Source: an optimization exercise on an open RTL-to-GDS flow (aim: small area, a short achievable clock period and few clock cycles). Production flows keep margins and buffers that such runs may drop.
In this exercise RTL edits were held to simulation tests only and were not proved equivalent to the original.
The series may have gaps, and a smaller design here may also do less where the tests do not look.

[design/flow/constraint.sdc]
create_clock -name core_clock -period 5.0 [get_ports {clk}]
set_input_delay 1.0000 -clock core_clock [delete_from_list [all_inputs] [get_ports {clk}]]
set_output_delay 1.0000 -clock core_clock [all_outputs]
set_load 0.01 [all_outputs]
[design/flow/design.v]
module chipmunk
	#(parameter addrSize = 12)
	(input clk,
	 input reset,
	 input [addrSize-1:0] startPC,
	 input [7:0] dataBus,
	 output [7:0] dataBusWrite,
	 output reg [addrSize-1:0] addrBus,
	 output weMem,
	 output done);
	reg [7:0] aReg;               
	reg [7:0] xReg;               
	reg [7:0] yReg;               
	reg [5:0] spReg;              
	reg [addrSize-1:0] pcReg;     
	reg [addrSize-1:0] pcRegAlt;  
	reg [addrSize-1:0] eaReg;     
	reg [7:0] dataReg;            
	wire [7:0] dataRegPlus = dataReg+1;  
	reg cFlagReg, zFlagReg, nFlagReg;
	reg [5:0] opcode;             
	reg [1:0] parameter_size;     
	reg [3:0] state;              
	reg finished;                 
	reg [7:0] dataBusOutput;        
	reg [3:0] nextState;            
	wire [7:0] addSubResult;        
	wire addSubCarryOut;
	wire [7:0] shifterResult;       
	wire shifterCarry;
	wire [7:0] bitOperationResult;  
	wire OpLoadA         = opcode[5:1] == 5'b00000;
	wire OpLoadX         = opcode[5:1] == 5'b00001;
	wire OpLoadY         = opcode[5:1] == 5'b00010;
	wire OpIncDecMem     = opcode[5:2] == 4'b0111 && opcode[0];
	wire OpRolRorMem     = (opcode == 6'b011001 || opcode == 6'b011011);
	wire OpIncDec        = opcode[5:1] == 5'b10101;
	wire OpInxDex        = opcode[5:1] == 5'b10110;
	wire OpInyDey        = opcode[5:1] == 5'b10111;
	wire OpSta           = opcode == 6'b100001;
	wire OpStx           = opcode == 6'b100011;
	wire OpSty           = opcode == 6'b100101;
	wire OpLdaY          = opcode == 6'b101000;
	wire OpStaY          = opcode == 6'b101001;
	wire OpIndexY        = opcode[5:1] == 5'b10100;  
	wire OpSetCarryFlag  = opcode[5:1] == 5'b00011;
	wire OpUseAdder      = opcode[5:3] == 3'b001;
	wire OpUseBitOp      = opcode[5:2] == 4'b0100;
	wire OpUseShifter    = opcode[5:2] == 4'b0110;
	wire OpAdderUseCarry = opcode[5:2] == 4'b0011;
	wire OpCpx           = opcode[5:1] == 5'b01011;
	wire OpCpy           = opcode == 6'b011100;
	wire OpDoCompare     = opcode[5:2] == 4'b0101 || OpCpy;
	wire OpSubtractInstead = OpDoCompare ||                           
	                         (opcode[5:3] == 3'b001 && opcode[1]) ||  
	                         (opcode[5:3] == 3'b101 && opcode[0]);    
	wire aluUseX         = OpCpx || OpInxDex;
	wire aluUseY         = OpCpy || OpInyDey;
	reg OpReadMemory;  
	wire OpReadMemory2   = dataBus[2] && !dataBus[7] && dataBus[7:2] != 6'b000111;  
	wire OpBranch        = opcode[5:3] == 3'b111;  
	wire flagsMatch      = (!opcode[2] && (!opcode[1] || (opcode[0] == nFlagReg)))     
                        || (opcode[2]  && ((!opcode[1] && (opcode[0] == zFlagReg))     
                                         || (opcode[1] && (opcode[0] == cFlagReg))));  
	wire BranchTaken     = OpBranch && flagsMatch;
	always @(posedge clk) begin
		if (!reset)
			finished <= 0;
		else if(state == 4'b0000 && dataBus == 8'h83)  
			finished <= 1;
	end
	always @(posedge clk) begin
		if (!reset)
			state <= 4'b0000;
		else 
			state <= nextState; 
	end
	always @(posedge clk) begin
		if (state == 4'b0000) begin
			opcode <= dataBus[7:2];
			parameter_size <= dataBus[1:0];
			eaReg <= 0;    
			OpReadMemory <= OpReadMemory2;
			dataReg <= (dataBus[7:3] == 5'b10101 || dataBus[7:3] == 5'b10110 || dataBus[7:3] == 5'b10111);
		end else if(state == 4'b0001) begin  
			dataReg <= dataBus;
			eaReg[7:0] <= dataBus;
		end else if(state == 4'b0010 || state == 4'b1111)  
			eaReg[addrSize-1:8] <= dataBus;
		else if(state == 4'b0101)  
			dataReg <= dataBus + (OpIncDecMem ? (opcode[1] ? 8'hff : 8'h01): 0);
		else if (state == 4'b0011 || state == 4'b0100)  
			eaReg <= eaReg + ((state == 4'b0100) ? yReg : xReg);
		else if (state == 4'b0111)  
			eaReg <= {{8{dataReg[7]}}, dataReg[7:0]} + pcReg;
		else if (state == 4'b1110)  
			eaReg[7:0] <= dataBus;
	end
	always @(posedge clk) begin
		if (!reset)
			spReg <= 6'b111111;
		else if (state == 4'b1100 ||
		        (state == 4'b0000 &&
					((dataBus[7:5] == 3'b110 && dataBus[2])  
					|| (dataBus[7:2] == 6'b100111))  
				))
			spReg <= spReg + 1'b1;  
		else if (state == 4'b1000 || state == 4'b1010 || state == 4'b1011)
			spReg <= spReg - 1'b1;  
	end
	wire [7:0] aluLeft = aluUseX ? xReg : (aluUseY ? yReg : aReg);
	assign { addSubCarryOut, addSubResult } = 
		OpAdderUseCarry ? (OpSubtractInstead ?  
			aluLeft + {1'b0, ~dataReg[7:0]} + cFlagReg
			: aluLeft + dataReg + cFlagReg)
		: (OpSubtractInstead ?  
			aluLeft + {1'b0, ~dataReg[7:0]} + 1'b1  
			: aluLeft + dataReg);
	assign bitOperationResult = opcode[1] ? (aReg ^ dataReg) : ~(aReg | dataReg);
	wire [7:0] shifterLeft = opcode[0] ? dataReg : aReg;
	assign shifterResult = opcode[1] ?  
			(shifterLeft >> 1) | ((opcode[0] && cFlagReg) ? 8'b10000000 : 8'b00000000)  
			:(shifterLeft << 1) | ((opcode[0] && cFlagReg) ? 8'b00000001 : 8'b00000000);
	assign shifterCarry = opcode[1] ? shifterLeft[0] : shifterLeft[7];
	always @(posedge clk) begin
		if (state == 4'b0110) begin
			if (OpLoadA || OpLdaY)  
				aReg <= dataReg;
			else if (OpUseAdder || OpIncDec)  
				aReg <= addSubResult;
			else if (OpUseBitOp)  
				aReg <= bitOperationResult;
			else if (OpUseShifter && !opcode[0])  
				aReg <= shifterResult;
			else if (opcode == 6'b100100 || opcode == 6'b100110)  
				aReg <= xReg;
		end else if(state == 4'b1001 && opcode[2:1] == 2'b01)  
			aReg <= dataBus;
	end
	always @(posedge clk) begin
		if (state == 4'b0110) begin
			if (OpLoadX)  
				xReg <= dataReg;
			else if(OpInxDex)  
				xReg <= addSubResult;
			else if (opcode == 6'b100010 || opcode == 6'b100110)  
				xReg <= aReg;
		end else if(state == 4'b1001 && opcode[2:1] == 2'b10)  
			xReg <= dataBus;
	end
	always @(posedge clk) begin
		if (state == 4'b0110) begin
			if (OpLoadY)  
				yReg <= dataReg;
			else if(OpInyDey)  
				yReg <= addSubResult;
		end else if(state == 4'b1001 && opcode[2:1] == 2'b11)  
			yReg <= dataBus;
	end
	always @(posedge clk) begin
		if (state == 4'b0110) begin
			if (OpSetCarryFlag)  
				cFlagReg <= opcode[0];
			else if (OpUseAdder || OpDoCompare || OpIncDec || OpInxDex || OpInyDey) begin  
				nFlagReg <= addSubResult[7];
				zFlagReg <= (addSubResult == 8'b00000000) ? 1 : 0;
				if (OpUseAdder || OpDoCompare)  
					cFlagReg <= addSubCarryOut;
			end else if(OpUseBitOp) begin
				nFlagReg <= bitOperationResult[7];
				zFlagReg <= (bitOperationResult == 8'b00000000) ? 1 : 0;
			end else if(OpUseShifter) begin
				nFlagReg <= shifterResult[7];
				zFlagReg <= (shifterResult == 8'b00000000) ? 1 : 0;
				cFlagReg <= shifterCarry;
			end else if(OpLoadA || OpLoadX || OpLoadY || OpIncDecMem) begin
				nFlagReg <= dataReg[7];
				zFlagReg <= (dataReg == 8'b00000000) ? 1 : 0;
			end
		end else if(state == 4'b1001 && opcode[2:1] == 2'b00)
			{nFlagReg, zFlagReg, cFlagReg} <= dataBus[2:0];
	end
	always @(posedge clk) begin
		if (!reset)
			pcReg <= startPC; 
		else if(state == 4'b0000 || state == 4'b0001 || state == 4'b0010)
			pcReg <= pcReg + 1'b1;
		else if(state == 4'b0110 && BranchTaken) begin
			pcRegAlt <= pcReg;                  
			pcReg <= eaReg;
		end else if(state == 4'b1100) begin
			pcRegAlt[7:0] <= dataBus;           
		end else if(state == 4'b1101) begin
			pcReg <= {pcRegAlt[7:0], dataBus};  
		end
	end
	always @* begin
		case (state)
			4'b0101, 4'b0110:  
				addrBus <= eaReg;
			4'b1000, 4'b1001, 4'b1010, 4'b1011, 4'b1100, 4'b1101: 
				addrBus <= { {(addrSize-9){1'b0}}, 1'b1, 1'b1, 1'b1, spReg };  
			4'b0000, 4'b0001, 4'b0010:  
				addrBus <= pcReg;
			4'b1110:
				addrBus <= {{(addrSize-8){1'b0}}, dataReg};
			4'b1111:
				addrBus <= {{(addrSize-8){1'b0}}, dataRegPlus};
			default:
				addrBus <= {addrSize{1'b0}};
		endcase
	end
	always @* begin
		if (state == 4'b0110 && (OpSta || OpStaY))
			dataBusOutput <= aReg;
		else if (state == 4'b0110 && OpStx)
			dataBusOutput <= xReg;
		else if (state == 4'b0110 && OpSty)
			dataBusOutput <= yReg;
		else if (state == 4'b0110 && OpRolRorMem)  
			dataBusOutput <= shifterResult;
		else if (state == 4'b0110 && OpIncDecMem)  
			dataBusOutput <= dataReg;
		else if (state == 4'b1000)  
			dataBusOutput <= (opcode[2:1] == 2'b00) ? {1'b0, 1'b0, 1'b0, 1'b0, 1'b0, nFlagReg, zFlagReg, cFlagReg} :
			                 (opcode[2:1] == 2'b01) ? aReg :
			                 (opcode[2:1] == 2'b10) ? xReg :
			                 yReg;
		else if (state == 4'b1010)
			dataBusOutput <= pcRegAlt[7:0];
		else if (state == 4'b1011)
			dataBusOutput <= { {(16-addrSize){1'b0}}, pcRegAlt[addrSize-1:8] };
		else
			dataBusOutput <= 8'b00000000;
	end
	wire writeCycle =  ((state == 4'b0110 && (OpSta || OpStx || OpSty || OpStaY || OpIncDecMem || OpRolRorMem)) || state == 4'b1000 || state == 4'b1010 || state == 4'b1011);
	assign weMem = !writeCycle;  
	assign dataBusWrite = dataBusOutput;  
	assign done = finished;
	always @* begin		
		case (state)
			4'b0000:
				nextState = (dataBus[7:2] == 6'b100111) ? 4'b1100 :
					((dataBus[7:5] == 3'b110 && !dataBus[2]) ? 4'b1000 : 
					((dataBus[7:5] == 3'b110 && dataBus[2]) ? 4'b1001 :
					(dataBus[0] || dataBus[1]) ? 4'b0001 :
					(OpReadMemory2 ? 4'b0101 : 4'b0110)));
			4'b0001:
				nextState = parameter_size[1] ? 4'b0010 :   
				           (OpReadMemory ? 4'b0101 :     
				           (OpBranch ? 4'b0111 :          
				           (OpIndexY ? 4'b1110 :                 
				           4'b0110)));                         
			4'b0010:
				nextState = parameter_size[0] ? 4'b0011 :         
				(OpReadMemory ? 4'b0101 :                
				(OpIndexY ? 4'b0100 :                             
				4'b0110));
			4'b0011:
				nextState = OpReadMemory ? 4'b0101 : 4'b0110;
			4'b0101, 4'b0111:               
				nextState = 4'b0110;
			4'b0110:
				nextState = (BranchTaken && opcode[2:0] == 3'b001) ? 4'b1010 : 4'b0000;  
			4'b1011, 4'b1101, 4'b1001, 4'b1000:
				nextState = 4'b0000;
			4'b0100:
				nextState = OpLdaY ? 4'b0101 : 4'b0110;
			4'b1100:
				nextState = 4'b1101;
			4'b1010:
				nextState = 4'b1011;
			4'b1110:  
				nextState = 4'b1111;
			4'b1111:  
				nextState = 4'b0100;
		endcase
	end
endmodule
[design/flow/config.mk]
export PLATFORM = sky130hd
export DESIGN_NAME = chipmunk
export DESIGN_NICKNAME = chipmunk
export VERILOG_FILES = /design/flow/design.v
export SDC_FILE = /design/flow/constraint.sdc
export NUM_CORES = 4
export LEC_CHECK = 0
export CAP_MARGIN = 20
export CORE_MARGIN = 2
export CORE_UTILIZATION = 40
export SLEW_MARGIN = 20
[design/flow/run.sh]
#!/bin/bash
# synth_recipe.tcl (not shown) runs the flow's synth.tcl, then flattens the netlist and writes it again
# the make line also repeats each setting of config.mk as NAME=value (left out here)
make -C /OpenROAD-flow-scripts/flow DESIGN_CONFIG=/design/flow/config.mk WORK_HOME=/design/flow/orfs CLKGATE_MAP_FILE= SYNTH_SCRIPT=/design/flow/synth_recipe.tcl finish
Run 1, placement by cell class:
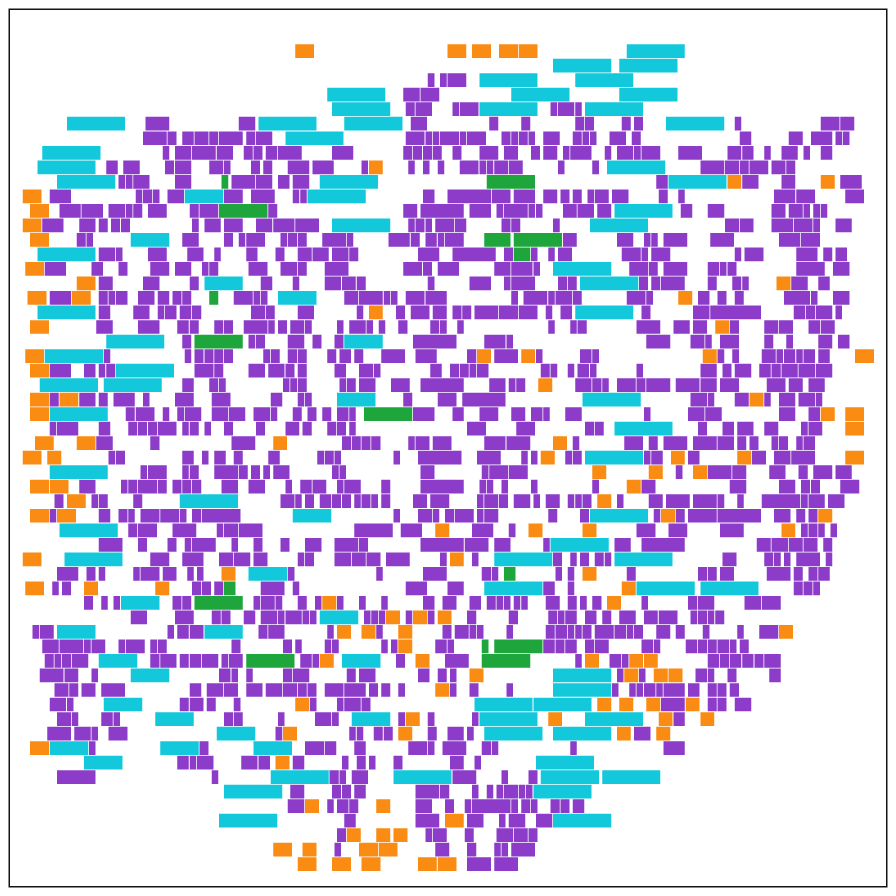
colour	class	cells	share of their area
green	clock drivers and dummy loads	16	2.4%
orange	remaining buffers and delay cells	119	8.9%
cyan	sequential cells	91	22%
purple	combinational and other logic	1123	67%
Core Region: 25200 sq um
Rows: 58
fraction of area in registers: 21.4%
fin util: 46.5%
Design Area, Final: 11700 sq um

Run 1, PDN straps and rails:
Pins as bars on the die edge.
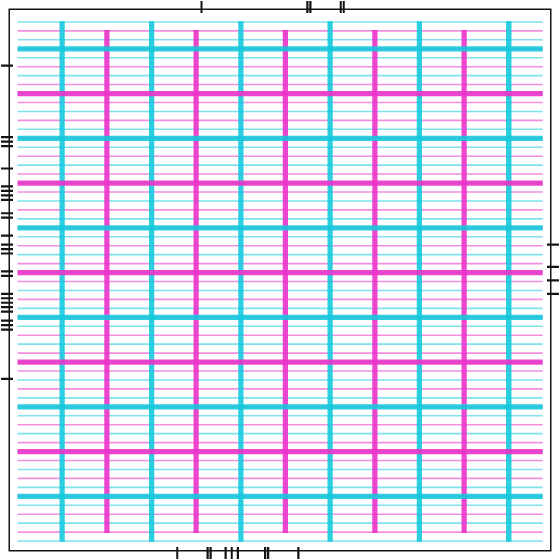
colour	net
magenta	VDD
cyan	VSS
rows	58
met1 rails	59
met4 straps	11
die width: 164 um
Die H: 164 um

Run 1, signal wires by layer:
The bar under the picture is 50 um long.
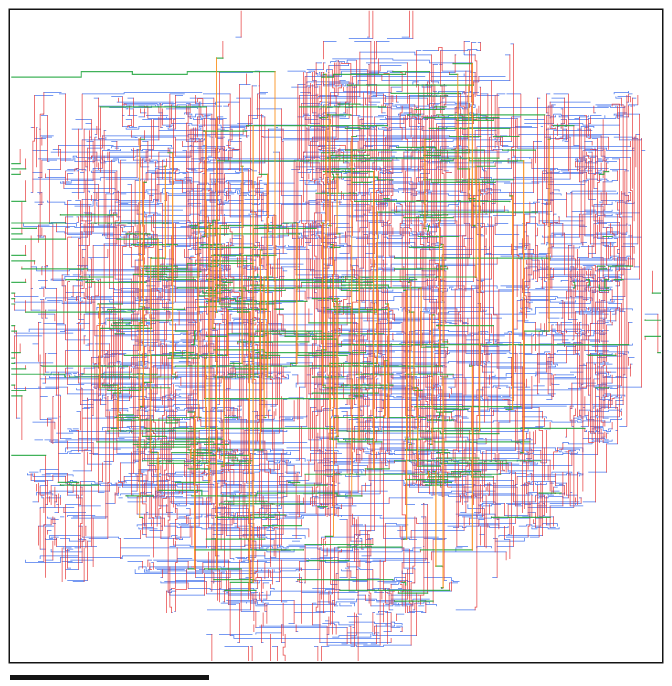
colour	layer	wire length
blue	metal 1	15500 um
green	metal 3	3480 um
orange	metal 4	2530 um
red	metal 2	18000 um
average wire per standard cell: 23.6 um
final WL: 39.5 mm
gr usage total: 29.7%
total number of vias: 10.7k

Run 1, the whole layout, all layers:
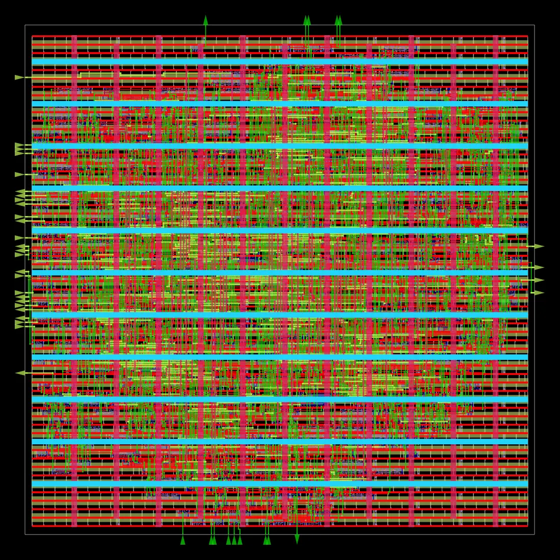
DIE AREA: 26900 sq um
Layout Cells excl Fill: 1679
Ports: 44

-- run 1: cell type report --
class	count	area share, %
Multi-Input combinational cell	1061	62.2
Sequential cell	91	21.4
Timing Repair Buffer	119	8.56
Tap cell	330	3.53
Clock buffer	12	2.11
Inverter	62	1.99
Clock inverter	4	0.225
-- run 1: cells by family (layout without fill, tap and decap cells) --
logic type	after synthesis	in the layout	synth area share (%)
flip-flops	91	91	24.4
AND/OR/NAND/NOR	415	415	18.8
adder cells (fa/ha/maj)	67	67	8.62
AO/OA/AOI/OAI	428	428	27.3
buffers and inverters	143	197	5.33
XOR/XNOR	61	61	5.21
multiplexers	90	90	10.4
-- run 1: layout by cell type (no fill, tap or decap), types with 7 or more instances in the layout --
master / Yosys / routed
nor2_1: 101 / 97
nor4_1: 14 / 13
o31ai_1: 8 / 8
a21oi_1: 119 / 118
mux4_2: 10 / 10
clkdlybuf4s50_1: 0 / 43
or3_1: 10 / 10
edfxtp_1: 68 / 68
and3_1: 10 / 10
inv_1: 58 / 58
nand2b_1: 8 / 8
a21o_1: 11 / 11
a222oi_1: 9 / 9
o22ai_1: 9 / 9
a31oi_1: 14 / 14
ha_1: 61 / 60
nand3_1: 22 / 22
mux2i_1: 48 / 48
nand4_1: 7 / 7
a211oi_1: 18 / 18
a221oi_1: 11 / 11
nor3_1: 34 / 33
a22oi_1: 9 / 8
nand2_1: 160 / 160
o21a_1: 8 / 8
o21bai_1: 12 / 11
clkbuf_16: 0 / 9
xor2_1: 16 / 16
a221o_1: 8 / 8
o21ai_0: 107 / 105
buf_4: 0 / 76
xnor2_1: 45 / 45
nor2b_1: 12 / 11
dfxtp_1: 23 / 23
and2_1: 8 / 7
mux2_2: 32 / 32
o211ai_1: 18 / 18
-- run 1: timing repair --
action	in CTS	in global routing
gates resized for setup	0	9
buffers inserted	0	1
endpoints found under the setup margin	0	6
-- run 1: through the flow --
step	hold WS (ns)	area, sq um
floorplan	0.460	10300
global placement	0.506	11400
detailed placement	0.511	11400
CTS	0.533	11700
global route	0.553	11700
finish	0.534	11700
==> qor.txt, run 1 <==
worst skew pair latency -> 0.37 ns
metal2 WL -> 18.0 mm
hold depth -> 2
crit path buf inv count -> 3
Placed Cells -> 1662
initial cell density of the core -> 40.7%
area grow syn2layout -> 14.1%
H-tree depth -> 3
most common cell in the netlist -> nand2_1
final-report setup violation count -> 0
register area -> 2500 sq um
status -> finished clean
Synth top area share -> 19.9%
Crit. End Element -> register
R2R Setup Slk -> 0.25 ns
Detail Placement HPWL -> 29.9 mm
register area share after synthesis -> 24.4%
YS warnings -> 1
vias in the first global route -> 10.2k
drt initial violations -> 1307
total gr overflow -> 0
top sig layer -> met4
met2 usage -> 48.8%
reg2reg end -> nFlagReg
reg2reg start -> opcode[5]
max_cap viols -> 0
crit path launch -> opcode[5]
CP Capture Point -> nFlagReg
largest delay contributor family on the critical path -> compound AO/OA/AOI/OAI gates
Hold Crit Class -> register to register
WP depth -> 18
Syn Inst Count -> 1295
initial antenna violation count -> 0
met3 Use GR -> 4.57%
detail-routed via count per cell -> 6.38
Clock transition at path regs -> 0.07 ns
Max Fclk -> 0.211 GHz
global-route wire length before repair -> 60.4 mm
TNS Setup -> 0 ns
Async SR Flop Fraction -> 0%
Antenna diodes -> 0
Slew Limit Headroom -> 25.1%
Root Driver -> clkbuf_16
CTS buffer count -> 9
final period utilization -> 95.0%
Slew Viols, Final -> 0
DRT met1 WL -> 15.5 mm
CP Class -> register to register
minimum clock period -> 4.75 ns
crit path DAT -> 4.87 ns
met1 Track Usage GR -> 37.0%
area of the multi-input gates -> 7280 sq um
critical path fanouts, max -> 12
Cell Chain, Critical Path -> nand2_1 > nor2_2 > inv_1 > o22ai_1 > and2_2 > buf_4 > o21ai_0 > ha_1 > buf_4 > a211oi_1 > o21ai_0 > a22o_1 > nand2_1 > nor2_1 > a311o_1 > or4_4 > and2_4 > o31a_1
CTS sink count -> 91
syn_area_per_cell -> 7.92 sq um
# hold bufs at CTS -> 0
CTS tree -> yes
syn nets -> 1384
post-detailed-route count of antenna-violating nets -> 0
synth unique cells -> 84
EDFF count, synth -> 68
fill count -> 2522
cell types occupying the most area after synthesis -> edfxtp_1 (20%), ha_1 (7.4%), nand2_1 (5.9%), a21oi_1 (5.8%), o21ai_0 (5.2%)
largest registers -> eaReg x12, pcRegAlt x12, pcReg x12
Main synth FF type -> edfxtp_1
final hold vios -> 0
met3 WL post-DR -> 3.48 mm
CP Data Required Time -> 5.12 ns
Post-synth top cells -> nand2_1 (160), a21oi_1 (119), o21ai_0 (107)
Seq cells post-synth -> 91
Port Buffers -> 43
CTS max path bufs -> 2
largest net degree at the start of global routing -> 41
layout cells sized above 1 -> 12.6%
Max stage delay on crit path -> 0.53 ns
FF-to-FF path depth -> 18
worst slew pin tran -> 1.12 ns
clk_skew -> 0.00828 ns
dpl ws -> 0.204 ns
Mapped Area -> 10300 sq um
drt drc -> 0
slowest CP cell -> or4_4
GR peak layer -> met2
placer congestion estimate -> 1.00
largest area contributor in the netlist -> edfxtp_1
CP startpoint kind -> register
Testbench counts for the RTL of run 1, summed over its fixed seeds: cycles 449,900.
==> run 2: a larger rewrite; changed files in full <==
==> design/flow/design.v <==
module chipmunk
	#(parameter addrSize = 12)
	(input clk,
	 input reset,
	 input [addrSize-1:0] startPC,
	 input [7:0] dataBus,
	 output [7:0] dataBusWrite,
	 output [addrSize-1:0] addrBus,
	 output weMem,
	 output done);
	function [8:0] add8(input [7:0] a, input [7:0] b, input ci);
		reg [7:0] g, p, gg, pp, g2, p2;
		reg [8:0] c;
		integer i, d;
		begin
			g = a & b;
			p = a ^ b;
			gg = g;
			pp = p;
			for (d = 1; d < 8; d = d * 2) begin
				g2 = gg; p2 = pp;
				for (i = d; i < 8; i = i + 1) begin
					g2[i] = gg[i] | (pp[i] & gg[i-d]);
					p2[i] = pp[i] & pp[i-d];
				end
				gg = g2; pp = p2;
			end
			c[0] = ci;
			c[8:1] = gg | (pp & {8{ci}});
			add8 = {c[8], p ^ c[7:0]};
		end
	endfunction
	function [3:0] inc4(input [3:0] a);
		inc4 = {a[3] ^ (&a[2:0]), a[2] ^ (&a[1:0]), a[1] ^ a[0], !a[0]};
	endfunction
	function [3:0] dec4(input [3:0] a);
		dec4 = {a[3] ^ !(|a[2:0]), a[2] ^ !(|a[1:0]), a[1] ^ !a[0], !a[0]};
	endfunction
	function [11:0] inc12(input [11:0] a);
		integer i;
		begin
			for (i = 0; i < 12; i = i + 1)
				inc12[i] = a[i] ^ (&(a | ~((12'd1 << i) - 12'd1)));
		end
	endfunction
	function [7:0] inc8(input [7:0] a);
		integer i;
		begin
			for (i = 0; i < 8; i = i + 1)
				inc8[i] = a[i] ^ (&(a | ~((8'd1 << i) - 8'd1)) | (i == 0));
		end
	endfunction
	function [7:0] dec8(input [7:0] a);
		integer i;
		begin
			for (i = 0; i < 8; i = i + 1)
				dec8[i] = a[i] ^ (!(|(a & ((8'd1 << i) - 8'd1))));
		end
	endfunction
	reg [7:0] aReg, xReg, yReg;
	reg [5:0] spReg;
	reg nFlag, cFlag;
	reg [7:0] zVal;               
	wire zFlag = (zVal == 8'd0);
	reg sF, sO1, sO2, sIX, sP1, sP2, sM, sW, sPL, sR1, sR2, sBD, sC1, sC2, sT, sPW;
	reg [11:0] ar;                
	reg [11:0] pc;                
	reg [7:0] ir;                 
	reg irValid;
	reg [7:0] dr;                 
	reg [3:0] hr;                 
	reg rc;                       
	reg wr;                       
	reg finished;
	reg xSelD, xSelS, xSelB, xSelH, xSelX;    
	reg xWA, xWX, xWY, xXA, xNZ, xPLP;        
	reg xCF, xCS, xCH, xCR;                   
	reg xAluX, xAluY, xSub, xUseC;
	reg wsA, wsX, wsY, wsD;
	reg pX, pY;
	assign addrBus = ar;
	assign weMem = !wr;
	assign done = finished;
	wire [5:0] f = ir[7:2];
	wire [1:0] ss = ir[1:0];
	wire iBr    = f[5:3] == 3'b111;
	wire iBsr   = f == 6'h39;
	wire iRmw   = f[5:3] == 3'b011 && f[0];
	wire iMem   = !f[5] && f[0] && f != 6'h07;       
	wire iSt    = f == 6'h21 || f == 6'h23 || f == 6'h25;
	wire iLdy   = f == 6'h28;
	wire iSty   = f == 6'h29;
	wire taken = !f[2] ? (!f[1] || (f[0] == nFlag)) :
	             (!f[1] ? (f[0] == zFlag) : (f[0] == cFlag));
	wire [5:0] bf = dataBus[7:2];
	wire [1:0] bs = dataBus[1:0];
	wire bStack = bf[5:3] == 3'b110;
	wire bRts   = bf == 6'h27;
	wire bMem   = !bf[5] && bf[0] && bf != 6'h07;
	wire bSt    = bf == 6'h21 || bf == 6'h23 || bf == 6'h25 || bf == 6'h29;
	wire bBr    = bf[5:3] == 3'b111;
	wire bPhp   = bf == 6'h30;
	wire [11:0] arInc = inc12(ar);
	wire [7:0]  spInc8 = inc8({2'b0, spReg});
	wire [7:0]  spDec8 = dec8({2'b0, spReg});
	wire [5:0]  spInc = spInc8[5:0];
	wire [5:0]  spDec = spDec8[5:0];
	wire [7:0] idx = ({8{pX}} & xReg) | ({8{pY}} & yReg);
	wire [8:0] idxLo = add8(dr, idx, 1'b0);
	wire [3:0] busHi = dataBus[3:0];
	wire [3:0] busHiInc = inc4(busHi);
	wire [11:0] idxA = {idxLo[8] ? busHiInc : busHi, idxLo[7:0]};    
	wire [8:0] ixLo = add8(dr, xReg, 1'b0);
	wire [11:0] ixSum = {ixLo[8] ? inc4(hr) : hr, ixLo[7:0]};
	wire [8:0] relLo = add8(pc[7:0], dr, 1'b0);
	wire [3:0] pcHiInc = inc4(pc[11:8]);
	wire [3:0] pcHiDec = dec4(pc[11:8]);
	wire [11:0] relT = {(relLo[8] == dr[7]) ? pc[11:8] : (relLo[8] ? pcHiInc : pcHiDec), relLo[7:0]};
	reg nF, nO1, nO2, nIX, nP1, nP2, nM, nW, nPL, nR1, nR2, nBD, nC1, nC2, nT, nPW;
	reg aInc, aPC, aSP, aSPI, aSPD, aHB, aIdx, aPtr, aHD, aRel, aHold;
	always @* begin
		{nF, nO1, nO2, nIX, nP1, nP2, nM, nW, nPL, nR1, nR2, nBD, nC1, nC2, nT, nPW} = 16'b0;
		{aInc, aPC, aSP, aSPI, aSPD, aHB, aIdx, aPtr, aHD, aRel, aHold} = 11'b0;
		if (sF) begin
			if (bRts) begin nR1 = 1'b1; aSPI = 1'b1; end
			else if (bPhp) begin nPW = 1'b1; aSP = 1'b1; end
			else if (bStack && !bf[0]) begin nW = 1'b1; aSP = 1'b1; end
			else if (bStack) begin nPL = 1'b1; aSPI = 1'b1; end
			else if (bs != 2'b00) begin nO1 = 1'b1; aInc = 1'b1; end
			else if (bMem) nM = 1'b1;                  
			else if (bSt) nW = 1'b1;                   
			else if (bBr) begin nBD = 1'b1; aInc = 1'b1; end
			else begin nF = 1'b1; aInc = 1'b1; end
		end
		if (sO1) begin
			if (ss[1]) begin nO2 = 1'b1; aInc = 1'b1; end
			else if (iMem) begin nM = 1'b1; aHB = 1'b1; end
			else if (iSt) begin nW = 1'b1; aHB = 1'b1; end
			else if (iLdy || iSty) begin nP1 = 1'b1; aHB = 1'b1; end
			else if (iBr && taken) begin
				if (iBsr) begin nC1 = 1'b1; aSP = 1'b1; end
				else begin nT = 1'b1; aHold = 1'b1; end
			end
			else begin nF = 1'b1; aInc = 1'b1; end
		end
		if (sO2) begin
			if (iMem || iSt || (iSty && ss[0])) begin
				if (iMem) nM = 1'b1; else nW = 1'b1;
				aIdx = 1'b1;
			end
			else if (!ss[0] && (iLdy || iSty)) begin
				if (iLdy) nM = 1'b1; else nW = 1'b1;
				aIdx = 1'b1;
			end
			else if (iBr && taken) begin
				if (iBsr && ss[0]) begin nIX = 1'b1; aHold = 1'b1; end
				else if (iBsr) begin nC1 = 1'b1; aSP = 1'b1; end
				else begin nF = 1'b1; aIdx = 1'b1; end
			end
			else begin nF = 1'b1; aInc = 1'b1; end
		end
		if (sIX) begin nC1 = 1'b1; aSP = 1'b1; end
		if (sP1) begin nP2 = 1'b1; aPtr = 1'b1; end
		if (sP2) begin
			if (iLdy) nM = 1'b1; else nW = 1'b1;
			aIdx = 1'b1;
		end
		if (sM) begin
			if (iRmw) begin nW = 1'b1; aHold = 1'b1; end
			else begin nF = 1'b1; aPC = 1'b1; end
		end
		if (sW || sPL) begin nF = 1'b1; aPC = 1'b1; end
		if (sPW) begin nW = 1'b1; aHold = 1'b1; end
		if (sR1) begin nR2 = 1'b1; aSPI = 1'b1; end
		if (sR2) begin nF = 1'b1; aHB = 1'b1; end
		if (sBD) begin
			if (!taken) begin nF = 1'b1; aPC = 1'b1; end
			else if (iBsr) begin nC1 = 1'b1; aSP = 1'b1; end
			else nF = 1'b1;                            
		end
		if (sC1) begin nC2 = 1'b1; aSPD = 1'b1; end
		if (sC2) begin
			if (ss == 2'b01) begin nT = 1'b1; aHold = 1'b1; end
			else begin nF = 1'b1; aHD = 1'b1; end
		end
		if (sT) begin nF = 1'b1; aRel = 1'b1; end
	end
	wire [11:0] arN = ({12{aInc}} & arInc) |
	                  ({12{aPC}}  & pc) |
	                  ({12{aSP}}  & {6'b000111, spReg}) |
	                  ({12{aSPI}} & {6'b000111, spInc}) |
	                  ({12{aSPD}} & {6'b000111, spDec}) |
	                  ({12{aHB}}  & {hr, dataBus}) |
	                  ({12{aIdx}} & idxA) |
	                  ({12{aPtr}} & {4'b0, inc8(dr)}) |
	                  ({12{aHD}}  & {hr, dr}) |
	                  ({12{aRel}} & relT);
	always @(posedge clk) begin
		if (!reset) begin
			{sF, sO1, sO2, sIX, sP1, sP2, sM, sW, sPL, sR1, sR2, sBD, sC1, sC2, sT, sPW} <= 16'h8000;
			ar <= startPC;
			wr <= 1'b0;
		end else begin
			{sF, sO1, sO2, sIX, sP1, sP2, sM, sW, sPL, sR1, sR2, sBD, sC1, sC2, sT, sPW} <=
				{nF, nO1, nO2, nIX, nP1, nP2, nM, nW, nPL, nR1, nR2, nBD, nC1, nC2, nT, nPW};
			if (!aHold)
				ar <= arN;
			wr <= nW || nC1 || nC2;
		end
	end
	always @(posedge clk) begin
		if (!reset)
			finished <= 1'b0;
		else if (sF && dataBus == 8'h83)
			finished <= 1'b1;
	end
	always @(posedge clk) begin
		if (!reset)
			irValid <= 1'b0;
		else if (sF)
			irValid <= 1'b1;
	end
	always @(posedge clk)
		if (sF || sO1 || sO2)
			pc <= arInc;
	always @(posedge clk) begin
		if (!reset)
			spReg <= 6'd63;
		else if ((sF && (bRts || (bStack && bf[0]))) || sR1)
			spReg <= spInc;
		else if (sW && (f[5:3] == 3'b110) || sC1 || sC2)
			spReg <= spDec;
	end
	always @(posedge clk) begin
		if (sF) begin
			ir <= dataBus;
			dr <= {7'b0, bf[5:3] == 3'b101 && bf[2:1] != 2'b00};
			hr <= 4'b0;
		end
		if (sO1 || sP1 || sPL)
			dr <= dataBus;
		if (sO2 || sR1)
			hr <= dataBus[3:0];
		if (sIX)
			{hr, dr} <= ixSum;
		if (sM) begin
			case (f[2:1])
				2'b00: dr <= {dataBus[6:0], cFlag};         
				2'b01: dr <= {cFlag, dataBus[7:1]};         
				2'b10: dr <= inc8(dataBus);                 
				default: dr <= dec8(dataBus);               
			endcase
			if (!iRmw)
				dr <= dataBus;
			rc <= f[1] ? dataBus[0] : dataBus[7];
		end
		if (sPW)
			dr <= {5'b0, nFlag, zFlag, cFlag};
	end
	always @(posedge clk) begin
		if (sF) begin
			xSelD <= bf[5:1] == 5'b00000 || bf[5:1] == 5'b00001 || bf[5:1] == 5'b00010 ||
			         bf == 6'h19 || bf == 6'h1B || bf == 6'h1D || bf == 6'h1F ||
			         bf == 6'h28 || bf == 6'h33 || bf == 6'h35 || bf == 6'h37;
			xSelS <= bf[5:3] == 3'b001 || bf[5:2] == 4'b0101 || bf == 6'h1C ||
			         (bf[5:3] == 3'b101 && bf[2:1] != 2'b00);
			xSelB <= bf[5:2] == 4'b0100;
			xSelH <= bf == 6'h18 || bf == 6'h1A;
			xSelX <= bf == 6'h24 || bf == 6'h26;
			xWA   <= bf[5:1] == 5'b00000 || bf[5:3] == 3'b001 || bf[5:2] == 4'b0100 ||
			         bf == 6'h18 || bf == 6'h1A || bf == 6'h24 || bf == 6'h26 ||
			         bf == 6'h28 || bf[5:1] == 5'b10101 || bf == 6'h33;
			xWX   <= bf[5:1] == 5'b00001 || bf[5:1] == 5'b10110 || bf == 6'h35;
			xWY   <= bf[5:1] == 5'b00010 || bf[5:1] == 5'b10111 || bf == 6'h37;
			xXA   <= bf == 6'h22 || bf == 6'h26;
			xNZ   <= bf[5:3] == 3'b000 && bf[2:1] != 2'b11 ||
			         bf[5:3] == 3'b001 || bf[5:2] == 4'b0100 || bf[5:2] == 4'b0101 ||
			         bf[5:2] == 4'b0110 || bf == 6'h1C || bf == 6'h1D || bf == 6'h1F ||
			         (bf[5:3] == 3'b101 && bf[2:1] != 2'b00);
			xPLP  <= bf == 6'h31;
			xCF   <= bf[5:1] == 5'b00011;
			xCS   <= bf[5:3] == 3'b001 || bf[5:2] == 4'b0101 || bf == 6'h1C;
			xCH   <= bf == 6'h18 || bf == 6'h1A;
			xCR   <= bf == 6'h19 || bf == 6'h1B;
			xAluX <= bf == 6'h16 || bf == 6'h17 || bf == 6'h2C || bf == 6'h2D;
			xAluY <= bf == 6'h1C || bf == 6'h2E || bf == 6'h2F;
			xSub  <= bf[5:2] == 4'b0101 || bf == 6'h1C || (bf[5:3] == 3'b001 && bf[1]) ||
			         (bf[5:3] == 3'b101 && bf[0]);
			xUseC <= bf[5:2] == 4'b0011;
			wsA   <= bf == 6'h21 || bf == 6'h29 || bf == 6'h32;
			wsX   <= bf == 6'h23 || bf == 6'h34;
			wsY   <= bf == 6'h25 || bf == 6'h36;
			wsD   <= bf[5:3] == 3'b011 && bf[0] || bf == 6'h30;
			pX    <= bs == 2'b11;
			pY    <= (bf == 6'h28 || bf == 6'h29) && bs != 2'b11;
		end
	end
	wire [7:0] aluL = xAluX ? xReg : (xAluY ? yReg : aReg);
	wire [8:0] sum = add8(aluL, xSub ? ~dr : dr, xUseC ? cFlag : xSub);
	wire [7:0] bitRes = ir[3] ? (aReg ^ dr) : ~(aReg | dr);
	wire [7:0] shRes = ir[3] ? {1'b0, aReg[7:1]} : {aReg[6:0], 1'b0};
	wire shC = ir[3] ? aReg[0] : aReg[7];
	wire [7:0] res = ({8{xSelD}} & dr) | ({8{xSelS}} & sum[7:0]) | ({8{xSelB}} & bitRes) |
	                 ({8{xSelH}} & shRes) | ({8{xSelX}} & xReg);
	wire ex = sF && irValid;
	always @(posedge clk) begin
		if (ex && xWA)
			aReg <= res;
		if (ex && (xWX || xXA))
			xReg <= xXA ? aReg : res;
		if (ex && xWY)
			yReg <= res;
		if (ex && xNZ) begin
			nFlag <= res[7];
			zVal <= res;
		end
		if (ex && xPLP) begin
			nFlag <= dr[2];
			zVal <= {7'b0, !dr[1]};
		end
		if (ex && (xCF || xCS || xCH || xCR || xPLP))
			cFlag <= (xCF & ir[2]) | (xCS & sum[8]) | (xCH & shC) | (xCR & rc) | (xPLP & dr[0]);
	end
	assign dataBusWrite = ({8{wsA}} & aReg) | ({8{wsX}} & xReg) | ({8{wsY}} & yReg) |
	                      ({8{wsD}} & dr) | ({8{sC1}} & pc[7:0]) | ({8{sC2}} & {4'b0, pc[11:8]});
endmodule
==> design/flow/config.mk <==
export PLATFORM = sky130hd
export DESIGN_NAME = chipmunk
export DESIGN_NICKNAME = chipmunk
export VERILOG_FILES = /design/flow/design.v
export SDC_FILE = /design/flow/constraint.sdc
export NUM_CORES = 4
export LEC_CHECK = 0
export CAP_MARGIN = 20
export CORE_MARGIN = 2
export CORE_UTILIZATION = 55
export SLEW_MARGIN = 20
Run 2, PDN straps and rails:
Pins as bars on the die edge.
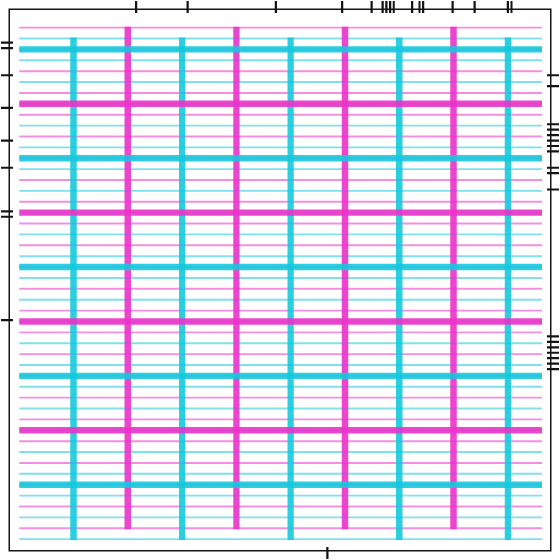
colour	net
cyan	VSS
magenta	VDD
met4 straps	9
signal pins	44
met5 straps	9
Die H: 135 um
Core Region: 16700 sq um

Run 2, signal wires by layer:
The bar under the picture is 50 um long.
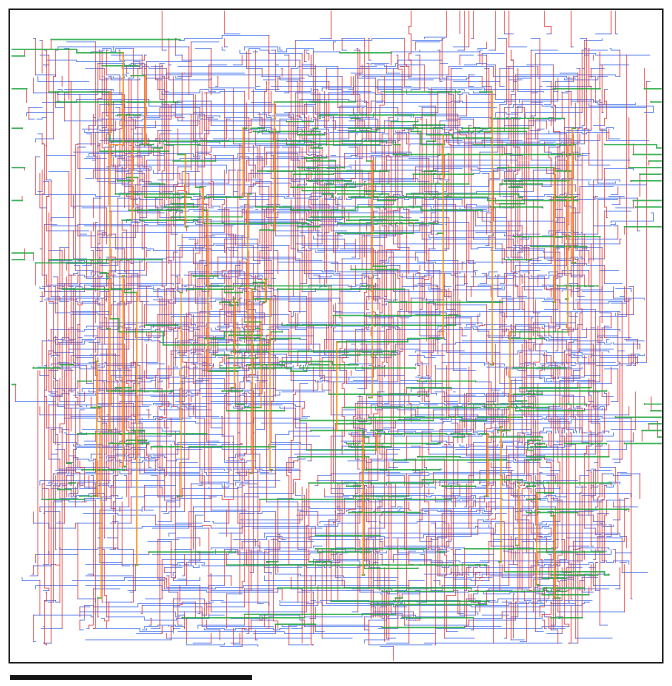
colour	layer	wire length
blue	metal 1	13500 um
orange	metal 4	967 um
red	metal 2	13600 um
green	metal 3	2920 um
gr usage total: 34.7%
average wire per standard cell: 24.1 um
total number of vias: 8696
final WL: 31.0 mm

==> qor.txt, run 2 <==
WHS -> 0.484 ns (was 0.534 ns)
post-detailed-route count of antenna-violating nets -> 0 (unchanged)
status -> finished clean (unchanged)
Root Driver -> clkbuf_16 (unchanged)
post-CTS setup buffers -> 0 (unchanged)
fin util -> 62.8% (was 46.5%)
area grow syn2layout -> 11.2% (was 14.1%)
Max Fclk -> 0.287 GHz (was 0.211 GHz)
minimum clock period -> 3.48 ns (was 4.75 ns)
die width -> 135 um (was 164 um)
largest registers -> ar x12, pc x12 (was eaReg x12, pcRegAlt x12, pcReg x12)
slowest CP cell -> edfxtp_1 (was or4_4)
final-report setup violation count -> 0 (unchanged)
initial antenna violation count -> 0 (unchanged)
vias in the first global route -> 8026 (was 10.2k)
Crit. End Element -> register (unchanged)
CTS max path bufs -> 2 (unchanged)
Main synth FF type -> edfxtp_1 (unchanged)
max_cap viols -> 0 (unchanged)
most frequent cells in the layout -> nand2_1 (104), edfxtp_1 (91), nor2_1 (79), o21ai_0 (69), ha_1 (59) (was nand2_1 (160), a21oi_1 (118), o21ai_0 (105), nor2_1 (97), buf_4 (76))
Clock transition at path regs -> 0.06 ns (was 0.07 ns)
CP Data Required Time -> 5.29 ns (was 5.12 ns)
area of the multi-input gates -> 5430 sq um (was 7280 sq um)
total gr overflow -> 0 (unchanged)
H-tree depth -> 4 (was 3)
Design Area, Final -> 10500 sq um (was 11700 sq um)
synth unique cells -> 73 (was 84)
EDFF count, synth -> 91 (was 68)
drt initial violations -> 1160 (was 1307)
DRT met1 WL -> 13.5 mm (was 15.5 mm)
Rows -> 47 (was 58)
crit path DAT -> 3.77 ns (was 4.87 ns)
Mapped Area -> 9430 sq um (was 10300 sq um)
Antenna diodes -> 0 (unchanged)
Slew Viols, Final -> 0 (unchanged)
DIE AREA -> 18200 sq um (was 26900 sq um)
CTS buffer count -> 17 (was 9)
met3 WL post-DR -> 2.92 mm (was 3.48 mm)
worst slew pin tran -> 1.13 ns (was 1.12 ns)
Async SR Flop Fraction -> 0% (unchanged)
clk_skew -> 0.00908 ns (was 0.00828 ns)
initial cell density of the core -> 56.5% (was 40.7%)
Synth top area share -> 29.0% (was 19.9%)
Detail Placement HPWL -> 22.6 mm (was 29.9 mm)
Post-synth top cells -> nand2_1 (104), edfxtp_1 (91), nor2_1 (79) (was nand2_1 (160), a21oi_1 (119), o21ai_0 (107))
Syn Inst Count -> 1049 (was 1295)
largest net degree at the start of global routing -> 41 (unchanged)
Hold Crit Class -> register to register (unchanged)
CP Class -> register to register (unchanged)
layout cells sized above 1 -> 7.33% (was 12.6%)
Testbench counts for the RTL of run 2, summed over its fixed seeds: cycles 330,214.
run 2: final timing paths:
check / depth (start not counted) / end / startpoint / slack, ns
min: 1 / zVal[6] / zVal[6] / 0.48
max: 10 / xReg[7] / xAluY / 1.52
min reg2reg: 1 / zVal[6] / zVal[6] / 0.48
max reg2reg: 10 / xReg[7] / xAluY / 1.52
run 2: area by class of cell:
class	count	share of cell area, %
clock buffers	18	4.09
clock inverters	14	1.25
inverters	59	2.11
multi-input cells	789	51.8
flip-flops and latches	128	33.1
well taps	220	2.62
repair buffers	56	5.03
run 2: through the flow:
stage                     setup WS, ns  cells
after floorplan                   1.98   1049
after global placement            1.24   1252
after detailed placement          1.16   1252
after CTS                         1.57   1284
after global routing              1.22   1284
final                             1.52   1284
run 2: cell families (layout without fill, tap and decap cells):
kind of cell	Yosys count	count (layout)	synth area share, %
and+or+nand+nor	335	335	17.3
AOI/OAI and AO/OA	303	303	22.5
buffers and inverters	132	147	5.68
DFF	128	128	36.8
adders and majority gates	64	64	8.78
xor gates and xnor gates	52	52	4.83
muxes	35	35	4.05
run 2: per-layer routing:
layer,vias up,global-route usage [%]
met5,-,0
met4,0,12.6
met3,77,5.59
met2,538,52.4
met1,4129,50.4
li1,3952,-
run 2: critical path: cells and delay by family, from the launching register on:
kind | cells | cell delay (ns)
compound gates | 5 | 1.56
flops | 1 | 0.68
mux | 2 | 0.51
fa+ha+maj | 1 | 0.38
simple gates | 1 | 0.11
xor+xnor | 1 | 0.09
## Run 3: what changed since run 2
--- a/design/flow/config.mk
+++ b/design/flow/config.mk
@@ -8,4 +8,5 @@
 export CAP_MARGIN = 20
 export CORE_MARGIN = 2
 export CORE_UTILIZATION = 55
+export SETUP_SLACK_MARGIN = 2.4
 export SLEW_MARGIN = 20
Run 3, signal wires by layer:
The bar under the picture is 50 um long.
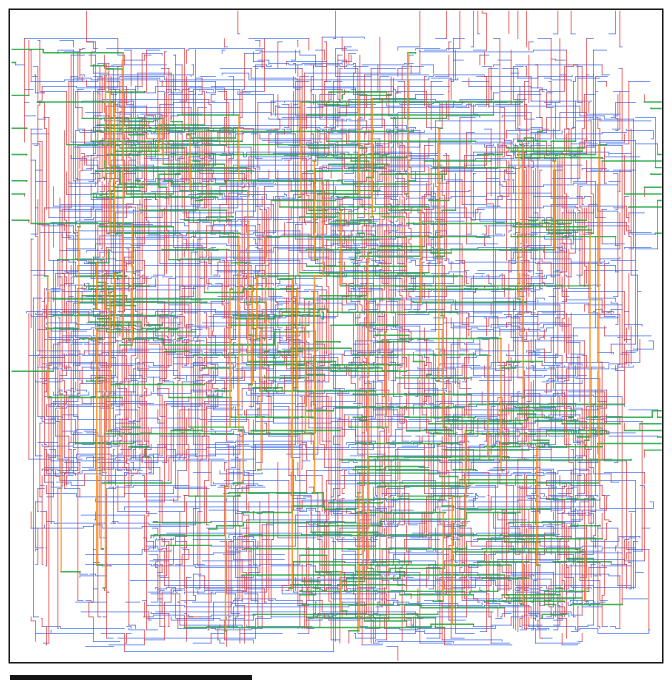
colour	layer	wire length
blue	metal 1	13800 um
orange	metal 4	1610 um
red	metal 2	15600 um
green	metal 3	4270 um

Run 3, placement by cell class:
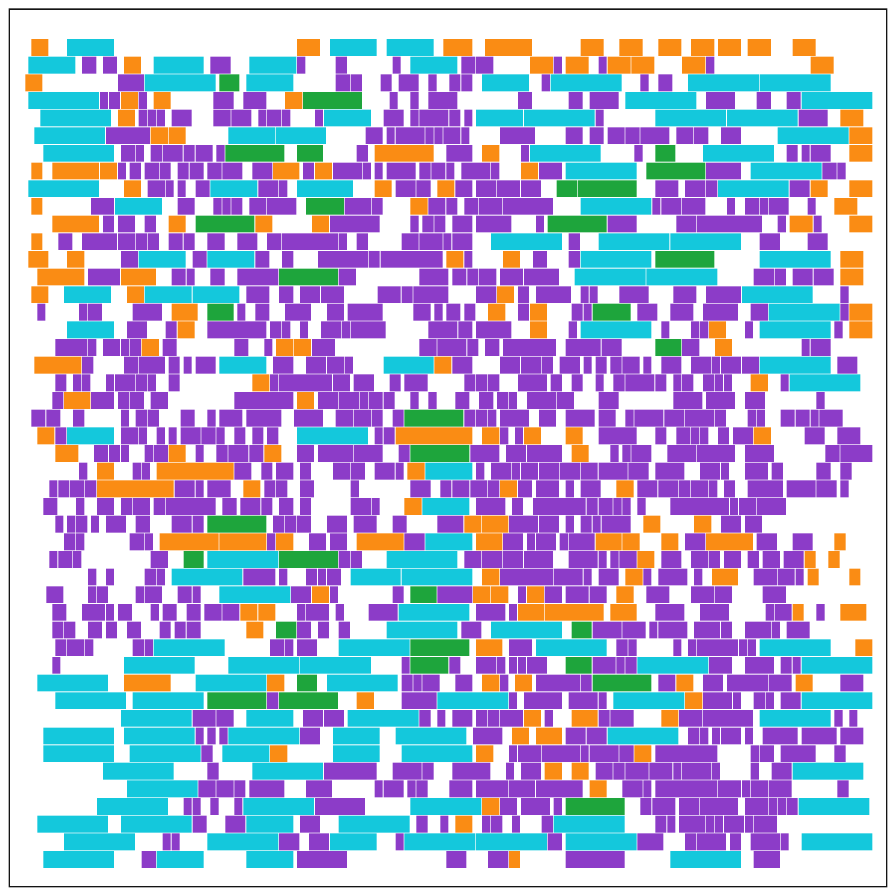
colour	class	cells	share of their area
green	clock drivers and dummy loads	32	5.0%
cyan	sequential cells	128	29%
orange	remaining buffers and delay cells	157	13%
purple	combinational and other logic	849	53%
Design Area, Final: 12200 sq um
fin util: 72.8%
fraction of area in registers: 28.7%
Rows: 47

==> qor.txt, run 3 <==
Ports -> 44 (unchanged)
synth unique cells -> 73 (unchanged)
global-route wire length before repair -> 50.5 mm (was 47.8 mm)
average wire per standard cell -> 25.4 um (was 24.1 um)
status -> finished clean (unchanged)
Seq cells post-synth -> 128 (unchanged)
CTS buffer count -> 17 (unchanged)
metal2 WL -> 15.6 mm (was 13.6 mm)
Die H -> 135 um (unchanged)
DRT met1 WL -> 13.8 mm (was 13.5 mm)
initial cell density of the core -> 56.5% (unchanged)
fill count -> 1268 (was 1486)
Mapped Area -> 9430 sq um (unchanged)
worst slew pin tran -> 0.993 ns (was 1.13 ns)
final hold vios -> 0 (unchanged)
commonest non-fill, non-tap cell in the layout -> nand2_1 (unchanged)
largest family of logic cells by synthesized area -> compound AO/OA/AOI/OAI gates (unchanged)
post-detailed-route count of antenna-violating nets -> 0 (unchanged)
CTS max path bufs -> 2 (unchanged)
Post-synth top cells -> nand2_1 (104), edfxtp_1 (91), nor2_1 (79) (unchanged)
CP startpoint kind -> register (unchanged)
Antenna diodes -> 0 (unchanged)
CTS tree -> yes (unchanged)
CP Data Required Time -> 5.18 ns (was 5.29 ns)
met3 WL post-DR -> 4.27 mm (was 2.92 mm)
Async SR Flop Fraction -> 0% (unchanged)
Detail Placement HPWL -> 22.6 mm (about the same)
Max Fclk -> 0.346 GHz (was 0.287 GHz)
WHS -> 0.545 ns (was 0.484 ns)
XOR/XNOR Fraction of Synth Area -> 4.83% (unchanged)
Slew Viols, Final -> 0 (unchanged)
Syn Inst Count -> 1049 (unchanged)
TNS Setup -> 0 ns (unchanged)
crit path DAT -> 3.07 ns (was 3.77 ns)
Adder-Cell Fraction of Synth Area -> 8.78% (unchanged)
clk_skew -> 0.00916 ns (was 0.00908 ns)
Hold Crit Class -> register to register (unchanged)
YS warnings -> 1 (unchanged)
vias in the first global route -> 8453 (was 8026)
mux contribution to synthesized area -> 4.05% (unchanged)
initial antenna violation count -> 0 (unchanged)
die width -> 135 um (unchanged)
Root Driver -> clkbuf_16 (unchanged)
total gr overflow -> 0 (unchanged)
run 3: what timing repair did:
action                                  CTS  global route
endpoints found under the setup margin   85            56
gates cloned                              4             3
pin swaps                                37            49
buffers inserted                         64            32
resized for setup                       144            92
run 3: logic make-up after synthesis:
logic type | count (synthesis)
adders and majority gates | 64
muxes | 35
buffers and inverters | 132
DFF | 128
AOI/OAI and AO/OA | 303
and+or+nand+nor | 335
xor gates and xnor gates | 52
run 3: cell type report:
class                   instances  share of cell area [%]
multi-input cells             790                    49.8
flip-flops and latches        128                    28.7
repair buffers                157                    12.5
clock buffers                  17                    3.50
well taps                     220                    2.27
inverters                      59                    1.93
clock inverters                15                    1.37
run 3: worst max-delay path: stages (launching register included):
cell,delay (ns)
edfxtp_1,0.50
a22o_1,0.29
ha_2,0.18
inv_2,0.05
fa_2,0.21
nor2b_2,0.06
o2111ai_2,0.17
nand3_2,0.14
o21ai_4,0.29
mux2_4,0.37
a221oi_2,0.29
a21oi_1,0.09
run 3: final timing paths:
check | cells after the start | endpoint | from | slack [ns]
worst min register to register | 2 | irValid | irValid | 0.55
worst max-delay path | 11 | ar[9] | pX | 2.11
worst max register to register | 11 | ar[9] | pX | 2.11
worst min-delay path | 2 | irValid | irValid | 0.55
run 3: stage by stage:
step	setup slack, ns	cell area [sq um]
3_5_place_dp	1.19	9970
6_report	2.11	12200
4_1_cts	2.16	11400
3_3_place_gp	1.27	9970
5_1_grt	2.04	12200
2_1_floorplan	2.16	9540
run 3: routing by layer:
layer / track usage (%) / up-vias
met5: 0 / -
met3: 8.56 / 130
met4: 14.9 / 0
met1: 51.8 / 4478
li1: - / 4168
met2: 55.2 / 674
## Run 4: what changed since run 3
--- a/design/flow/design.v
+++ b/design/flow/design.v
@@ -78,6 +78,7 @@
 	reg xAluX, xAluY, xSub, xUseC;
 	reg wsA, wsX, wsY, wsD;
 	reg pX, pY;
+	reg cx;                       
 	assign addrBus = ar;
 	assign weMem = !wr;
 	assign done = finished;
@@ -106,10 +107,10 @@
 	wire [5:0]  spInc = spInc8[5:0];
 	wire [5:0]  spDec = spDec8[5:0];
 	wire [7:0] idx = ({8{pX}} & xReg) | ({8{pY}} & yReg);
-	wire [8:0] idxLo = add8(dr, idx, 1'b0);
+	wire [8:0] idxIn = add8(dataBus, idx, 1'b0);
 	wire [3:0] busHi = dataBus[3:0];
 	wire [3:0] busHiInc = inc4(busHi);
-	wire [11:0] idxA = {idxLo[8] ? busHiInc : busHi, idxLo[7:0]};    
+	wire [11:0] idxA = {cx ? busHiInc : busHi, dr};
 	wire [8:0] ixLo = add8(dr, xReg, 1'b0);
 	wire [11:0] ixSum = {ixLo[8] ? inc4(hr) : hr, ixLo[7:0]};
 	wire [8:0] relLo = add8(pc[7:0], dr, 1'b0);
@@ -237,8 +238,12 @@
 			dr <= {7'b0, bf[5:3] == 3'b101 && bf[2:1] != 2'b00};
 			hr <= 4'b0;
 		end
-		if (sO1 || sP1 || sPL)
+		if (sO1 || sPL)
 			dr <= dataBus;
+		if ((sO1 && ss[1]) || sP1) begin
+			dr <= idxIn[7:0];
+			cx <= idxIn[8];
+		end
 		if (sO2 || sR1)
 			hr <= dataBus[3:0];
 		if (sIX)
@@ -291,7 +296,7 @@
 			wsX   <= bf == 6'h23 || bf == 6'h34;
 			wsY   <= bf == 6'h25 || bf == 6'h36;
 			wsD   <= bf[5:3] == 3'b011 && bf[0] || bf == 6'h30;
-			pX    <= bs == 2'b11;
+			pX    <= bs == 2'b11 && (bMem || bSt || (bBr && bf != 6'h39));
 			pY    <= (bf == 6'h28 || bf == 6'h29) && bs != 2'b11;
 		end
 	end
Run 4, placement by cell class:
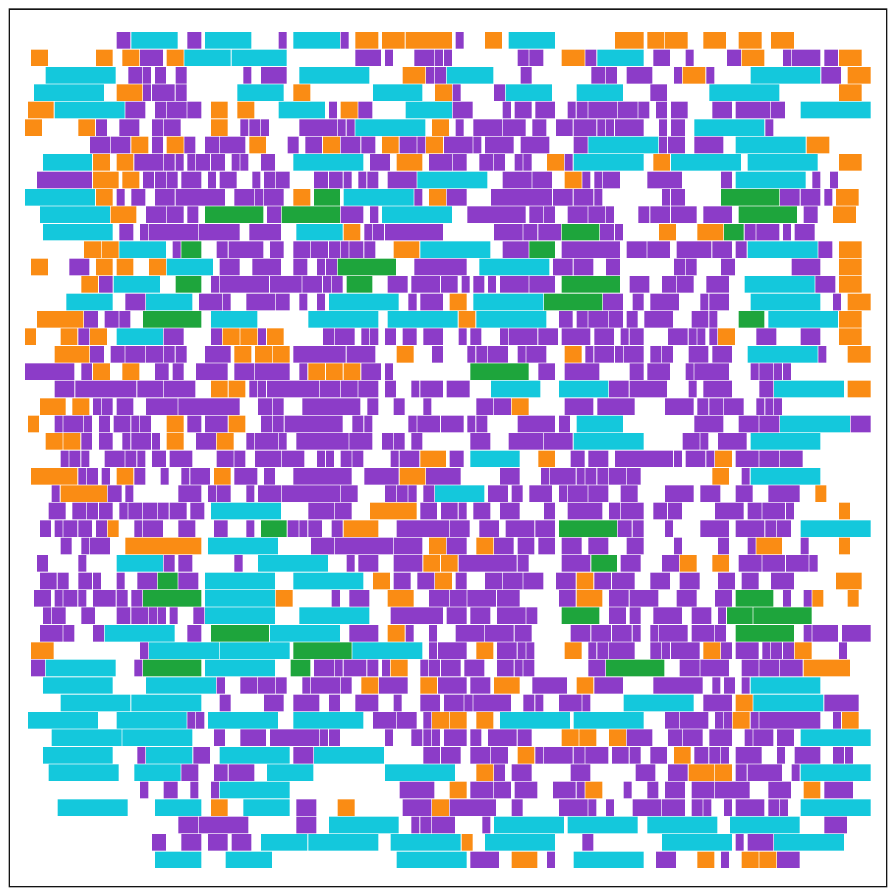
colour	class	cells	share of their area
cyan	sequential cells	129	29%
orange	remaining buffers and delay cells	175	13%
purple	combinational and other logic	860	54%
green	clock drivers and dummy loads	32	4.9%

Run 4, PDN straps and rails:
Pins as bars on the die edge.
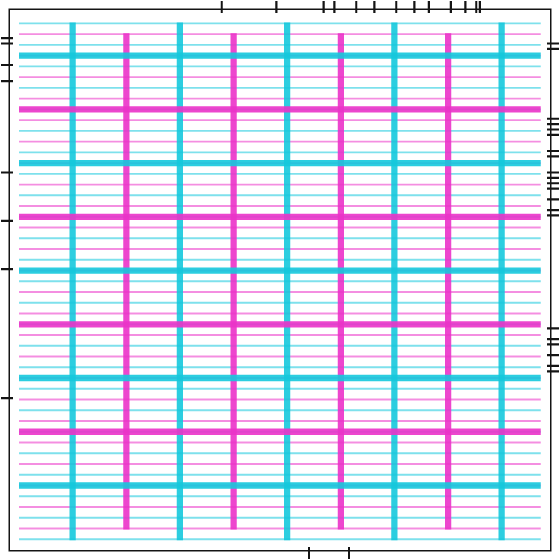
colour	net
magenta	VDD
cyan	VSS
met1 rails	49
met5 straps	9
rows	48
signal pins	44
met4 straps	9
Core Region: 17200 sq um

==> qor.txt, run 4 <==
die width -> 137 um (was 135 um)
vias in the first global route -> 8548 (was 8453)
CP Class -> register to register (unchanged)
Slew Limit Headroom -> 30.5% (was 33.6%)
dpl ws -> 1.09 ns (was 1.19 ns)
final hold vios -> 0 (unchanged)
global-route wire length before repair -> 50.6 mm (was 50.5 mm)
Post-synth top cells -> nand2_1 (102), edfxtp_1 (92), nor2_1 (78) (was nand2_1 (104), edfxtp_1 (91), nor2_1 (79))
fill count -> 1293 (was 1268)
detail-routed via count per cell -> 6.76 (was 6.82)
largest registers -> ar x12, pc x12 (unchanged)
reg2reg end -> xReg[4] (was ar[9])
syn nets -> 1149 (was 1134)
Port Buffers -> 43 (unchanged)
fraction of area in multi-input gates -> 50.7% (was 49.8%)
placer congestion estimate -> 0.920 (was 0.959)
average wire per standard cell -> 24.4 um (was 25.4 um)
Antenna diodes -> 0 (unchanged)
Syn Inst Count -> 1064 (was 1049)
Rows -> 48 (was 47)
max_cap viols -> 0 (unchanged)
fin util -> 72.4% (was 72.8%)
initial cell density of the core -> 56.2% (was 56.5%)
Seq cells post-synth -> 129 (was 128)
largest area contributor in the netlist -> edfxtp_1 (unchanged)
Signal buffers -> 175 (was 157)
gr usage total -> 36.3% (was 36.9%)
EDFF count, synth -> 92 (was 91)
largest net degree at the start of global routing -> 37 (was 39)
H-tree depth -> 4 (unchanged)
cell types occupying the most area after synthesis -> edfxtp_1 (29%), dfxtp_1 (7.7%), ha_1 (7.6%), nand2_1 (4.0%), a21oi_1 (3.7%) (was edfxtp_1 (29%), dfxtp_1 (7.9%), ha_1 (7.8%), nand2_1 (4.1%), o21ai_0 (3.7%))
total gr overflow -> 0 (unchanged)
R2R Setup Slk -> 2.22 ns (was 2.11 ns)
total number of vias -> 9608 (was 9450)
Detail Placement HPWL -> 22.8 mm (was 22.6 mm)
Crit. End Element -> register (unchanged)
PnR worst setup slack -> 2.22 ns (was 2.11 ns)
inverter count -> 50 (was 59)
reg2reg start -> xAluY (was pX)
commonest non-fill, non-tap cell in the layout -> buf_4 (was nand2_1)
TNS Setup -> 0 ns (unchanged)
CTS tree -> yes (unchanged)
layout cells sized above 1 -> 27.5% (was 25.1%)
Mapped Area -> 9680 sq um (was 9430 sq um)
Hold Crit Class -> register to register (unchanged)
clk_skew -> 0.0123 ns (was 0.00916 ns)
CP startpoint kind -> register (unchanged)
synth unique cells -> 81 (was 73)
worst skew pair latency -> 0.43 ns (was 0.44 ns)
hold depth -> 1 (was 2)
critical path fanouts, max -> 3 (was 4)
FF-to-FF path depth -> 11 (unchanged)
syn_area_per_cell -> 9.10 sq um (was 8.99 sq um)
hold_sp -> sR1 (was irValid)
register area share after synthesis -> 36.2% (was 36.8%)
Clock Network Area Fraction -> 4.80% (was 4.87%)
most frequent cells in the layout -> buf_4 (111), nand2_1 (99), edfxtp_1 (92), nor2_1 (75), a21oi_1 (54) (was nand2_1 (101), edfxtp_1 (91), buf_4 (86), nor2_1 (77), o21ai_0 (55))
register area -> 3510 sq um (was 3480 sq um)
Layout Nets -> 1268 (was 1238)
Min-Delay Endpoint -> sR2 (was irValid)
YS warnings -> 1 (unchanged)
status -> finished clean (unchanged)
minimum clock period -> 2.78 ns (was 2.89 ns)
crit path DAT -> 2.97 ns (was 3.07 ns)
Main synth FF type -> edfxtp_1 (unchanged)
drt initial violations -> 1273 (was 1254)
Async SR Flop Fraction -> 0% (unchanged)
most common cell in the netlist -> nand2_1 (unchanged)
Max Fclk -> 0.359 GHz (was 0.346 GHz)
worst slew pin tran -> 1.03 ns (was 0.993 ns)
area of the multi-input gates -> 6330 sq um (was 6050 sq um)
drt drc -> 0 (unchanged)
Area after DPL -> 10300 sq um (was 9970 sq um)
Slew Viols, Final -> 0 (unchanged)
seq_cells -> 129 (was 128)
final WL -> 34.7 mm (was 35.2 mm)
Ports -> 44 (unchanged)
DIE AREA -> 18700 sq um (was 18200 sq um)
Design Area, Final -> 12500 sq um (was 12200 sq um)
Leading cell kind -> multi-input gates (unchanged)
multi-input gates -> 810 (was 790)
fraction of area in registers -> 28.2% (was 28.7%)
Tap Count -> 225 (was 220)
Final non-clock buffer share -> 12.3% (was 12.5%)
CTS buffer count -> 17 (unchanged)
CP Data Required Time -> 5.18 ns (about the same)
Root Driver -> clkbuf_16 (unchanged)
CTS max path bufs -> 2 (unchanged)
final-report setup violation count -> 0 (unchanged)
CTS sink count -> 129 (was 128)
Die H -> 137 um (was 135 um)
initial antenna violation count -> 0 (unchanged)
Synth top area share -> 28.5% (was 29.0%)
area grow syn2layout -> 29.0% (was 28.8%)
final period utilization -> 55.7% (was 57.8%)
Testbench counts for the RTL of run 4, summed over its fixed seeds: cycles 330,214.
[run 4: cell count changes in the layout (fill, tap and decap cells not counted), moves of 7 or more]
| cell | before | now |
|---|---|---|
| a21oi_1 | 44 | 54 |
| buf_4 | 86 | 111 |
| a21oi_2 | 8 | 16 |
| o21ai_0 | 55 | 45 |
| nand3_1 | 26 | 16 |
| mux2i_1 | 16 | 23 |
| nor4_1 | 9 | 1 |
| nand2b_1 | 4 | 18 |
[run 4: cell families after synthesis]
logic type               after synthesis  share of synthesized area, %
XOR/XNOR                              53                          4.80
AND/OR/NAND/NOR                      328                          17.1
multiplexers                          38                          4.20
adder cells (fa/ha/maj)               63                          8.45
flip-flops                           129                          36.2
buffers and inverters                126                          5.48
AO/OA/AOI/OAI                        327                          23.7
[run 4: routing by layer]
metal	vias to the layer above	global-route usage, %	wire length, um
met3	98	7.81	4050
met5	-	0	0
met1	4558	51.2	14000
met4	0	12.4	1050
li1	4259	-	-
met2	693	55.3	15600
[run 4: worst max path at each step]
stage,startpoint,end,slack (ns)
2_1_floorplan,dataBus[0],dr[6],2.22
3_3_place_gp,dataBus[0],dr[7],1.19
3_5_place_dp,dataBus[5],ar[10],1.09
4_1_cts,dataBus[0],dr[6],2.29
5_1_grt,xAluY,xReg[4],2.09
6_report,xAluY,xReg[4],2.22
[run 4: per-stage QoR]
| step | hold slack (ns) | cells |
|---|---|---|
| 6_report | 0.510 | 1421 |
| 5_1_grt | 0.534 | 1421 |
| 4_1_cts | 0.499 | 1375 |
| 3_5_place_dp | 0.471 | 1272 |
| 3_3_place_gp | 0.478 | 1272 |
| 2_1_floorplan | 0.436 | 1064 |
[run 4: what timing repair did]
item	in CTS	in global routing
hold buffers	0	0
endpoints found under the setup margin	93	66
setup buffers	68	46
gates resized for setup	146	93
pin swaps	39	71
cloned	3	0
[run 4: critical path, stage by stage (launching register included)]
cell,delay (ns)
edfxtp_1,0.44
buf_4,0.18
mux2i_1,0.11
o21ai_0,0.23
ha_1,0.31
a21o_1,0.18
nand2_1,0.09
nand3b_1,0.15
a21oi_2,0.18
xor2_1,0.21
o221ai_2,0.14
mux2_2,0.30
## Run 5: what changed since run 4
--- a/design/flow/config.mk
+++ b/design/flow/config.mk
@@ -8,5 +8,5 @@
 export CAP_MARGIN = 20
 export CORE_MARGIN = 2
 export CORE_UTILIZATION = 55
-export SETUP_SLACK_MARGIN = 2.4
+export SETUP_SLACK_MARGIN = 2.8
 export SLEW_MARGIN = 20
Run 5, signal wires by layer:
The bar under the picture is 50 um long.
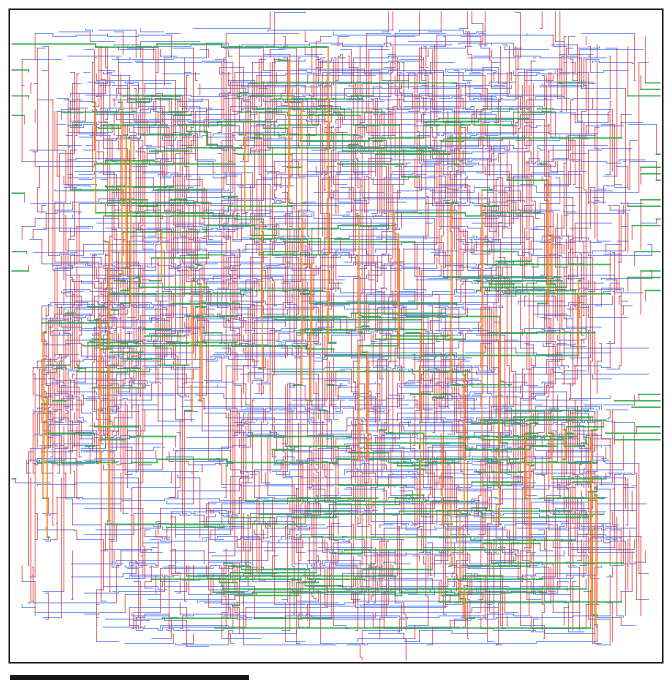
colour	layer	wire length
blue	metal 1	14300 um
orange	metal 4	1090 um
red	metal 2	15100 um
green	metal 3	3420 um
total number of vias: 9402
average wire per standard cell: 23.9 um
gr usage total: 36.4%
final WL: 33.9 mm

Run 5, routed clock nets over the placement:
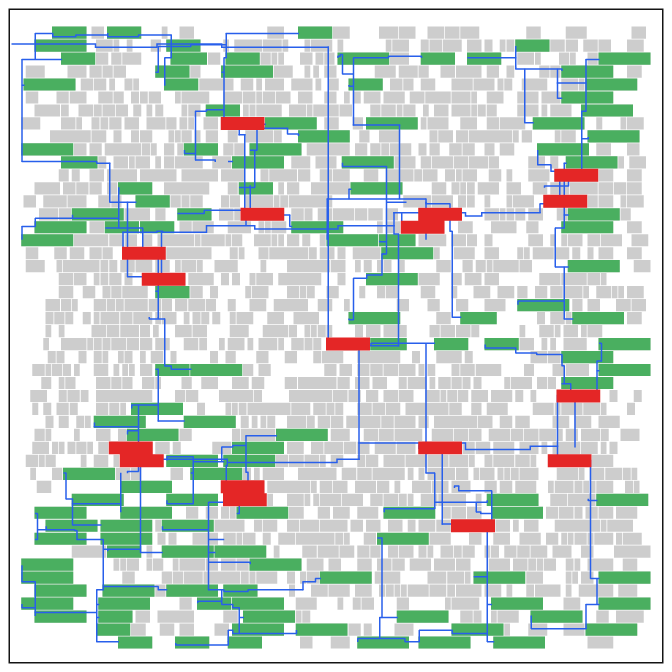
[green] flip-flops | count: 129
[red] clock drivers | count: 17
[blue] clock wires | length: 1920 um
routed clock nets	18
flops lie	all over the die
clk_skew: 0.0120 ns
worst skew pair latency: 0.44 ns

==> qor.txt, run 5 <==
# hold bufs at CTS -> 0 (unchanged)
Core Region -> 17200 sq um (unchanged)
DIE AREA -> 18700 sq um (unchanged)
Min-Delay Endpoint -> sR2 (unchanged)
WHS -> 0.516 ns (was 0.510 ns)
R2R Setup Slk -> 2.30 ns (was 2.22 ns)
syn nets -> 1149 (unchanged)
most common cell in the netlist -> nand2_1 (unchanged)
synth unique cells -> 81 (unchanged)
reg2reg end -> xReg[6] (was xReg[4])
register area share after synthesis -> 36.2% (unchanged)
slowest CP cell -> edfxtp_1 (unchanged)
Layout Nets -> 1270 (was 1268)
CTS buffer count -> 17 (unchanged)
Clock transition at path regs -> 0.07 ns (about the same)
Max stage delay on crit path -> 0.51 ns (was 0.44 ns)
worst slew pin tran -> 0.908 ns (was 1.03 ns)
final period utilization -> 54.8% (was 55.7%)
Detail Placement HPWL -> 22.8 mm (about the same)
largest area contributor in the netlist -> edfxtp_1 (unchanged)
hold depth -> 1 (unchanged)
Port Buffers -> 43 (unchanged)
Antenna diodes -> 0 (unchanged)
vias in the first global route -> 8797 (was 8548)
EDFF count, synth -> 92 (unchanged)
TNS Setup -> 0 ns (unchanged)
most frequent cells in the layout -> buf_4 (103), nand2_1 (95), edfxtp_1 (92), nor2_1 (74), a21oi_1 (50) (was buf_4 (111), nand2_1 (99), edfxtp_1 (92), nor2_1 (75), a21oi_1 (54))
total gr overflow -> 0 (unchanged)
final hold vios -> 0 (unchanged)
final-report setup violation count -> 0 (unchanged)
CTS tree -> yes (unchanged)
Max Fclk -> 0.365 GHz (was 0.359 GHz)
critical path fanouts, max -> 4 (was 3)
commonest non-fill, non-tap cell in the layout -> buf_4 (unchanged)
hold_sp -> sR1 (unchanged)
drt drc -> 0 (unchanged)
crit path DAT -> 1.74 ns (was 2.97 ns)
Synth top area share -> 28.5% (unchanged)
syn_area_per_cell -> 9.10 sq um (unchanged)
area grow syn2layout -> 31.5% (was 29.0%)
RSZ-0062 raised after global routing -> true (unchanged)
Syn Inst Count -> 1064 (unchanged)
Mapped Area -> 9680 sq um (unchanged)
Root Driver -> clkbuf_16 (unchanged)
CP Class -> register to primary output (was register to register)
fin util -> 73.8% (was 72.4%)
CP Data Required Time -> 4.00 ns (was 5.18 ns)
global-route wire length before repair -> 50.8 mm (was 50.6 mm)
Die H -> 137 um (unchanged)
Rows -> 48 (unchanged)
largest registers -> ar x12, pc x12 (unchanged)
cell types occupying the most area after synthesis -> edfxtp_1 (29%), dfxtp_1 (7.7%), ha_1 (7.6%), nand2_1 (4.0%), a21oi_1 (3.7%) (unchanged)
CP startpoint kind -> register (unchanged)
Async SR Flop Fraction -> 0% (unchanged)
placer congestion estimate -> 0.919 (was 0.920)
status -> finished clean (unchanged)
FF-to-FF path depth -> 12 (was 11)
CTS max path bufs -> 2 (unchanged)
drt initial violations -> 1184 (was 1273)
CTS sink count -> 129 (unchanged)
Main synth FF type -> edfxtp_1 (unchanged)
Hold Crit Class -> register to register (unchanged)
H-tree depth -> 4 (unchanged)
YS warnings -> 1 (unchanged)
Ports -> 44 (unchanged)
minimum clock period -> 2.74 ns (was 2.78 ns)
Cell Chain, Critical Path -> buf_6 > a222oi_1 > nand2_1 > buf_2 (was buf_4 > mux2i_1 > o21ai_0 > ha_1 > a21o_1 > nand2_1 > nand3b_1 > a21oi_2 > xor2_1 > o221ai_2 > mux2_2)
die width -> 137 um (unchanged)
Post-synth top cells -> nand2_1 (102), edfxtp_1 (92), nor2_1 (78) (unchanged)
Crit. End Element -> primary output (was register)
max_cap viols -> 0 (unchanged)
largest net degree at the start of global routing -> 38 (was 37)
Slew Viols, Final -> 0 (unchanged)
initial cell density of the core -> 56.2% (unchanged)
layout cells sized above 1 -> 29.2% (was 27.5%)
post-detailed-route count of antenna-violating nets -> 0 (unchanged)
detail-routed via count per cell -> 6.61 (was 6.76)
reg2reg start -> xAluY (unchanged)
Slew Limit Headroom -> 39.4% (was 30.5%)
initial antenna violation count -> 0 (unchanged)
drt pass-1 iters -> 8 (was 6)
Seq cells post-synth -> 129 (unchanged)
==> run 5: layout make-up <==
type / count / area (sq um)
flip-flops and latches: 129 / 3510
clock inverters: 15 / 188
well taps: 225 / 282
repair buffers: 177 / 1600
fillers: 1278 / 4510
clock buffers: 17 / 425
multi-input cells: 810 / 6500
inverters: 50 / 218
==> run 5: worst max-delay path: cells and delay by family (launching register included) <==
kind	cells	cell delay, ns
flip-flops	1	0.51
AO/OA/AOI/OAI	1	0.34
AND/OR/NAND/NOR	1	0.12
buffers and inverters	2	0.33
==> run 5: how the worst max path moves through the flow <==
stage                    start              end  slack (ns)  cells after the start
global route             xAluY          xReg[7]        2.16                     11
CTS                      xAluY          xReg[7]        2.31                     11
floorplan           dataBus[0]            dr[6]        2.25                      9
finish                     wsD  dataBusWrite[4]        2.26                      4
detailed placement  dataBus[5]            dr[7]        1.23                      9
global placement    dataBus[5]            ar[7]        1.25                      8
==> run 5: metrics by stage <==
stage	cells	area [sq um]	setup WS [ns]
6_report	1423	12700	2.26
5_1_grt	1423	12700	2.16
4_1_cts	1396	12200	2.31
3_5_place_dp	1275	10500	1.23
3_3_place_gp	1275	10500	1.25
2_1_floorplan	1064	10100	2.25
==> run 5: cells by family (layout without fill, tap and decap cells) <==
logic type               Yosys count  after routing  synth area share [%]
multiplexers                      38             38                  4.20
flip-flops                       129            129                  36.2
buffers and inverters            126            259                  5.48
adder cells (fa/ha/maj)           63             63                  8.45
AND/OR/NAND/NOR                  328            329                  17.1
XOR/XNOR                          53             53                  4.80
AO/OA/AOI/OAI                    327            327                  23.7
==> run 5: per-layer routing <==
metal  up-vias  wire length [um]  GRT usage, %  share of wire [%]
met3        91              3420          7.63                 10
met2       589             15100          55.5                 45
met1      4458             14300          51.1                 42
met4         0              1090          12.7                3.2
li1       4264                 -             -                  -
met5         -                 0             0                  0
==> run 5: repair_timing <==
item	CTS	global route
buffers inserted	87	27
cloned	2	0
endpoints found under the setup margin	138	95
pin swaps	66	52
gates resized for setup	189	75
## Run 6: what changed since run 5
--- a/design/flow/design.v
+++ b/design/flow/design.v
@@ -72,9 +72,6 @@
 	reg rc;                       
 	reg wr;                       
 	reg finished;
-	reg xSelD, xSelS, xSelB, xSelH, xSelX;    
-	reg xWA, xWX, xWY, xXA, xNZ, xPLP;        
-	reg xCF, xCS, xCH, xCR;                   
 	reg xAluX, xAluY, xSub, xUseC;
 	reg wsA, wsX, wsY, wsD;
 	reg pX, pY;
@@ -264,29 +261,6 @@
 	end
 	always @(posedge clk) begin
 		if (sF) begin
-			xSelD <= bf[5:1] == 5'b00000 || bf[5:1] == 5'b00001 || bf[5:1] == 5'b00010 ||
-			         bf == 6'h19 || bf == 6'h1B || bf == 6'h1D || bf == 6'h1F ||
-			         bf == 6'h28 || bf == 6'h33 || bf == 6'h35 || bf == 6'h37;
-			xSelS <= bf[5:3] == 3'b001 || bf[5:2] == 4'b0101 || bf == 6'h1C ||
-			         (bf[5:3] == 3'b101 && bf[2:1] != 2'b00);
-			xSelB <= bf[5:2] == 4'b0100;
-			xSelH <= bf == 6'h18 || bf == 6'h1A;
-			xSelX <= bf == 6'h24 || bf == 6'h26;
-			xWA   <= bf[5:1] == 5'b00000 || bf[5:3] == 3'b001 || bf[5:2] == 4'b0100 ||
-			         bf == 6'h18 || bf == 6'h1A || bf == 6'h24 || bf == 6'h26 ||
-			         bf == 6'h28 || bf[5:1] == 5'b10101 || bf == 6'h33;
-			xWX   <= bf[5:1] == 5'b00001 || bf[5:1] == 5'b10110 || bf == 6'h35;
-			xWY   <= bf[5:1] == 5'b00010 || bf[5:1] == 5'b10111 || bf == 6'h37;
-			xXA   <= bf == 6'h22 || bf == 6'h26;
-			xNZ   <= bf[5:3] == 3'b000 && bf[2:1] != 2'b11 ||
-			         bf[5:3] == 3'b001 || bf[5:2] == 4'b0100 || bf[5:2] == 4'b0101 ||
-			         bf[5:2] == 4'b0110 || bf == 6'h1C || bf == 6'h1D || bf == 6'h1F ||
-			         (bf[5:3] == 3'b101 && bf[2:1] != 2'b00);
-			xPLP  <= bf == 6'h31;
-			xCF   <= bf[5:1] == 5'b00011;
-			xCS   <= bf[5:3] == 3'b001 || bf[5:2] == 4'b0101 || bf == 6'h1C;
-			xCH   <= bf == 6'h18 || bf == 6'h1A;
-			xCR   <= bf == 6'h19 || bf == 6'h1B;
 			xAluX <= bf == 6'h16 || bf == 6'h17 || bf == 6'h2C || bf == 6'h2D;
 			xAluY <= bf == 6'h1C || bf == 6'h2E || bf == 6'h2F;
 			xSub  <= bf[5:2] == 4'b0101 || bf == 6'h1C || (bf[5:3] == 3'b001 && bf[1]) ||
@@ -300,6 +274,29 @@
 			pY    <= (bf == 6'h28 || bf == 6'h29) && bs != 2'b11;
 		end
 	end
+	wire xSelD = f[5:1] == 5'b00000 || f[5:1] == 5'b00001 || f[5:1] == 5'b00010 ||
+	           f == 6'h19 || f == 6'h1B || f == 6'h1D || f == 6'h1F ||
+	           f == 6'h28 || f == 6'h33 || f == 6'h35 || f == 6'h37;
+	wire xSelS = f[5:3] == 3'b001 || f[5:2] == 4'b0101 || f == 6'h1C ||
+	           (f[5:3] == 3'b101 && f[2:1] != 2'b00);
+	wire xSelB = f[5:2] == 4'b0100;
+	wire xSelH = f == 6'h18 || f == 6'h1A;
+	wire xSelX = f == 6'h24 || f == 6'h26;
+	wire xWA = f[5:1] == 5'b00000 || f[5:3] == 3'b001 || f[5:2] == 4'b0100 ||
+	           f == 6'h18 || f == 6'h1A || f == 6'h24 || f == 6'h26 ||
+	           f == 6'h28 || f[5:1] == 5'b10101 || f == 6'h33;
+	wire xWX = f[5:1] == 5'b00001 || f[5:1] == 5'b10110 || f == 6'h35;
+	wire xWY = f[5:1] == 5'b00010 || f[5:1] == 5'b10111 || f == 6'h37;
+	wire xXA = f == 6'h22 || f == 6'h26;
+	wire xNZ = f[5:3] == 3'b000 && f[2:1] != 2'b11 ||
+	           f[5:3] == 3'b001 || f[5:2] == 4'b0100 || f[5:2] == 4'b0101 ||
+	           f[5:2] == 4'b0110 || f == 6'h1C || f == 6'h1D || f == 6'h1F ||
+	           (f[5:3] == 3'b101 && f[2:1] != 2'b00);
+	wire xPLP = f == 6'h31;
+	wire xCF = f[5:1] == 5'b00011;
+	wire xCS = f[5:3] == 3'b001 || f[5:2] == 4'b0101 || f == 6'h1C;
+	wire xCH = f == 6'h18 || f == 6'h1A;
+	wire xCR = f == 6'h19 || f == 6'h1B;
 	wire [7:0] aluL = xAluX ? xReg : (xAluY ? yReg : aReg);
 	wire [8:0] sum = add8(aluL, xSub ? ~dr : dr, xUseC ? cFlag : xSub);
 	wire [7:0] bitRes = ir[3] ? (aReg ^ dr) : ~(aReg | dr);
--- a/design/flow/config.mk
+++ b/design/flow/config.mk
@@ -8,5 +8,5 @@
 export CAP_MARGIN = 20
 export CORE_MARGIN = 2
 export CORE_UTILIZATION = 55
-export SETUP_SLACK_MARGIN = 2.8
+export SETUP_SLACK_MARGIN = 2.2
 export SLEW_MARGIN = 20
Run 6, routed clock nets over the placement:
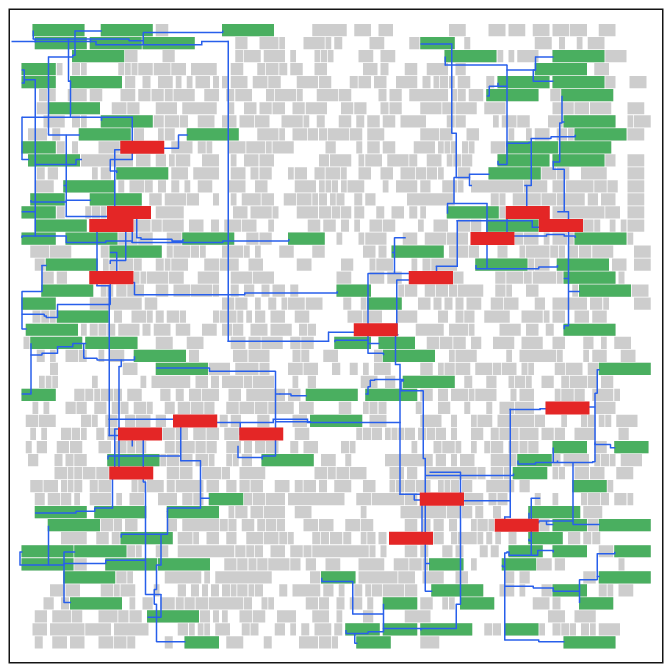
[blue] clock wires | length: 1960 um
[red] clock drivers | count: 17
[green] flip-flops | count: 115
routed clock nets	18
clk_skew: 0.0117 ns
worst skew pair latency: 0.43 ns

Run 6, the whole layout, all layers:
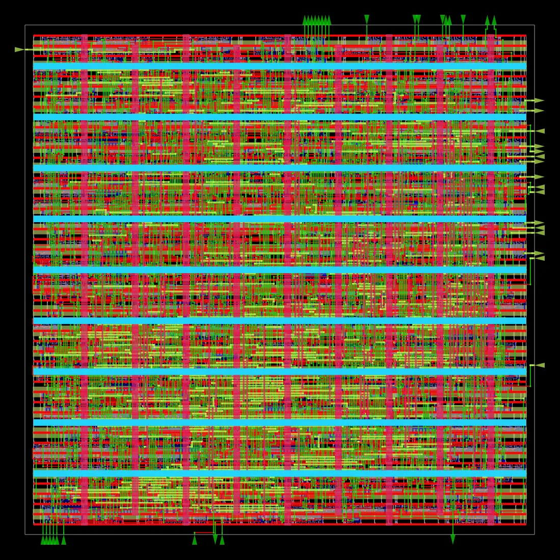
fin util: 69.2%
Rows: 48
final WL: 36.4 mm
Die H: 136 um

==> qor.txt, run 6 <==
Max stage delay on crit path -> 0.49 ns (was 0.51 ns)
Async SR Flop Fraction -> 0% (unchanged)
YS warnings -> 1 (unchanged)
Port Buffers -> 43 (unchanged)
detail-routed via count per cell -> 6.77 (was 6.61)
largest net degree at the start of global routing -> 32 (was 38)
fill count -> 1426 (was 1278)
synth unique cells -> 87 (was 81)
status -> finished clean (unchanged)
final hold vios -> 0 (unchanged)
placer congestion estimate -> 0.983 (was 0.919)
Post-synth top cells -> nand2_1 (121), edfxtp_1 (78), nor2_1 (73) (was nand2_1 (102), edfxtp_1 (92), nor2_1 (78))
Slew Viols, Final -> 0 (unchanged)
largest delay contributor family on the critical path -> compound AO/OA/AOI/OAI gates (was flip-flops)
syn_area_per_cell -> 8.60 sq um (was 9.10 sq um)
Slew Limit Headroom -> 24.8% (was 39.4%)
post-detailed-route count of antenna-violating nets -> 0 (unchanged)
critical path fanouts, max -> 7 (was 4)
drt drc -> 0 (unchanged)
largest area contributor in the netlist -> edfxtp_1 (unchanged)
TNS Setup -> 0 ns (unchanged)
CP startpoint kind -> register (unchanged)
CP Class -> register to register (was register to primary output)
Detail Placement HPWL -> 24.7 mm (was 22.8 mm)
H-tree depth -> 4 (unchanged)
CP Capture Point -> ar[10] (was dataBusWrite[4])
average wire per standard cell -> 25.3 um (was 23.9 um)
Clock transition at path regs -> 0.06 ns (was 0.07 ns)
Syn Inst Count -> 1116 (was 1064)
gr usage total -> 39.5% (was 36.4%)
crit path DAT -> 2.99 ns (was 1.74 ns)
final period utilization -> 56.8% (was 54.8%)
Root Driver -> clkbuf_16 (unchanged)
syn nets -> 1201 (was 1149)
CTS sink count -> 115 (was 129)
Core Region -> 17200 sq um (about the same)
Hold Crit Class -> register to register (unchanged)
Layout Nets -> 1289 (was 1270)
drt initial violations -> 1237 (was 1184)
# hold bufs at CTS -> 0 (unchanged)
met3 WL post-DR -> 3.80 mm (was 3.42 mm)
Antenna diodes -> 0 (unchanged)
commonest non-fill, non-tap cell in the layout -> nand2_1 (was buf_4)
top sig layer -> met4 (unchanged)
Mapped Area -> 9600 sq um (was 9680 sq um)
reg2reg end -> ar[10] (was xReg[6])
CTS buffer count -> 17 (unchanged)
total gr overflow -> 0 (unchanged)
largest registers -> ar x12, pc x12 (unchanged)
WP depth -> 9 (was 4)
vias in the first global route -> 9093 (was 8797)
CTS tree -> yes (unchanged)
max_cap viols -> 0 (unchanged)
Synth top area share -> 24.4% (was 28.5%)
CTS max path bufs -> 2 (unchanged)
crit path buf inv count -> 2 (unchanged)
Cell Chain, Critical Path -> buf_12 > or3b_4 > a32oi_2 > nor4_4 > or2_1 > a311o_2 > buf_12 > a22oi_2 > a31oi_1 (was buf_6 > a222oi_1 > nand2_1 > buf_2)
Testbench counts for the RTL of run 6, summed over its fixed seeds: cycles 330,214.
run 6: cell count changes after synthesis, sizes merged, moves of 7 or more:
cell    previous run  this run
nand2b            20        27
o21ai             65        79
nor4               5        17
a31oi             17        27
a21oi             71        61
edfxtp            92        78
clkbuf            41        48
a22o              19         9
a222oi            13         6
nand2            102       121
run 6: final cells by class:
cell class | instances | area, sq um | share of cell area [%]
multi-input combinational | 868 | 6280 | 52.9
sequential | 115 | 3090 | 26.0
timing repair buffer | 149 | 1390 | 11.6
clock buffer | 19 | 443 | 3.72
tap | 225 | 282 | 2.37
clock inverter | 13 | 206 | 1.74
inverter | 53 | 203 | 1.70
run 6: logic make-up (layout without fill, tap and decap cells):
group	Yosys count	after routing	synth area share [%]
adders and majority gates	63	63	8.52
AOI/OAI and AO/OA	347	347	25.4
xor gates and xnor gates	47	47	4.29
and+or+nand+nor	368	368	19.0
DFF	115	115	32.1
muxes	43	43	4.97
buffers and inverters	133	234	5.72
run 6: worst reg2reg max path, cell delays in order (launching register included):
cell and delay [ns]:
edfxtp_1 0.48, buf_12 0.18, or3b_4 0.36, a32oi_2 0.26
nor4_4 0.09, or2_1 0.27, a311o_2 0.50, buf_12 0.19
a22oi_2 0.14, a31oi_1 0.11
run 6: worst min path at each step:
stage / from / endpoint / slack (ns) / cells after the start
finish: finished / finished / 0.47 / 2
global route: zVal[3] / zVal[3] / 0.49 / 2
CTS: finished / finished / 0.48 / 2
detailed placement: finished / finished / 0.47 / 2
global placement: finished / finished / 0.46 / 2
floorplan: zVal[3] / zVal[3] / 0.45 / 2
run 6: layer usage:
metal	GRT usage, %	vias up
li1	-	4383
met1	51.1	4543
met2	61.9	700
met3	9.10	142
met4	20.1	0
met5	0	-
run 6: per-stage QoR:
stage | setup slack, ns | utilization, % | area [sq um] | cells
after global placement | 0.912 | 59.2 | 10200 | 1327
after detailed placement | 0.831 | 59.2 | 10200 | 1327
after floorplan | 2.20 | - | 9620 | 1116
after global routing | 2.05 | 69.2 | 11900 | 1442
final | 2.16 | 69.2 | 11900 | 1442
after CTS | 2.17 | 67.7 | 11600 | 1422
## Run 7: what changed since run 6
--- a/design/flow/design.v
+++ b/design/flow/design.v
@@ -62,7 +62,7 @@
 	reg nFlag, cFlag;
 	reg [7:0] zVal;               
 	wire zFlag = (zVal == 8'd0);
-	reg sF, sO1, sO2, sIX, sP1, sP2, sM, sW, sPL, sR1, sR2, sBD, sC1, sC2, sT, sPW;
+	reg sF, sO1, sO2, sP1, sP2, sM, sW, sPL, sR1, sR2, sBD, sC1, sC2, sT, sPW;
 	reg [11:0] ar;                
 	reg [11:0] pc;                
 	reg [7:0] ir;                 
@@ -108,16 +108,14 @@
 	wire [3:0] busHi = dataBus[3:0];
 	wire [3:0] busHiInc = inc4(busHi);
 	wire [11:0] idxA = {cx ? busHiInc : busHi, dr};
-	wire [8:0] ixLo = add8(dr, xReg, 1'b0);
-	wire [11:0] ixSum = {ixLo[8] ? inc4(hr) : hr, ixLo[7:0]};
 	wire [8:0] relLo = add8(pc[7:0], dr, 1'b0);
 	wire [3:0] pcHiInc = inc4(pc[11:8]);
 	wire [3:0] pcHiDec = dec4(pc[11:8]);
 	wire [11:0] relT = {(relLo[8] == dr[7]) ? pc[11:8] : (relLo[8] ? pcHiInc : pcHiDec), relLo[7:0]};
-	reg nF, nO1, nO2, nIX, nP1, nP2, nM, nW, nPL, nR1, nR2, nBD, nC1, nC2, nT, nPW;
+	reg nF, nO1, nO2, nP1, nP2, nM, nW, nPL, nR1, nR2, nBD, nC1, nC2, nT, nPW;
 	reg aInc, aPC, aSP, aSPI, aSPD, aHB, aIdx, aPtr, aHD, aRel, aHold;
 	always @* begin
-		{nF, nO1, nO2, nIX, nP1, nP2, nM, nW, nPL, nR1, nR2, nBD, nC1, nC2, nT, nPW} = 16'b0;
+		{nF, nO1, nO2, nP1, nP2, nM, nW, nPL, nR1, nR2, nBD, nC1, nC2, nT, nPW} = 15'b0;
 		{aInc, aPC, aSP, aSPI, aSPD, aHB, aIdx, aPtr, aHD, aRel, aHold} = 11'b0;
 		if (sF) begin
 			if (bRts) begin nR1 = 1'b1; aSPI = 1'b1; end
@@ -151,13 +149,11 @@
 				aIdx = 1'b1;
 			end
 			else if (iBr && taken) begin
-				if (iBsr && ss[0]) begin nIX = 1'b1; aHold = 1'b1; end
-				else if (iBsr) begin nC1 = 1'b1; aSP = 1'b1; end
+				if (iBsr) begin nC1 = 1'b1; aSP = 1'b1; end
 				else begin nF = 1'b1; aIdx = 1'b1; end
 			end
 			else begin nF = 1'b1; aInc = 1'b1; end
 		end
-		if (sIX) begin nC1 = 1'b1; aSP = 1'b1; end
 		if (sP1) begin nP2 = 1'b1; aPtr = 1'b1; end
 		if (sP2) begin
 			if (iLdy) nM = 1'b1; else nW = 1'b1;
@@ -195,12 +191,12 @@
 	                  ({12{aRel}} & relT);
 	always @(posedge clk) begin
 		if (!reset) begin
-			{sF, sO1, sO2, sIX, sP1, sP2, sM, sW, sPL, sR1, sR2, sBD, sC1, sC2, sT, sPW} <= 16'h8000;
+			{sF, sO1, sO2, sP1, sP2, sM, sW, sPL, sR1, sR2, sBD, sC1, sC2, sT, sPW} <= 15'h4000;
 			ar <= startPC;
 			wr <= 1'b0;
 		end else begin
-			{sF, sO1, sO2, sIX, sP1, sP2, sM, sW, sPL, sR1, sR2, sBD, sC1, sC2, sT, sPW} <=
-				{nF, nO1, nO2, nIX, nP1, nP2, nM, nW, nPL, nR1, nR2, nBD, nC1, nC2, nT, nPW};
+			{sF, sO1, sO2, sP1, sP2, sM, sW, sPL, sR1, sR2, sBD, sC1, sC2, sT, sPW} <=
+				{nF, nO1, nO2, nP1, nP2, nM, nW, nPL, nR1, nR2, nBD, nC1, nC2, nT, nPW};
 			if (!aHold)
 				ar <= arN;
 			wr <= nW || nC1 || nC2;
@@ -241,10 +237,10 @@
 			dr <= idxIn[7:0];
 			cx <= idxIn[8];
 		end
-		if (sO2 || sR1)
+		if (sO2)
+			hr <= idxA[11:8];
+		if (sR1)
 			hr <= dataBus[3:0];
-		if (sIX)
-			{hr, dr} <= ixSum;
 		if (sM) begin
 			case (f[2:1])
 				2'b00: dr <= {dataBus[6:0], cFlag};         
@@ -270,7 +266,7 @@
 			wsX   <= bf == 6'h23 || bf == 6'h34;
 			wsY   <= bf == 6'h25 || bf == 6'h36;
 			wsD   <= bf[5:3] == 3'b011 && bf[0] || bf == 6'h30;
-			pX    <= bs == 2'b11 && (bMem || bSt || (bBr && bf != 6'h39));
+			pX    <= bs == 2'b11 && (bMem || bSt || bBr);
 			pY    <= (bf == 6'h28 || bf == 6'h29) && bs != 2'b11;
 		end
 	end
--- a/design/flow/config.mk
+++ b/design/flow/config.mk
@@ -8,5 +8,5 @@
 export CAP_MARGIN = 20
 export CORE_MARGIN = 2
 export CORE_UTILIZATION = 55
-export SETUP_SLACK_MARGIN = 2.2
+export SETUP_SLACK_MARGIN = 2.8
 export SLEW_MARGIN = 20
Run 7, signal wires by layer:
The bar under the picture is 50 um long.
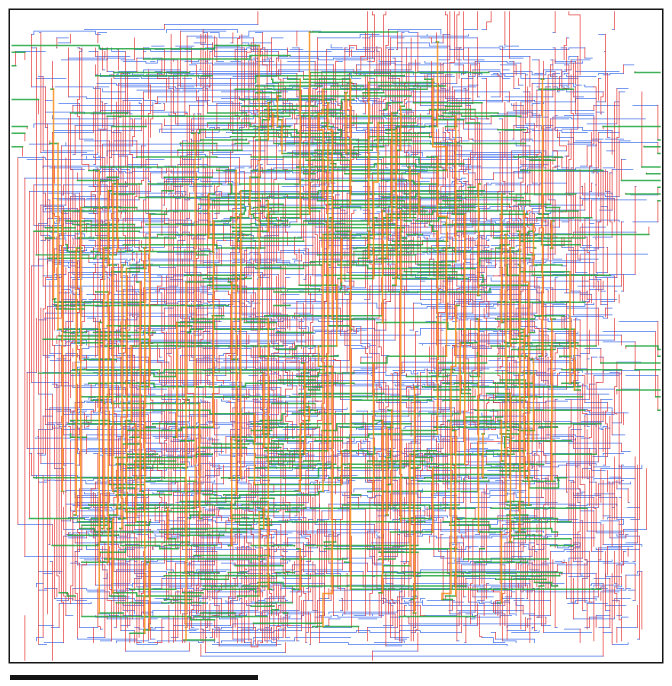
colour	layer	wire length
orange	metal 4	3220 um
blue	metal 1	14200 um
red	metal 2	17100 um
green	metal 3	5680 um

Run 7, placement by cell class:
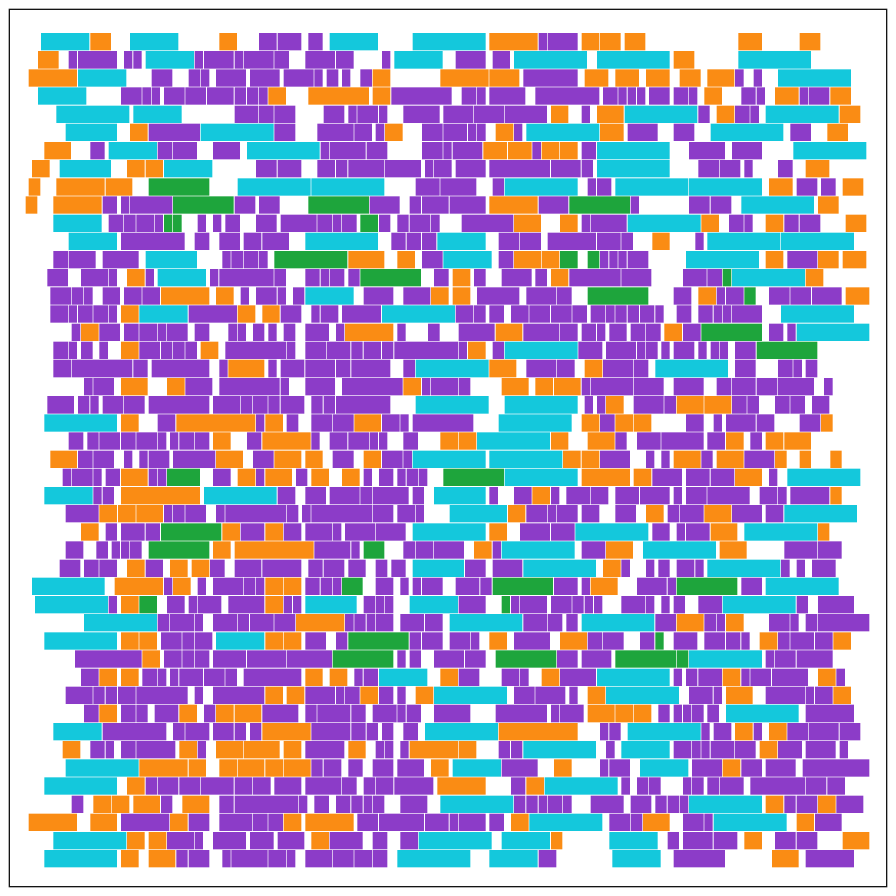
colour	class	cells	share of their area
green	clock drivers and dummy loads	32	4.3%
cyan	sequential cells	114	24%
purple	combinational and other logic	835	53%
orange	remaining buffers and delay cells	247	19%
Design Area, Final: 13000 sq um
fin util: 82.3%

==> qor.txt, run 7 <==
Root Driver -> clkbuf_16 (unchanged)
max_cap viols -> 0 (unchanged)
status -> finished clean (unchanged)
Crit. End Element -> register (unchanged)
Max stage delay on crit path -> 0.41 ns (was 0.49 ns)
Main synth FF type -> edfxtp_1 (unchanged)
top sig layer -> met4 (unchanged)
Hold Crit Class -> register to register (unchanged)
drt pass-1 iters -> 8 (was 7)
crit path buf inv count -> 3 (was 2)
die width -> 131 um (was 136 um)
minimum clock period -> 3.00 ns (was 2.84 ns)
Port Buffers -> 43 (unchanged)
H-tree depth -> 4 (unchanged)
Syn Inst Count -> 1024 (was 1116)
CTS buffer count -> 17 (unchanged)
Detail Placement HPWL -> 23.5 mm (was 24.7 mm)
DRT met1 WL -> 14.2 mm (was 14.3 mm)
met3 WL post-DR -> 5.68 mm (was 3.80 mm)
CP startpoint kind -> register (unchanged)
drt drc -> 0 (unchanged)
Async SR Flop Fraction -> 0% (unchanged)
largest net degree at the start of global routing -> 32 (unchanged)
DIE AREA -> 17200 sq um (was 18500 sq um)
worst slew pin tran -> 0.850 ns (was 1.12 ns)
final WL -> 40.2 mm (was 36.4 mm)
Mapped Area -> 8900 sq um (was 9600 sq um)
R2R Setup Slk -> 2.00 ns (was 2.16 ns)
Antenna diodes -> 0 (unchanged)
final period utilization -> 60.0% (was 56.8%)
placer congestion estimate -> 0.989 (was 0.983)
Clock transition at path regs -> 0.06 ns (about the same)
Ports -> 44 (unchanged)
reg2reg end -> xReg[4] (was ar[10])
post-detailed-route count of antenna-violating nets -> 0 (unchanged)
layout cells sized above 1 -> 37.4% (was 19.6%)
fill count -> 910 (was 1426)
final-report setup violation count -> 0 (unchanged)
Testbench counts for the RTL of run 7, summed over its fixed seeds: cycles 330,214.
-- run 7: cells by family (layout without fill, tap and decap cells) --
family	count (synthesis)	in the layout	share of synthesized area [%]
xor gates and xnor gates	44	44	4.33
muxes	40	40	4.82
adders and majority gates	52	52	7.56
and+or+nand+nor	333	333	18.3
buffers and inverters	134	335	6.04
AOI/OAI and AO/OA	307	310	24.5
DFF	114	114	34.4
-- run 7: per-stage QoR --
| stage | hold WS, ns | area [sq um] | util (%) | setup WS [ns] |
|---|---|---|---|---|
| 6_report | 0.505 | 13000 | 82.3 | 2.00 |
| 5_1_grt | 0.522 | 13000 | 82.3 | 1.92 |
| 4_1_cts | 0.506 | 11900 | 75.3 | 2.03 |
| 3_5_place_dp | 0.462 | 9630 | 60.9 | 1.09 |
| 3_3_place_gp | 0.449 | 9630 | 60.9 | 1.18 |
| 2_1_floorplan | 0.437 | 9260 | - | 2.27 |
-- run 7: layout make-up --
cell class	count	share of cell area, %
Multi-Input combinational cell	779	49.9
Sequential cell	114	23.6
Timing Repair Buffer	247	18.6
Clock buffer	23	3.51
Tap cell	216	2.07
Inverter	56	1.75
Clock inverter	9	0.653
-- run 7: metal layers --
layer  global-route usage, %  up-vias
met5                       0        -
met4                    25.7        0
met3                    9.45      246
met2                    65.6     1019
met1                    57.6     4798
li1                        -     4254
-- run 7: how the worst min path moves through the flow --
stage / startpoint / to / slack (ns) / cells after the start
2_1_floorplan: zVal[4] / zVal[4] / 0.44 / 2
5_1_grt: zVal[1] / zVal[1] / 0.52 / 2
6_report: zVal[1] / zVal[1] / 0.50 / 2
4_1_cts: zVal[4] / zVal[4] / 0.51 / 2
3_3_place_gp: zVal[4] / zVal[4] / 0.45 / 2
3_5_place_dp: zVal[4] / zVal[4] / 0.46 / 2
-- run 7: timing repair --
action | CTS | global route
endpoints found under the setup margin | 146 | 97
gates resized for setup | 235 | 137
pin swaps | 67 | 73
hold buffers | 0 | 0
gates cloned | 7 | 1
setup buffers | 128 | 56
## Run 8: what changed since run 7
--- a/design/flow/design.v
+++ b/design/flow/design.v
@@ -62,7 +62,7 @@
 	reg nFlag, cFlag;
 	reg [7:0] zVal;               
 	wire zFlag = (zVal == 8'd0);
-	reg sF, sO1, sO2, sP1, sP2, sM, sW, sPL, sR1, sR2, sBD, sC1, sC2, sT, sPW;
+	reg sF, sO1, sO2, sP1, sP2, sM, sW, sR1, sR2, sBD, sC1, sC2, sPW;
 	reg [11:0] ar;                
 	reg [11:0] pc;                
 	reg [7:0] ir;                 
@@ -75,6 +75,8 @@
 	reg xAluX, xAluY, xSub, xUseC;
 	reg wsA, wsX, wsY, wsD;
 	reg pX, pY;
+	reg pR;                       
+	reg rs;                       
 	reg cx;                       
 	assign addrBus = ar;
 	assign weMem = !wr;
@@ -103,25 +105,25 @@
 	wire [7:0]  spDec8 = dec8({2'b0, spReg});
 	wire [5:0]  spInc = spInc8[5:0];
 	wire [5:0]  spDec = spDec8[5:0];
-	wire [7:0] idx = ({8{pX}} & xReg) | ({8{pY}} & yReg);
-	wire [8:0] idxIn = add8(dataBus, idx, 1'b0);
+	wire spUp = (sF && (bRts || (bStack && bf[0]))) || sR1;
+	wire spDown = (sW && (f[5:3] == 3'b110)) || sC1 || sC2;
+	wire [5:0] spN = spUp ? spInc : (spDown ? spDec : spReg);
+	wire [7:0] idx = ({8{pX}} & xReg) | ({8{pY}} & yReg) | ({8{pR}} & ar[7:0]);
+	wire [8:0] idxIn = add8(dataBus, idx, pR);
+	wire [3:0] tgtHi = (!pR || cx == rs) ? hr : (cx ? inc4(hr) : dec4(hr));
 	wire [3:0] busHi = dataBus[3:0];
 	wire [3:0] busHiInc = inc4(busHi);
 	wire [11:0] idxA = {cx ? busHiInc : busHi, dr};
-	wire [8:0] relLo = add8(pc[7:0], dr, 1'b0);
-	wire [3:0] pcHiInc = inc4(pc[11:8]);
-	wire [3:0] pcHiDec = dec4(pc[11:8]);
-	wire [11:0] relT = {(relLo[8] == dr[7]) ? pc[11:8] : (relLo[8] ? pcHiInc : pcHiDec), relLo[7:0]};
-	reg nF, nO1, nO2, nP1, nP2, nM, nW, nPL, nR1, nR2, nBD, nC1, nC2, nT, nPW;
-	reg aInc, aPC, aSP, aSPI, aSPD, aHB, aIdx, aPtr, aHD, aRel, aHold;
+	reg nF, nO1, nO2, nP1, nP2, nM, nW, nR1, nR2, nBD, nC1, nC2, nPW;
+	reg aInc, aPC, aSP, aHB, aIdx, aPtr, aHD, aHold;
 	always @* begin
-		{nF, nO1, nO2, nP1, nP2, nM, nW, nPL, nR1, nR2, nBD, nC1, nC2, nT, nPW} = 15'b0;
-		{aInc, aPC, aSP, aSPI, aSPD, aHB, aIdx, aPtr, aHD, aRel, aHold} = 11'b0;
+		{nF, nO1, nO2, nP1, nP2, nM, nW, nR1, nR2, nBD, nC1, nC2, nPW} = 13'b0;
+		{aInc, aPC, aSP, aHB, aIdx, aPtr, aHD, aHold} = 8'b0;
 		if (sF) begin
-			if (bRts) begin nR1 = 1'b1; aSPI = 1'b1; end
+			if (bRts) begin nR1 = 1'b1; aSP = 1'b1; end
 			else if (bPhp) begin nPW = 1'b1; aSP = 1'b1; end
 			else if (bStack && !bf[0]) begin nW = 1'b1; aSP = 1'b1; end
-			else if (bStack) begin nPL = 1'b1; aSPI = 1'b1; end
+			else if (bStack) begin nM = 1'b1; aSP = 1'b1; end
 			else if (bs != 2'b00) begin nO1 = 1'b1; aInc = 1'b1; end
 			else if (bMem) nM = 1'b1;                  
 			else if (bSt) nW = 1'b1;                   
@@ -135,7 +137,7 @@
 			else if (iLdy || iSty) begin nP1 = 1'b1; aHB = 1'b1; end
 			else if (iBr && taken) begin
 				if (iBsr) begin nC1 = 1'b1; aSP = 1'b1; end
-				else begin nT = 1'b1; aHold = 1'b1; end
+				else begin nBD = 1'b1; aHold = 1'b1; end
 			end
 			else begin nF = 1'b1; aInc = 1'b1; end
 		end
@@ -163,40 +165,35 @@
 			if (iRmw) begin nW = 1'b1; aHold = 1'b1; end
 			else begin nF = 1'b1; aPC = 1'b1; end
 		end
-		if (sW || sPL) begin nF = 1'b1; aPC = 1'b1; end
+		if (sW) begin nF = 1'b1; aPC = 1'b1; end
 		if (sPW) begin nW = 1'b1; aHold = 1'b1; end
-		if (sR1) begin nR2 = 1'b1; aSPI = 1'b1; end
+		if (sR1) begin nR2 = 1'b1; aSP = 1'b1; end
 		if (sR2) begin nF = 1'b1; aHB = 1'b1; end
 		if (sBD) begin
 			if (!taken) begin nF = 1'b1; aPC = 1'b1; end
 			else if (iBsr) begin nC1 = 1'b1; aSP = 1'b1; end
-			else nF = 1'b1;                            
+			else begin nF = 1'b1; aHD = 1'b1; end
 		end
-		if (sC1) begin nC2 = 1'b1; aSPD = 1'b1; end
+		if (sC1) begin nC2 = 1'b1; aSP = 1'b1; end
 		if (sC2) begin
-			if (ss == 2'b01) begin nT = 1'b1; aHold = 1'b1; end
-			else begin nF = 1'b1; aHD = 1'b1; end
+			nF = 1'b1; aHD = 1'b1;
 		end
-		if (sT) begin nF = 1'b1; aRel = 1'b1; end
 	end
 	wire [11:0] arN = ({12{aInc}} & arInc) |
 	                  ({12{aPC}}  & pc) |
-	                  ({12{aSP}}  & {6'b000111, spReg}) |
-	                  ({12{aSPI}} & {6'b000111, spInc}) |
-	                  ({12{aSPD}} & {6'b000111, spDec}) |
+	                  ({12{aSP}}  & {6'b000111, spN}) |
 	                  ({12{aHB}}  & {hr, dataBus}) |
 	                  ({12{aIdx}} & idxA) |
 	                  ({12{aPtr}} & {4'b0, inc8(dr)}) |
-	                  ({12{aHD}}  & {hr, dr}) |
-	                  ({12{aRel}} & relT);
+	                  ({12{aHD}}  & {tgtHi, dr});
 	always @(posedge clk) begin
 		if (!reset) begin
-			{sF, sO1, sO2, sP1, sP2, sM, sW, sPL, sR1, sR2, sBD, sC1, sC2, sT, sPW} <= 15'h4000;
+			{sF, sO1, sO2, sP1, sP2, sM, sW, sR1, sR2, sBD, sC1, sC2, sPW} <= 13'h1000;
 			ar <= startPC;
 			wr <= 1'b0;
 		end else begin
-			{sF, sO1, sO2, sP1, sP2, sM, sW, sPL, sR1, sR2, sBD, sC1, sC2, sT, sPW} <=
-				{nF, nO1, nO2, nP1, nP2, nM, nW, nPL, nR1, nR2, nBD, nC1, nC2, nT, nPW};
+			{sF, sO1, sO2, sP1, sP2, sM, sW, sR1, sR2, sBD, sC1, sC2, sPW} <=
+				{nF, nO1, nO2, nP1, nP2, nM, nW, nR1, nR2, nBD, nC1, nC2, nPW};
 			if (!aHold)
 				ar <= arN;
 			wr <= nW || nC1 || nC2;
@@ -220,10 +217,8 @@
 	always @(posedge clk) begin
 		if (!reset)
 			spReg <= 6'd63;
-		else if ((sF && (bRts || (bStack && bf[0]))) || sR1)
-			spReg <= spInc;
-		else if (sW && (f[5:3] == 3'b110) || sC1 || sC2)
-			spReg <= spDec;
+		else
+			spReg <= spN;
 	end
 	always @(posedge clk) begin
 		if (sF) begin
@@ -231,9 +226,13 @@
 			dr <= {7'b0, bf[5:3] == 3'b101 && bf[2:1] != 2'b00};
 			hr <= 4'b0;
 		end
-		if (sO1 || sPL)
+		if (sO1)
 			dr <= dataBus;
-		if ((sO1 && ss[1]) || sP1) begin
+		if (sO1 && pR) begin
+			hr <= ar[11:8];
+			rs <= dataBus[7];
+		end
+		if ((sO1 && (ss[1] || pR)) || sP1) begin
 			dr <= idxIn[7:0];
 			cx <= idxIn[8];
 		end
@@ -268,6 +267,7 @@
 			wsD   <= bf[5:3] == 3'b011 && bf[0] || bf == 6'h30;
 			pX    <= bs == 2'b11 && (bMem || bSt || bBr);
 			pY    <= (bf == 6'h28 || bf == 6'h29) && bs != 2'b11;
+			pR    <= bBr && bs == 2'b01;
 		end
 	end
 	wire xSelD = f[5:1] == 5'b00000 || f[5:1] == 5'b00001 || f[5:1] == 5'b00010 ||
--- a/design/flow/config.mk
+++ b/design/flow/config.mk
@@ -8,5 +8,5 @@
 export CAP_MARGIN = 20
 export CORE_MARGIN = 2
 export CORE_UTILIZATION = 55
-export SETUP_SLACK_MARGIN = 2.8
+export SETUP_SLACK_MARGIN = 2.5
 export SLEW_MARGIN = 20
Run 8, placement by cell class:
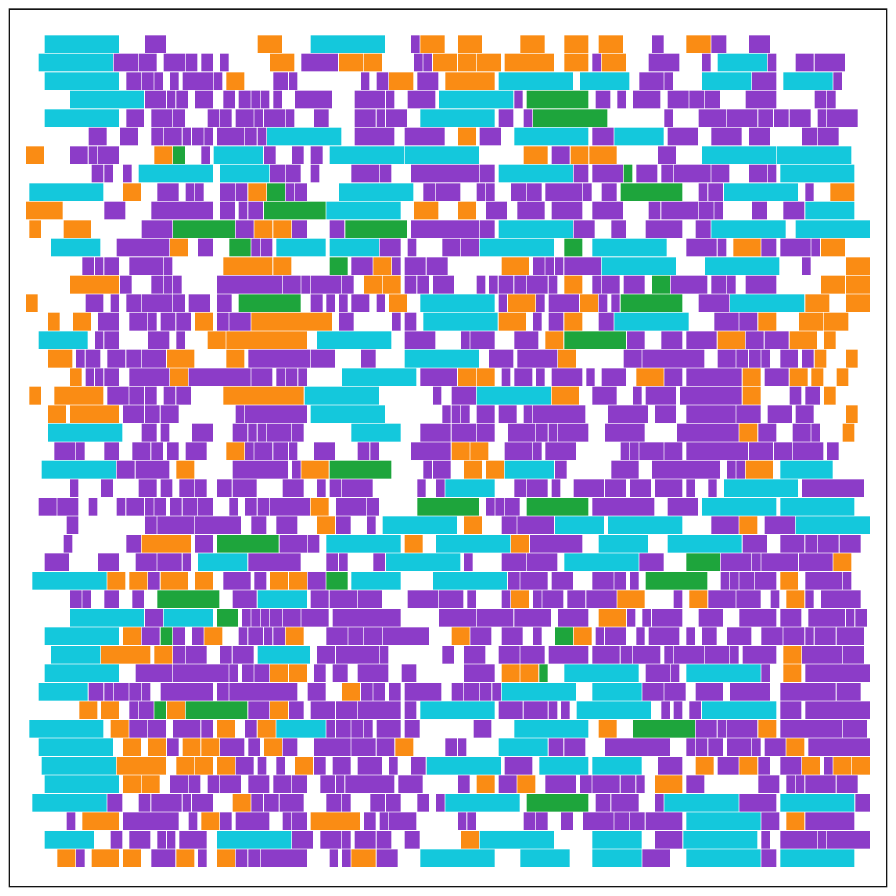
colour	class	cells	share of their area
cyan	sequential cells	114	27%
purple	combinational and other logic	782	54%
orange	remaining buffers and delay cells	181	15%
green	clock drivers and dummy loads	32	4.8%

Run 8, signal wires by layer:
The bar under the picture is 50 um long.
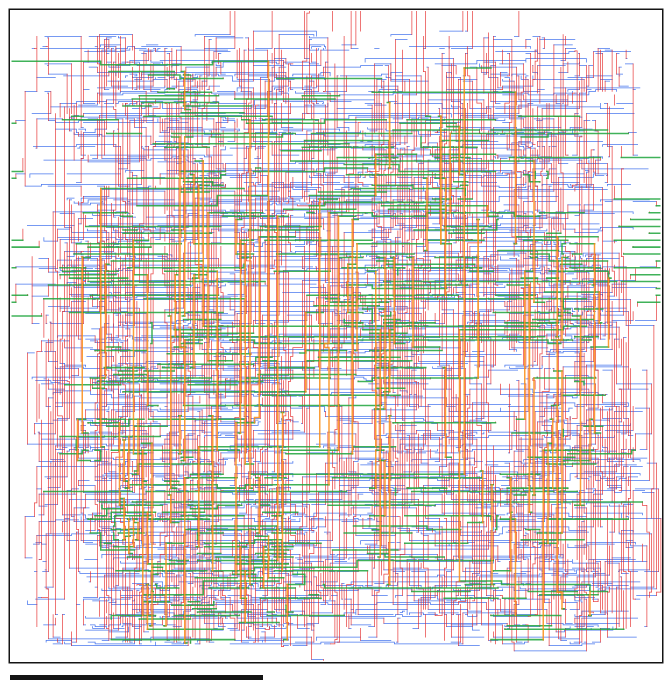
colour	layer	wire length
green	metal 3	4650 um
orange	metal 4	2480 um
blue	metal 1	13000 um
red	metal 2	15600 um

==> qor.txt, run 8 <==
FF-to-FF path depth -> 7 (was 12)
cell types occupying the most area after synthesis -> edfxtp_1 (28%), dfxtp_1 (7.9%), ha_1 (6.1%), nand2_1 (4.0%), mux2i_1 (3.2%) (was edfxtp_1 (26%), dfxtp_1 (8.1%), ha_1 (6.9%), nand2_1 (4.6%), mux2i_1 (3.3%))
Die H -> 129 um (was 131 um)
Area after DPL -> 9190 sq um (was 9630 sq um)
Rows -> 45 (was 46)
Core Region -> 15200 sq um (was 15800 sq um)
largest registers -> ar x12, pc x12 (unchanged)
Crit. End Element -> primary output (was register)
syn nets -> 1030 (was 1098)
DRT met1 WL -> 13.0 mm (was 14.2 mm)
vias in the first global route -> 8829 (was 9450)
CTS sink count -> 114 (unchanged)
Main synth FF type -> edfxtp_1 (unchanged)
largest area contributor in the netlist -> edfxtp_1 (unchanged)
status -> finished clean (unchanged)
Antenna diodes -> 0 (unchanged)
drt drc -> 0 (unchanged)
Mapped Area -> 8560 sq um (was 8900 sq um)
global-route wire length before repair -> 50.2 mm (was 57.0 mm)
reg2reg end -> ar[6] (was xReg[4])
final WL -> 35.7 mm (was 40.2 mm)
Slew Viols, Final -> 0 (unchanged)
CTS buffer count -> 17 (unchanged)
crit path DAT -> 1.80 ns (was 3.17 ns)
total gr overflow -> 0 (unchanged)
largest net degree at the start of global routing -> 34 (was 32)
Detail Placement HPWL -> 22.2 mm (was 23.5 mm)
max_cap viols -> 0 (unchanged)
drt initial violations -> 1481 (was 1831)
CP Data Required Time -> 4.00 ns (was 5.16 ns)
area grow syn2layout -> 37.6% (was 46.4%)
DIE AREA -> 16600 sq um (was 17200 sq um)
CTS max path bufs -> 2 (unchanged)
detail-routed via count per cell -> 7.27 (was 7.14)
Syn Inst Count -> 964 (was 1024)
Max Fclk -> 0.358 GHz (was 0.333 GHz)
Layout Nets -> 1162 (was 1289)
commonest non-fill, non-tap cell in the layout -> buf_4 (unchanged)
final hold vios -> 0 (unchanged)
R2R Setup Slk -> 2.28 ns (was 2.00 ns)
drt pass-1 iters -> 9 (was 8)
syn_area_per_cell -> 8.88 sq um (was 8.69 sq um)
fill count -> 1004 (was 910)
met3 WL post-DR -> 4.65 mm (was 5.68 mm)
average wire per standard cell -> 27.6 um (was 27.8 um)
reg2reg start -> ir[4] (was xAluY)
Post-synth top cells -> nand2_1 (91), edfxtp_1 (80), nor2_1 (62) (was nand2_1 (109), edfxtp_1 (78), nor2_1 (75))
initial cell density of the core -> 56.3% (was 56.2%)
most frequent cells in the layout -> buf_4 (106), nand2_1 (87), edfxtp_1 (80), inv_1 (57), nor2_1 (56) (was buf_4 (140), nand2_1 (95), edfxtp_1 (78), nor2_1 (62), inv_1 (46))
most common cell in the netlist -> nand2_1 (unchanged)
Seq cells post-synth -> 114 (unchanged)
minimum clock period -> 2.80 ns (was 3.00 ns)
WHS -> 0.476 ns (was 0.505 ns)
Async SR Flop Fraction -> 0% (unchanged)
post-detailed-route count of antenna-violating nets -> 0 (unchanged)
TNS Setup -> 0 ns (unchanged)
Layout Cells excl Fill -> 1297 (was 1444)
Port Buffers -> 43 (unchanged)
clk_skew -> 0.0155 ns (was 0.0144 ns)
# hold bufs at CTS -> 0 (unchanged)
critical path fanouts, max -> 5 (unchanged)
initial antenna violation count -> 0 (unchanged)
hold depth -> 2 (unchanged)
final period utilization -> 55.9% (was 60.0%)
crit path launch -> wsD (was xAluY)
die width -> 129 um (was 131 um)
Hold Crit Class -> register to register (unchanged)
Slew Limit Headroom -> 44.3% (was 43.2%)
YS warnings -> 1 (unchanged)
Ports -> 44 (unchanged)
H-tree depth -> 4 (unchanged)
total number of vias -> 9427 (was 10.3k)
Placed Cells -> 1142 (was 1220)
metal2 WL -> 15.6 mm (was 17.1 mm)
register area share after synthesis -> 36.0% (was 34.4%)
worst skew pair latency -> 0.43 ns (about the same)
EDFF count, synth -> 80 (was 78)
layout cells sized above 1 -> 32.3% (was 37.4%)
CP startpoint kind -> register (unchanged)
synth unique cells -> 78 (unchanged)
Min-Delay Endpoint -> zVal[7] (was zVal[1])
Synth top area share -> 28.1% (was 26.3%)
worst slew pin tran -> 0.833 ns (was 0.850 ns)
top sig layer -> met4 (unchanged)
Clock transition at path regs -> 0.06 ns (about the same)
CTS tree -> yes (unchanged)
Design Area, Final -> 11800 sq um (was 13000 sq um)
gr usage total -> 40.6% (was 43.5%)
final-report setup violation count -> 0 (unchanged)
RSZ-0062 raised after global routing -> true (unchanged)
Root Driver -> clkbuf_16 (unchanged)
hold_sp -> zVal[7] (was zVal[1])
CP Class -> register to primary output (was register to register)
placer congestion estimate -> 0.974 (was 0.989)
Testbench counts for the RTL of run 8, summed over its fixed seeds: cycles 328,514.
run 8: cell count changes in the layout (fill, tap and decap cells not counted), sizes merged, moves of 9 or more:
cell / before / now
dlygate4sd2: 14 / 0
a22o: 12 / 1
buf: 215 / 146
nor2: 75 / 62
a22oi: 32 / 23
nand2: 109 / 91
clkdlybuf4s50: 12 / 27
run 8: per-stage QoR:
stage | setup slack [ns] | util (%)
floorplan | 2.21 | -
global placement | 1.14 | 60.4
global route | 2.19 | 77.5
CTS | 2.31 | 72.1
detailed placement | 1.08 | 60.4
finish | 2.20 | 77.5
run 8: area by class of cell:
type,instances,area (sq um),area share [%]
Clock buffer,19,443,3.76
Clock inverter,13,113,0.955
Inverter,61,241,2.05
Multi-Input combinational cell,721,5990,50.8
Sequential cell,114,3090,26.2
Tap cell,188,235,2.00
Timing Repair Buffer,181,1680,14.2
run 8: per-layer routing:
metal  GRT usage [%]  vias up
met1            52.5     4426
met3            9.65      222
met5               0        -
met2            63.1      854
li1                -     3925
met4            21.9        0
run 8: timing repair:
item / 4_1_cts / 5_1_grt
endpoints found under the setup margin: 115 / 79
buffers inserted: 80 / 38
gates resized for setup: 163 / 117
pin swaps: 48 / 52
cloned: 4 / 1
run 8: kinds of logic after synthesis:
logic type	after synthesis	share of synthesized area (%)
multiplexers	46	5.92
AO/OA/AOI/OAI	285	23.7
AND/OR/NAND/NOR	309	18.1
flip-flops	114	36.0
adder cells (fa/ha/maj)	44	6.60
buffers and inverters	130	5.95
XOR/XNOR	36	3.68
run 8: worst max-delay path, stage by stage (launching register included):
cell      delay, ns
edfxtp_1       0.51
buf_6          0.18
a222oi_1       0.43
nand2_1        0.10
buf_2          0.15
run 8: worst max-delay path by stage:
stage,slack (ns),end,cells after the start
global route,2.19,ar[8],7
CTS,2.31,dataBusWrite[7],4
detailed placement,1.08,ar[8],7
finish,2.20,dataBusWrite[4],4
global placement,1.14,ar[0],7
floorplan,2.21,dr[2],9

==> layout pictures side by side <==
Routed clock nets over the placement.
image #1
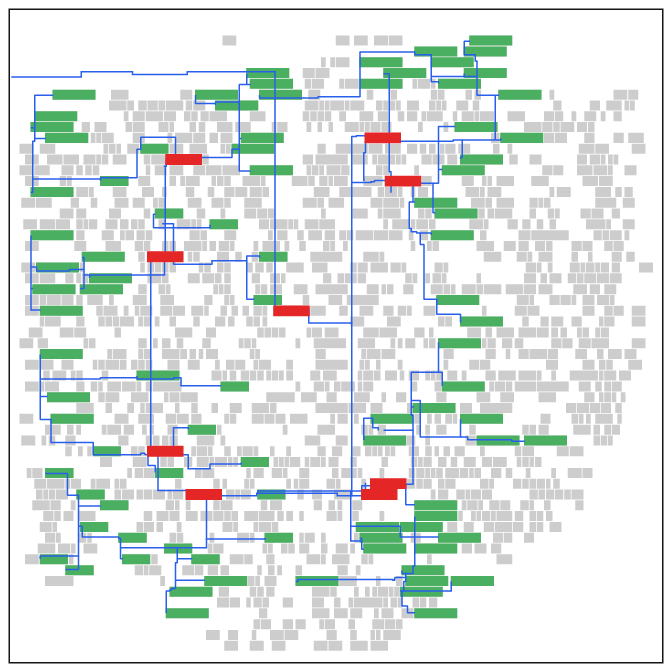
image #2
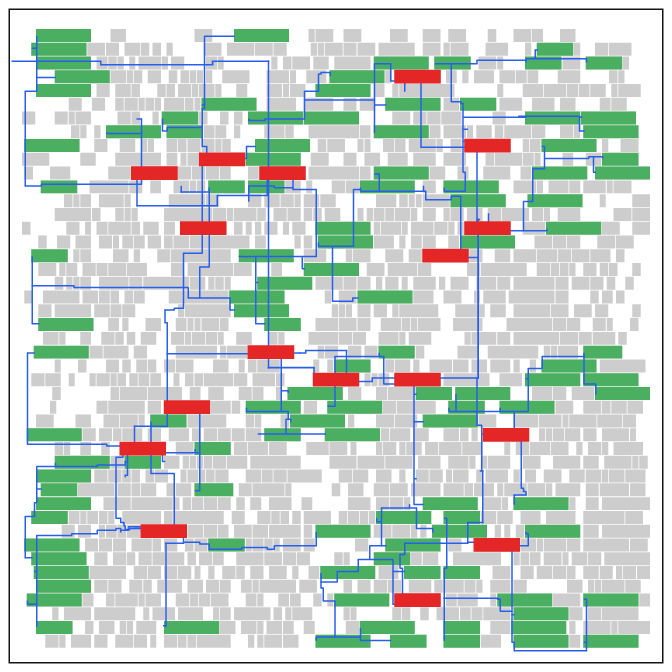
image #3
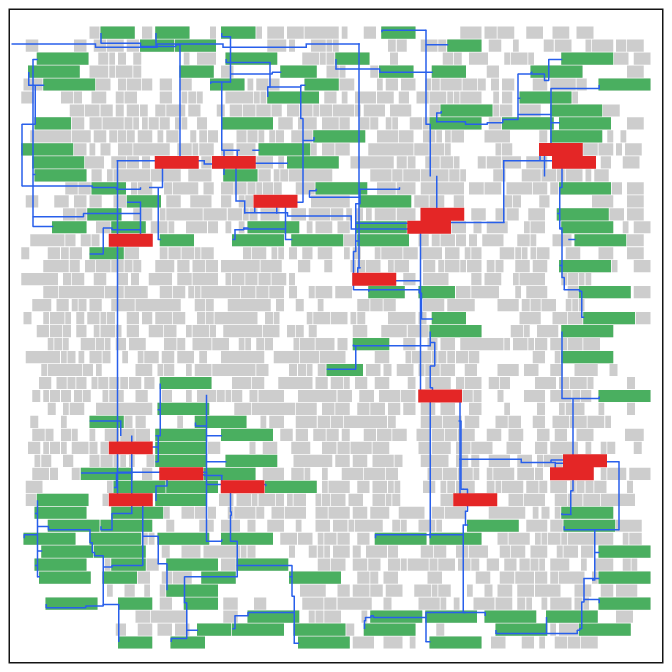
image #4
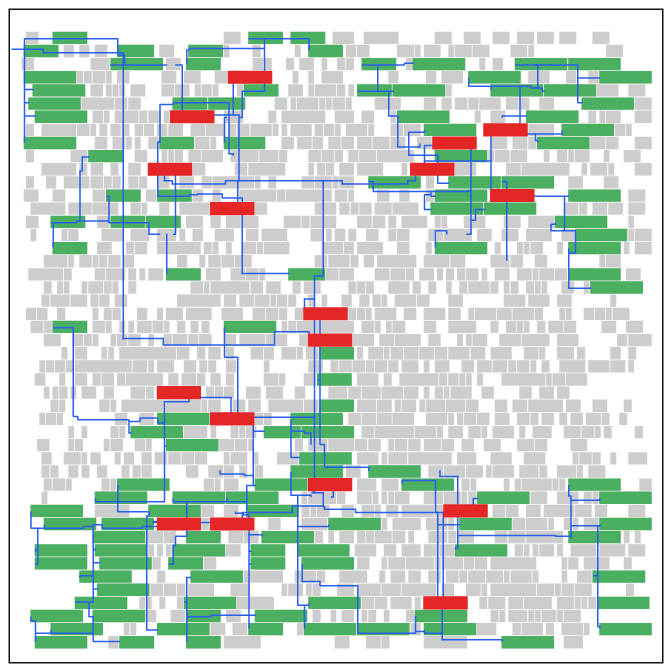
image #5
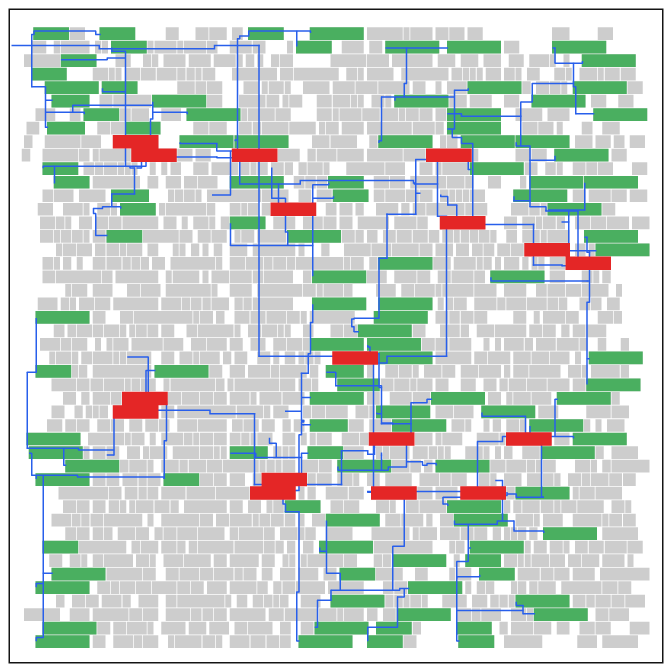
Image #1 is run 1.
Image #5 is run 7.
Image #4 is run 3.
Image #3 is run 4.
Image #2 is run 8.

## port drivers added, routing unchanged
Ports are ideal in the flow. The routed layouts listed here were re-timed in OpenROAD.
Step 1: set_driving_cell puts a clkbuf_16 on clk and a buf_2 on each other input, an assumption about the parent block.
Step 2 moves the port delays by t, midway between the first and last clock arrival at a register: inputs arrive t later, outputs are due t later. That takes back most of the time a late clock gives input paths.
a / b / c = no drivers / after step 1 / after step 2; a / b = the first two.
run | t (ns) | setup WS [ns] | pins driven straight from the clock port
run 1 | 0.404 | 0.251 / 0.224 / 0.251 | 1
run 2 | 0.468 | 1.519 / 1.519 / 1.123 | 1
run 3 | 0.479 | 2.109 / 2.109 / 1.887 | 1
run 4 | 0.475 | 2.217 / 2.204 / 1.835 | 1
run 5 | 0.481 | 2.261 / 2.213 / 1.924 | 1
run 6 | 0.469 | 2.159 / 2.155 / 1.726 | 1
run 7 | 0.472 | 1.998 / 1.998 / 1.909 | 1
run 8 | 0.469 | 2.205 / 2.159 / 1.891 | 1
After both steps setup and hold are still met in every run listed. The setup slack of run 6, which loses most, moves by -0.004 ns with the drivers and by -0.433 ns with both steps.
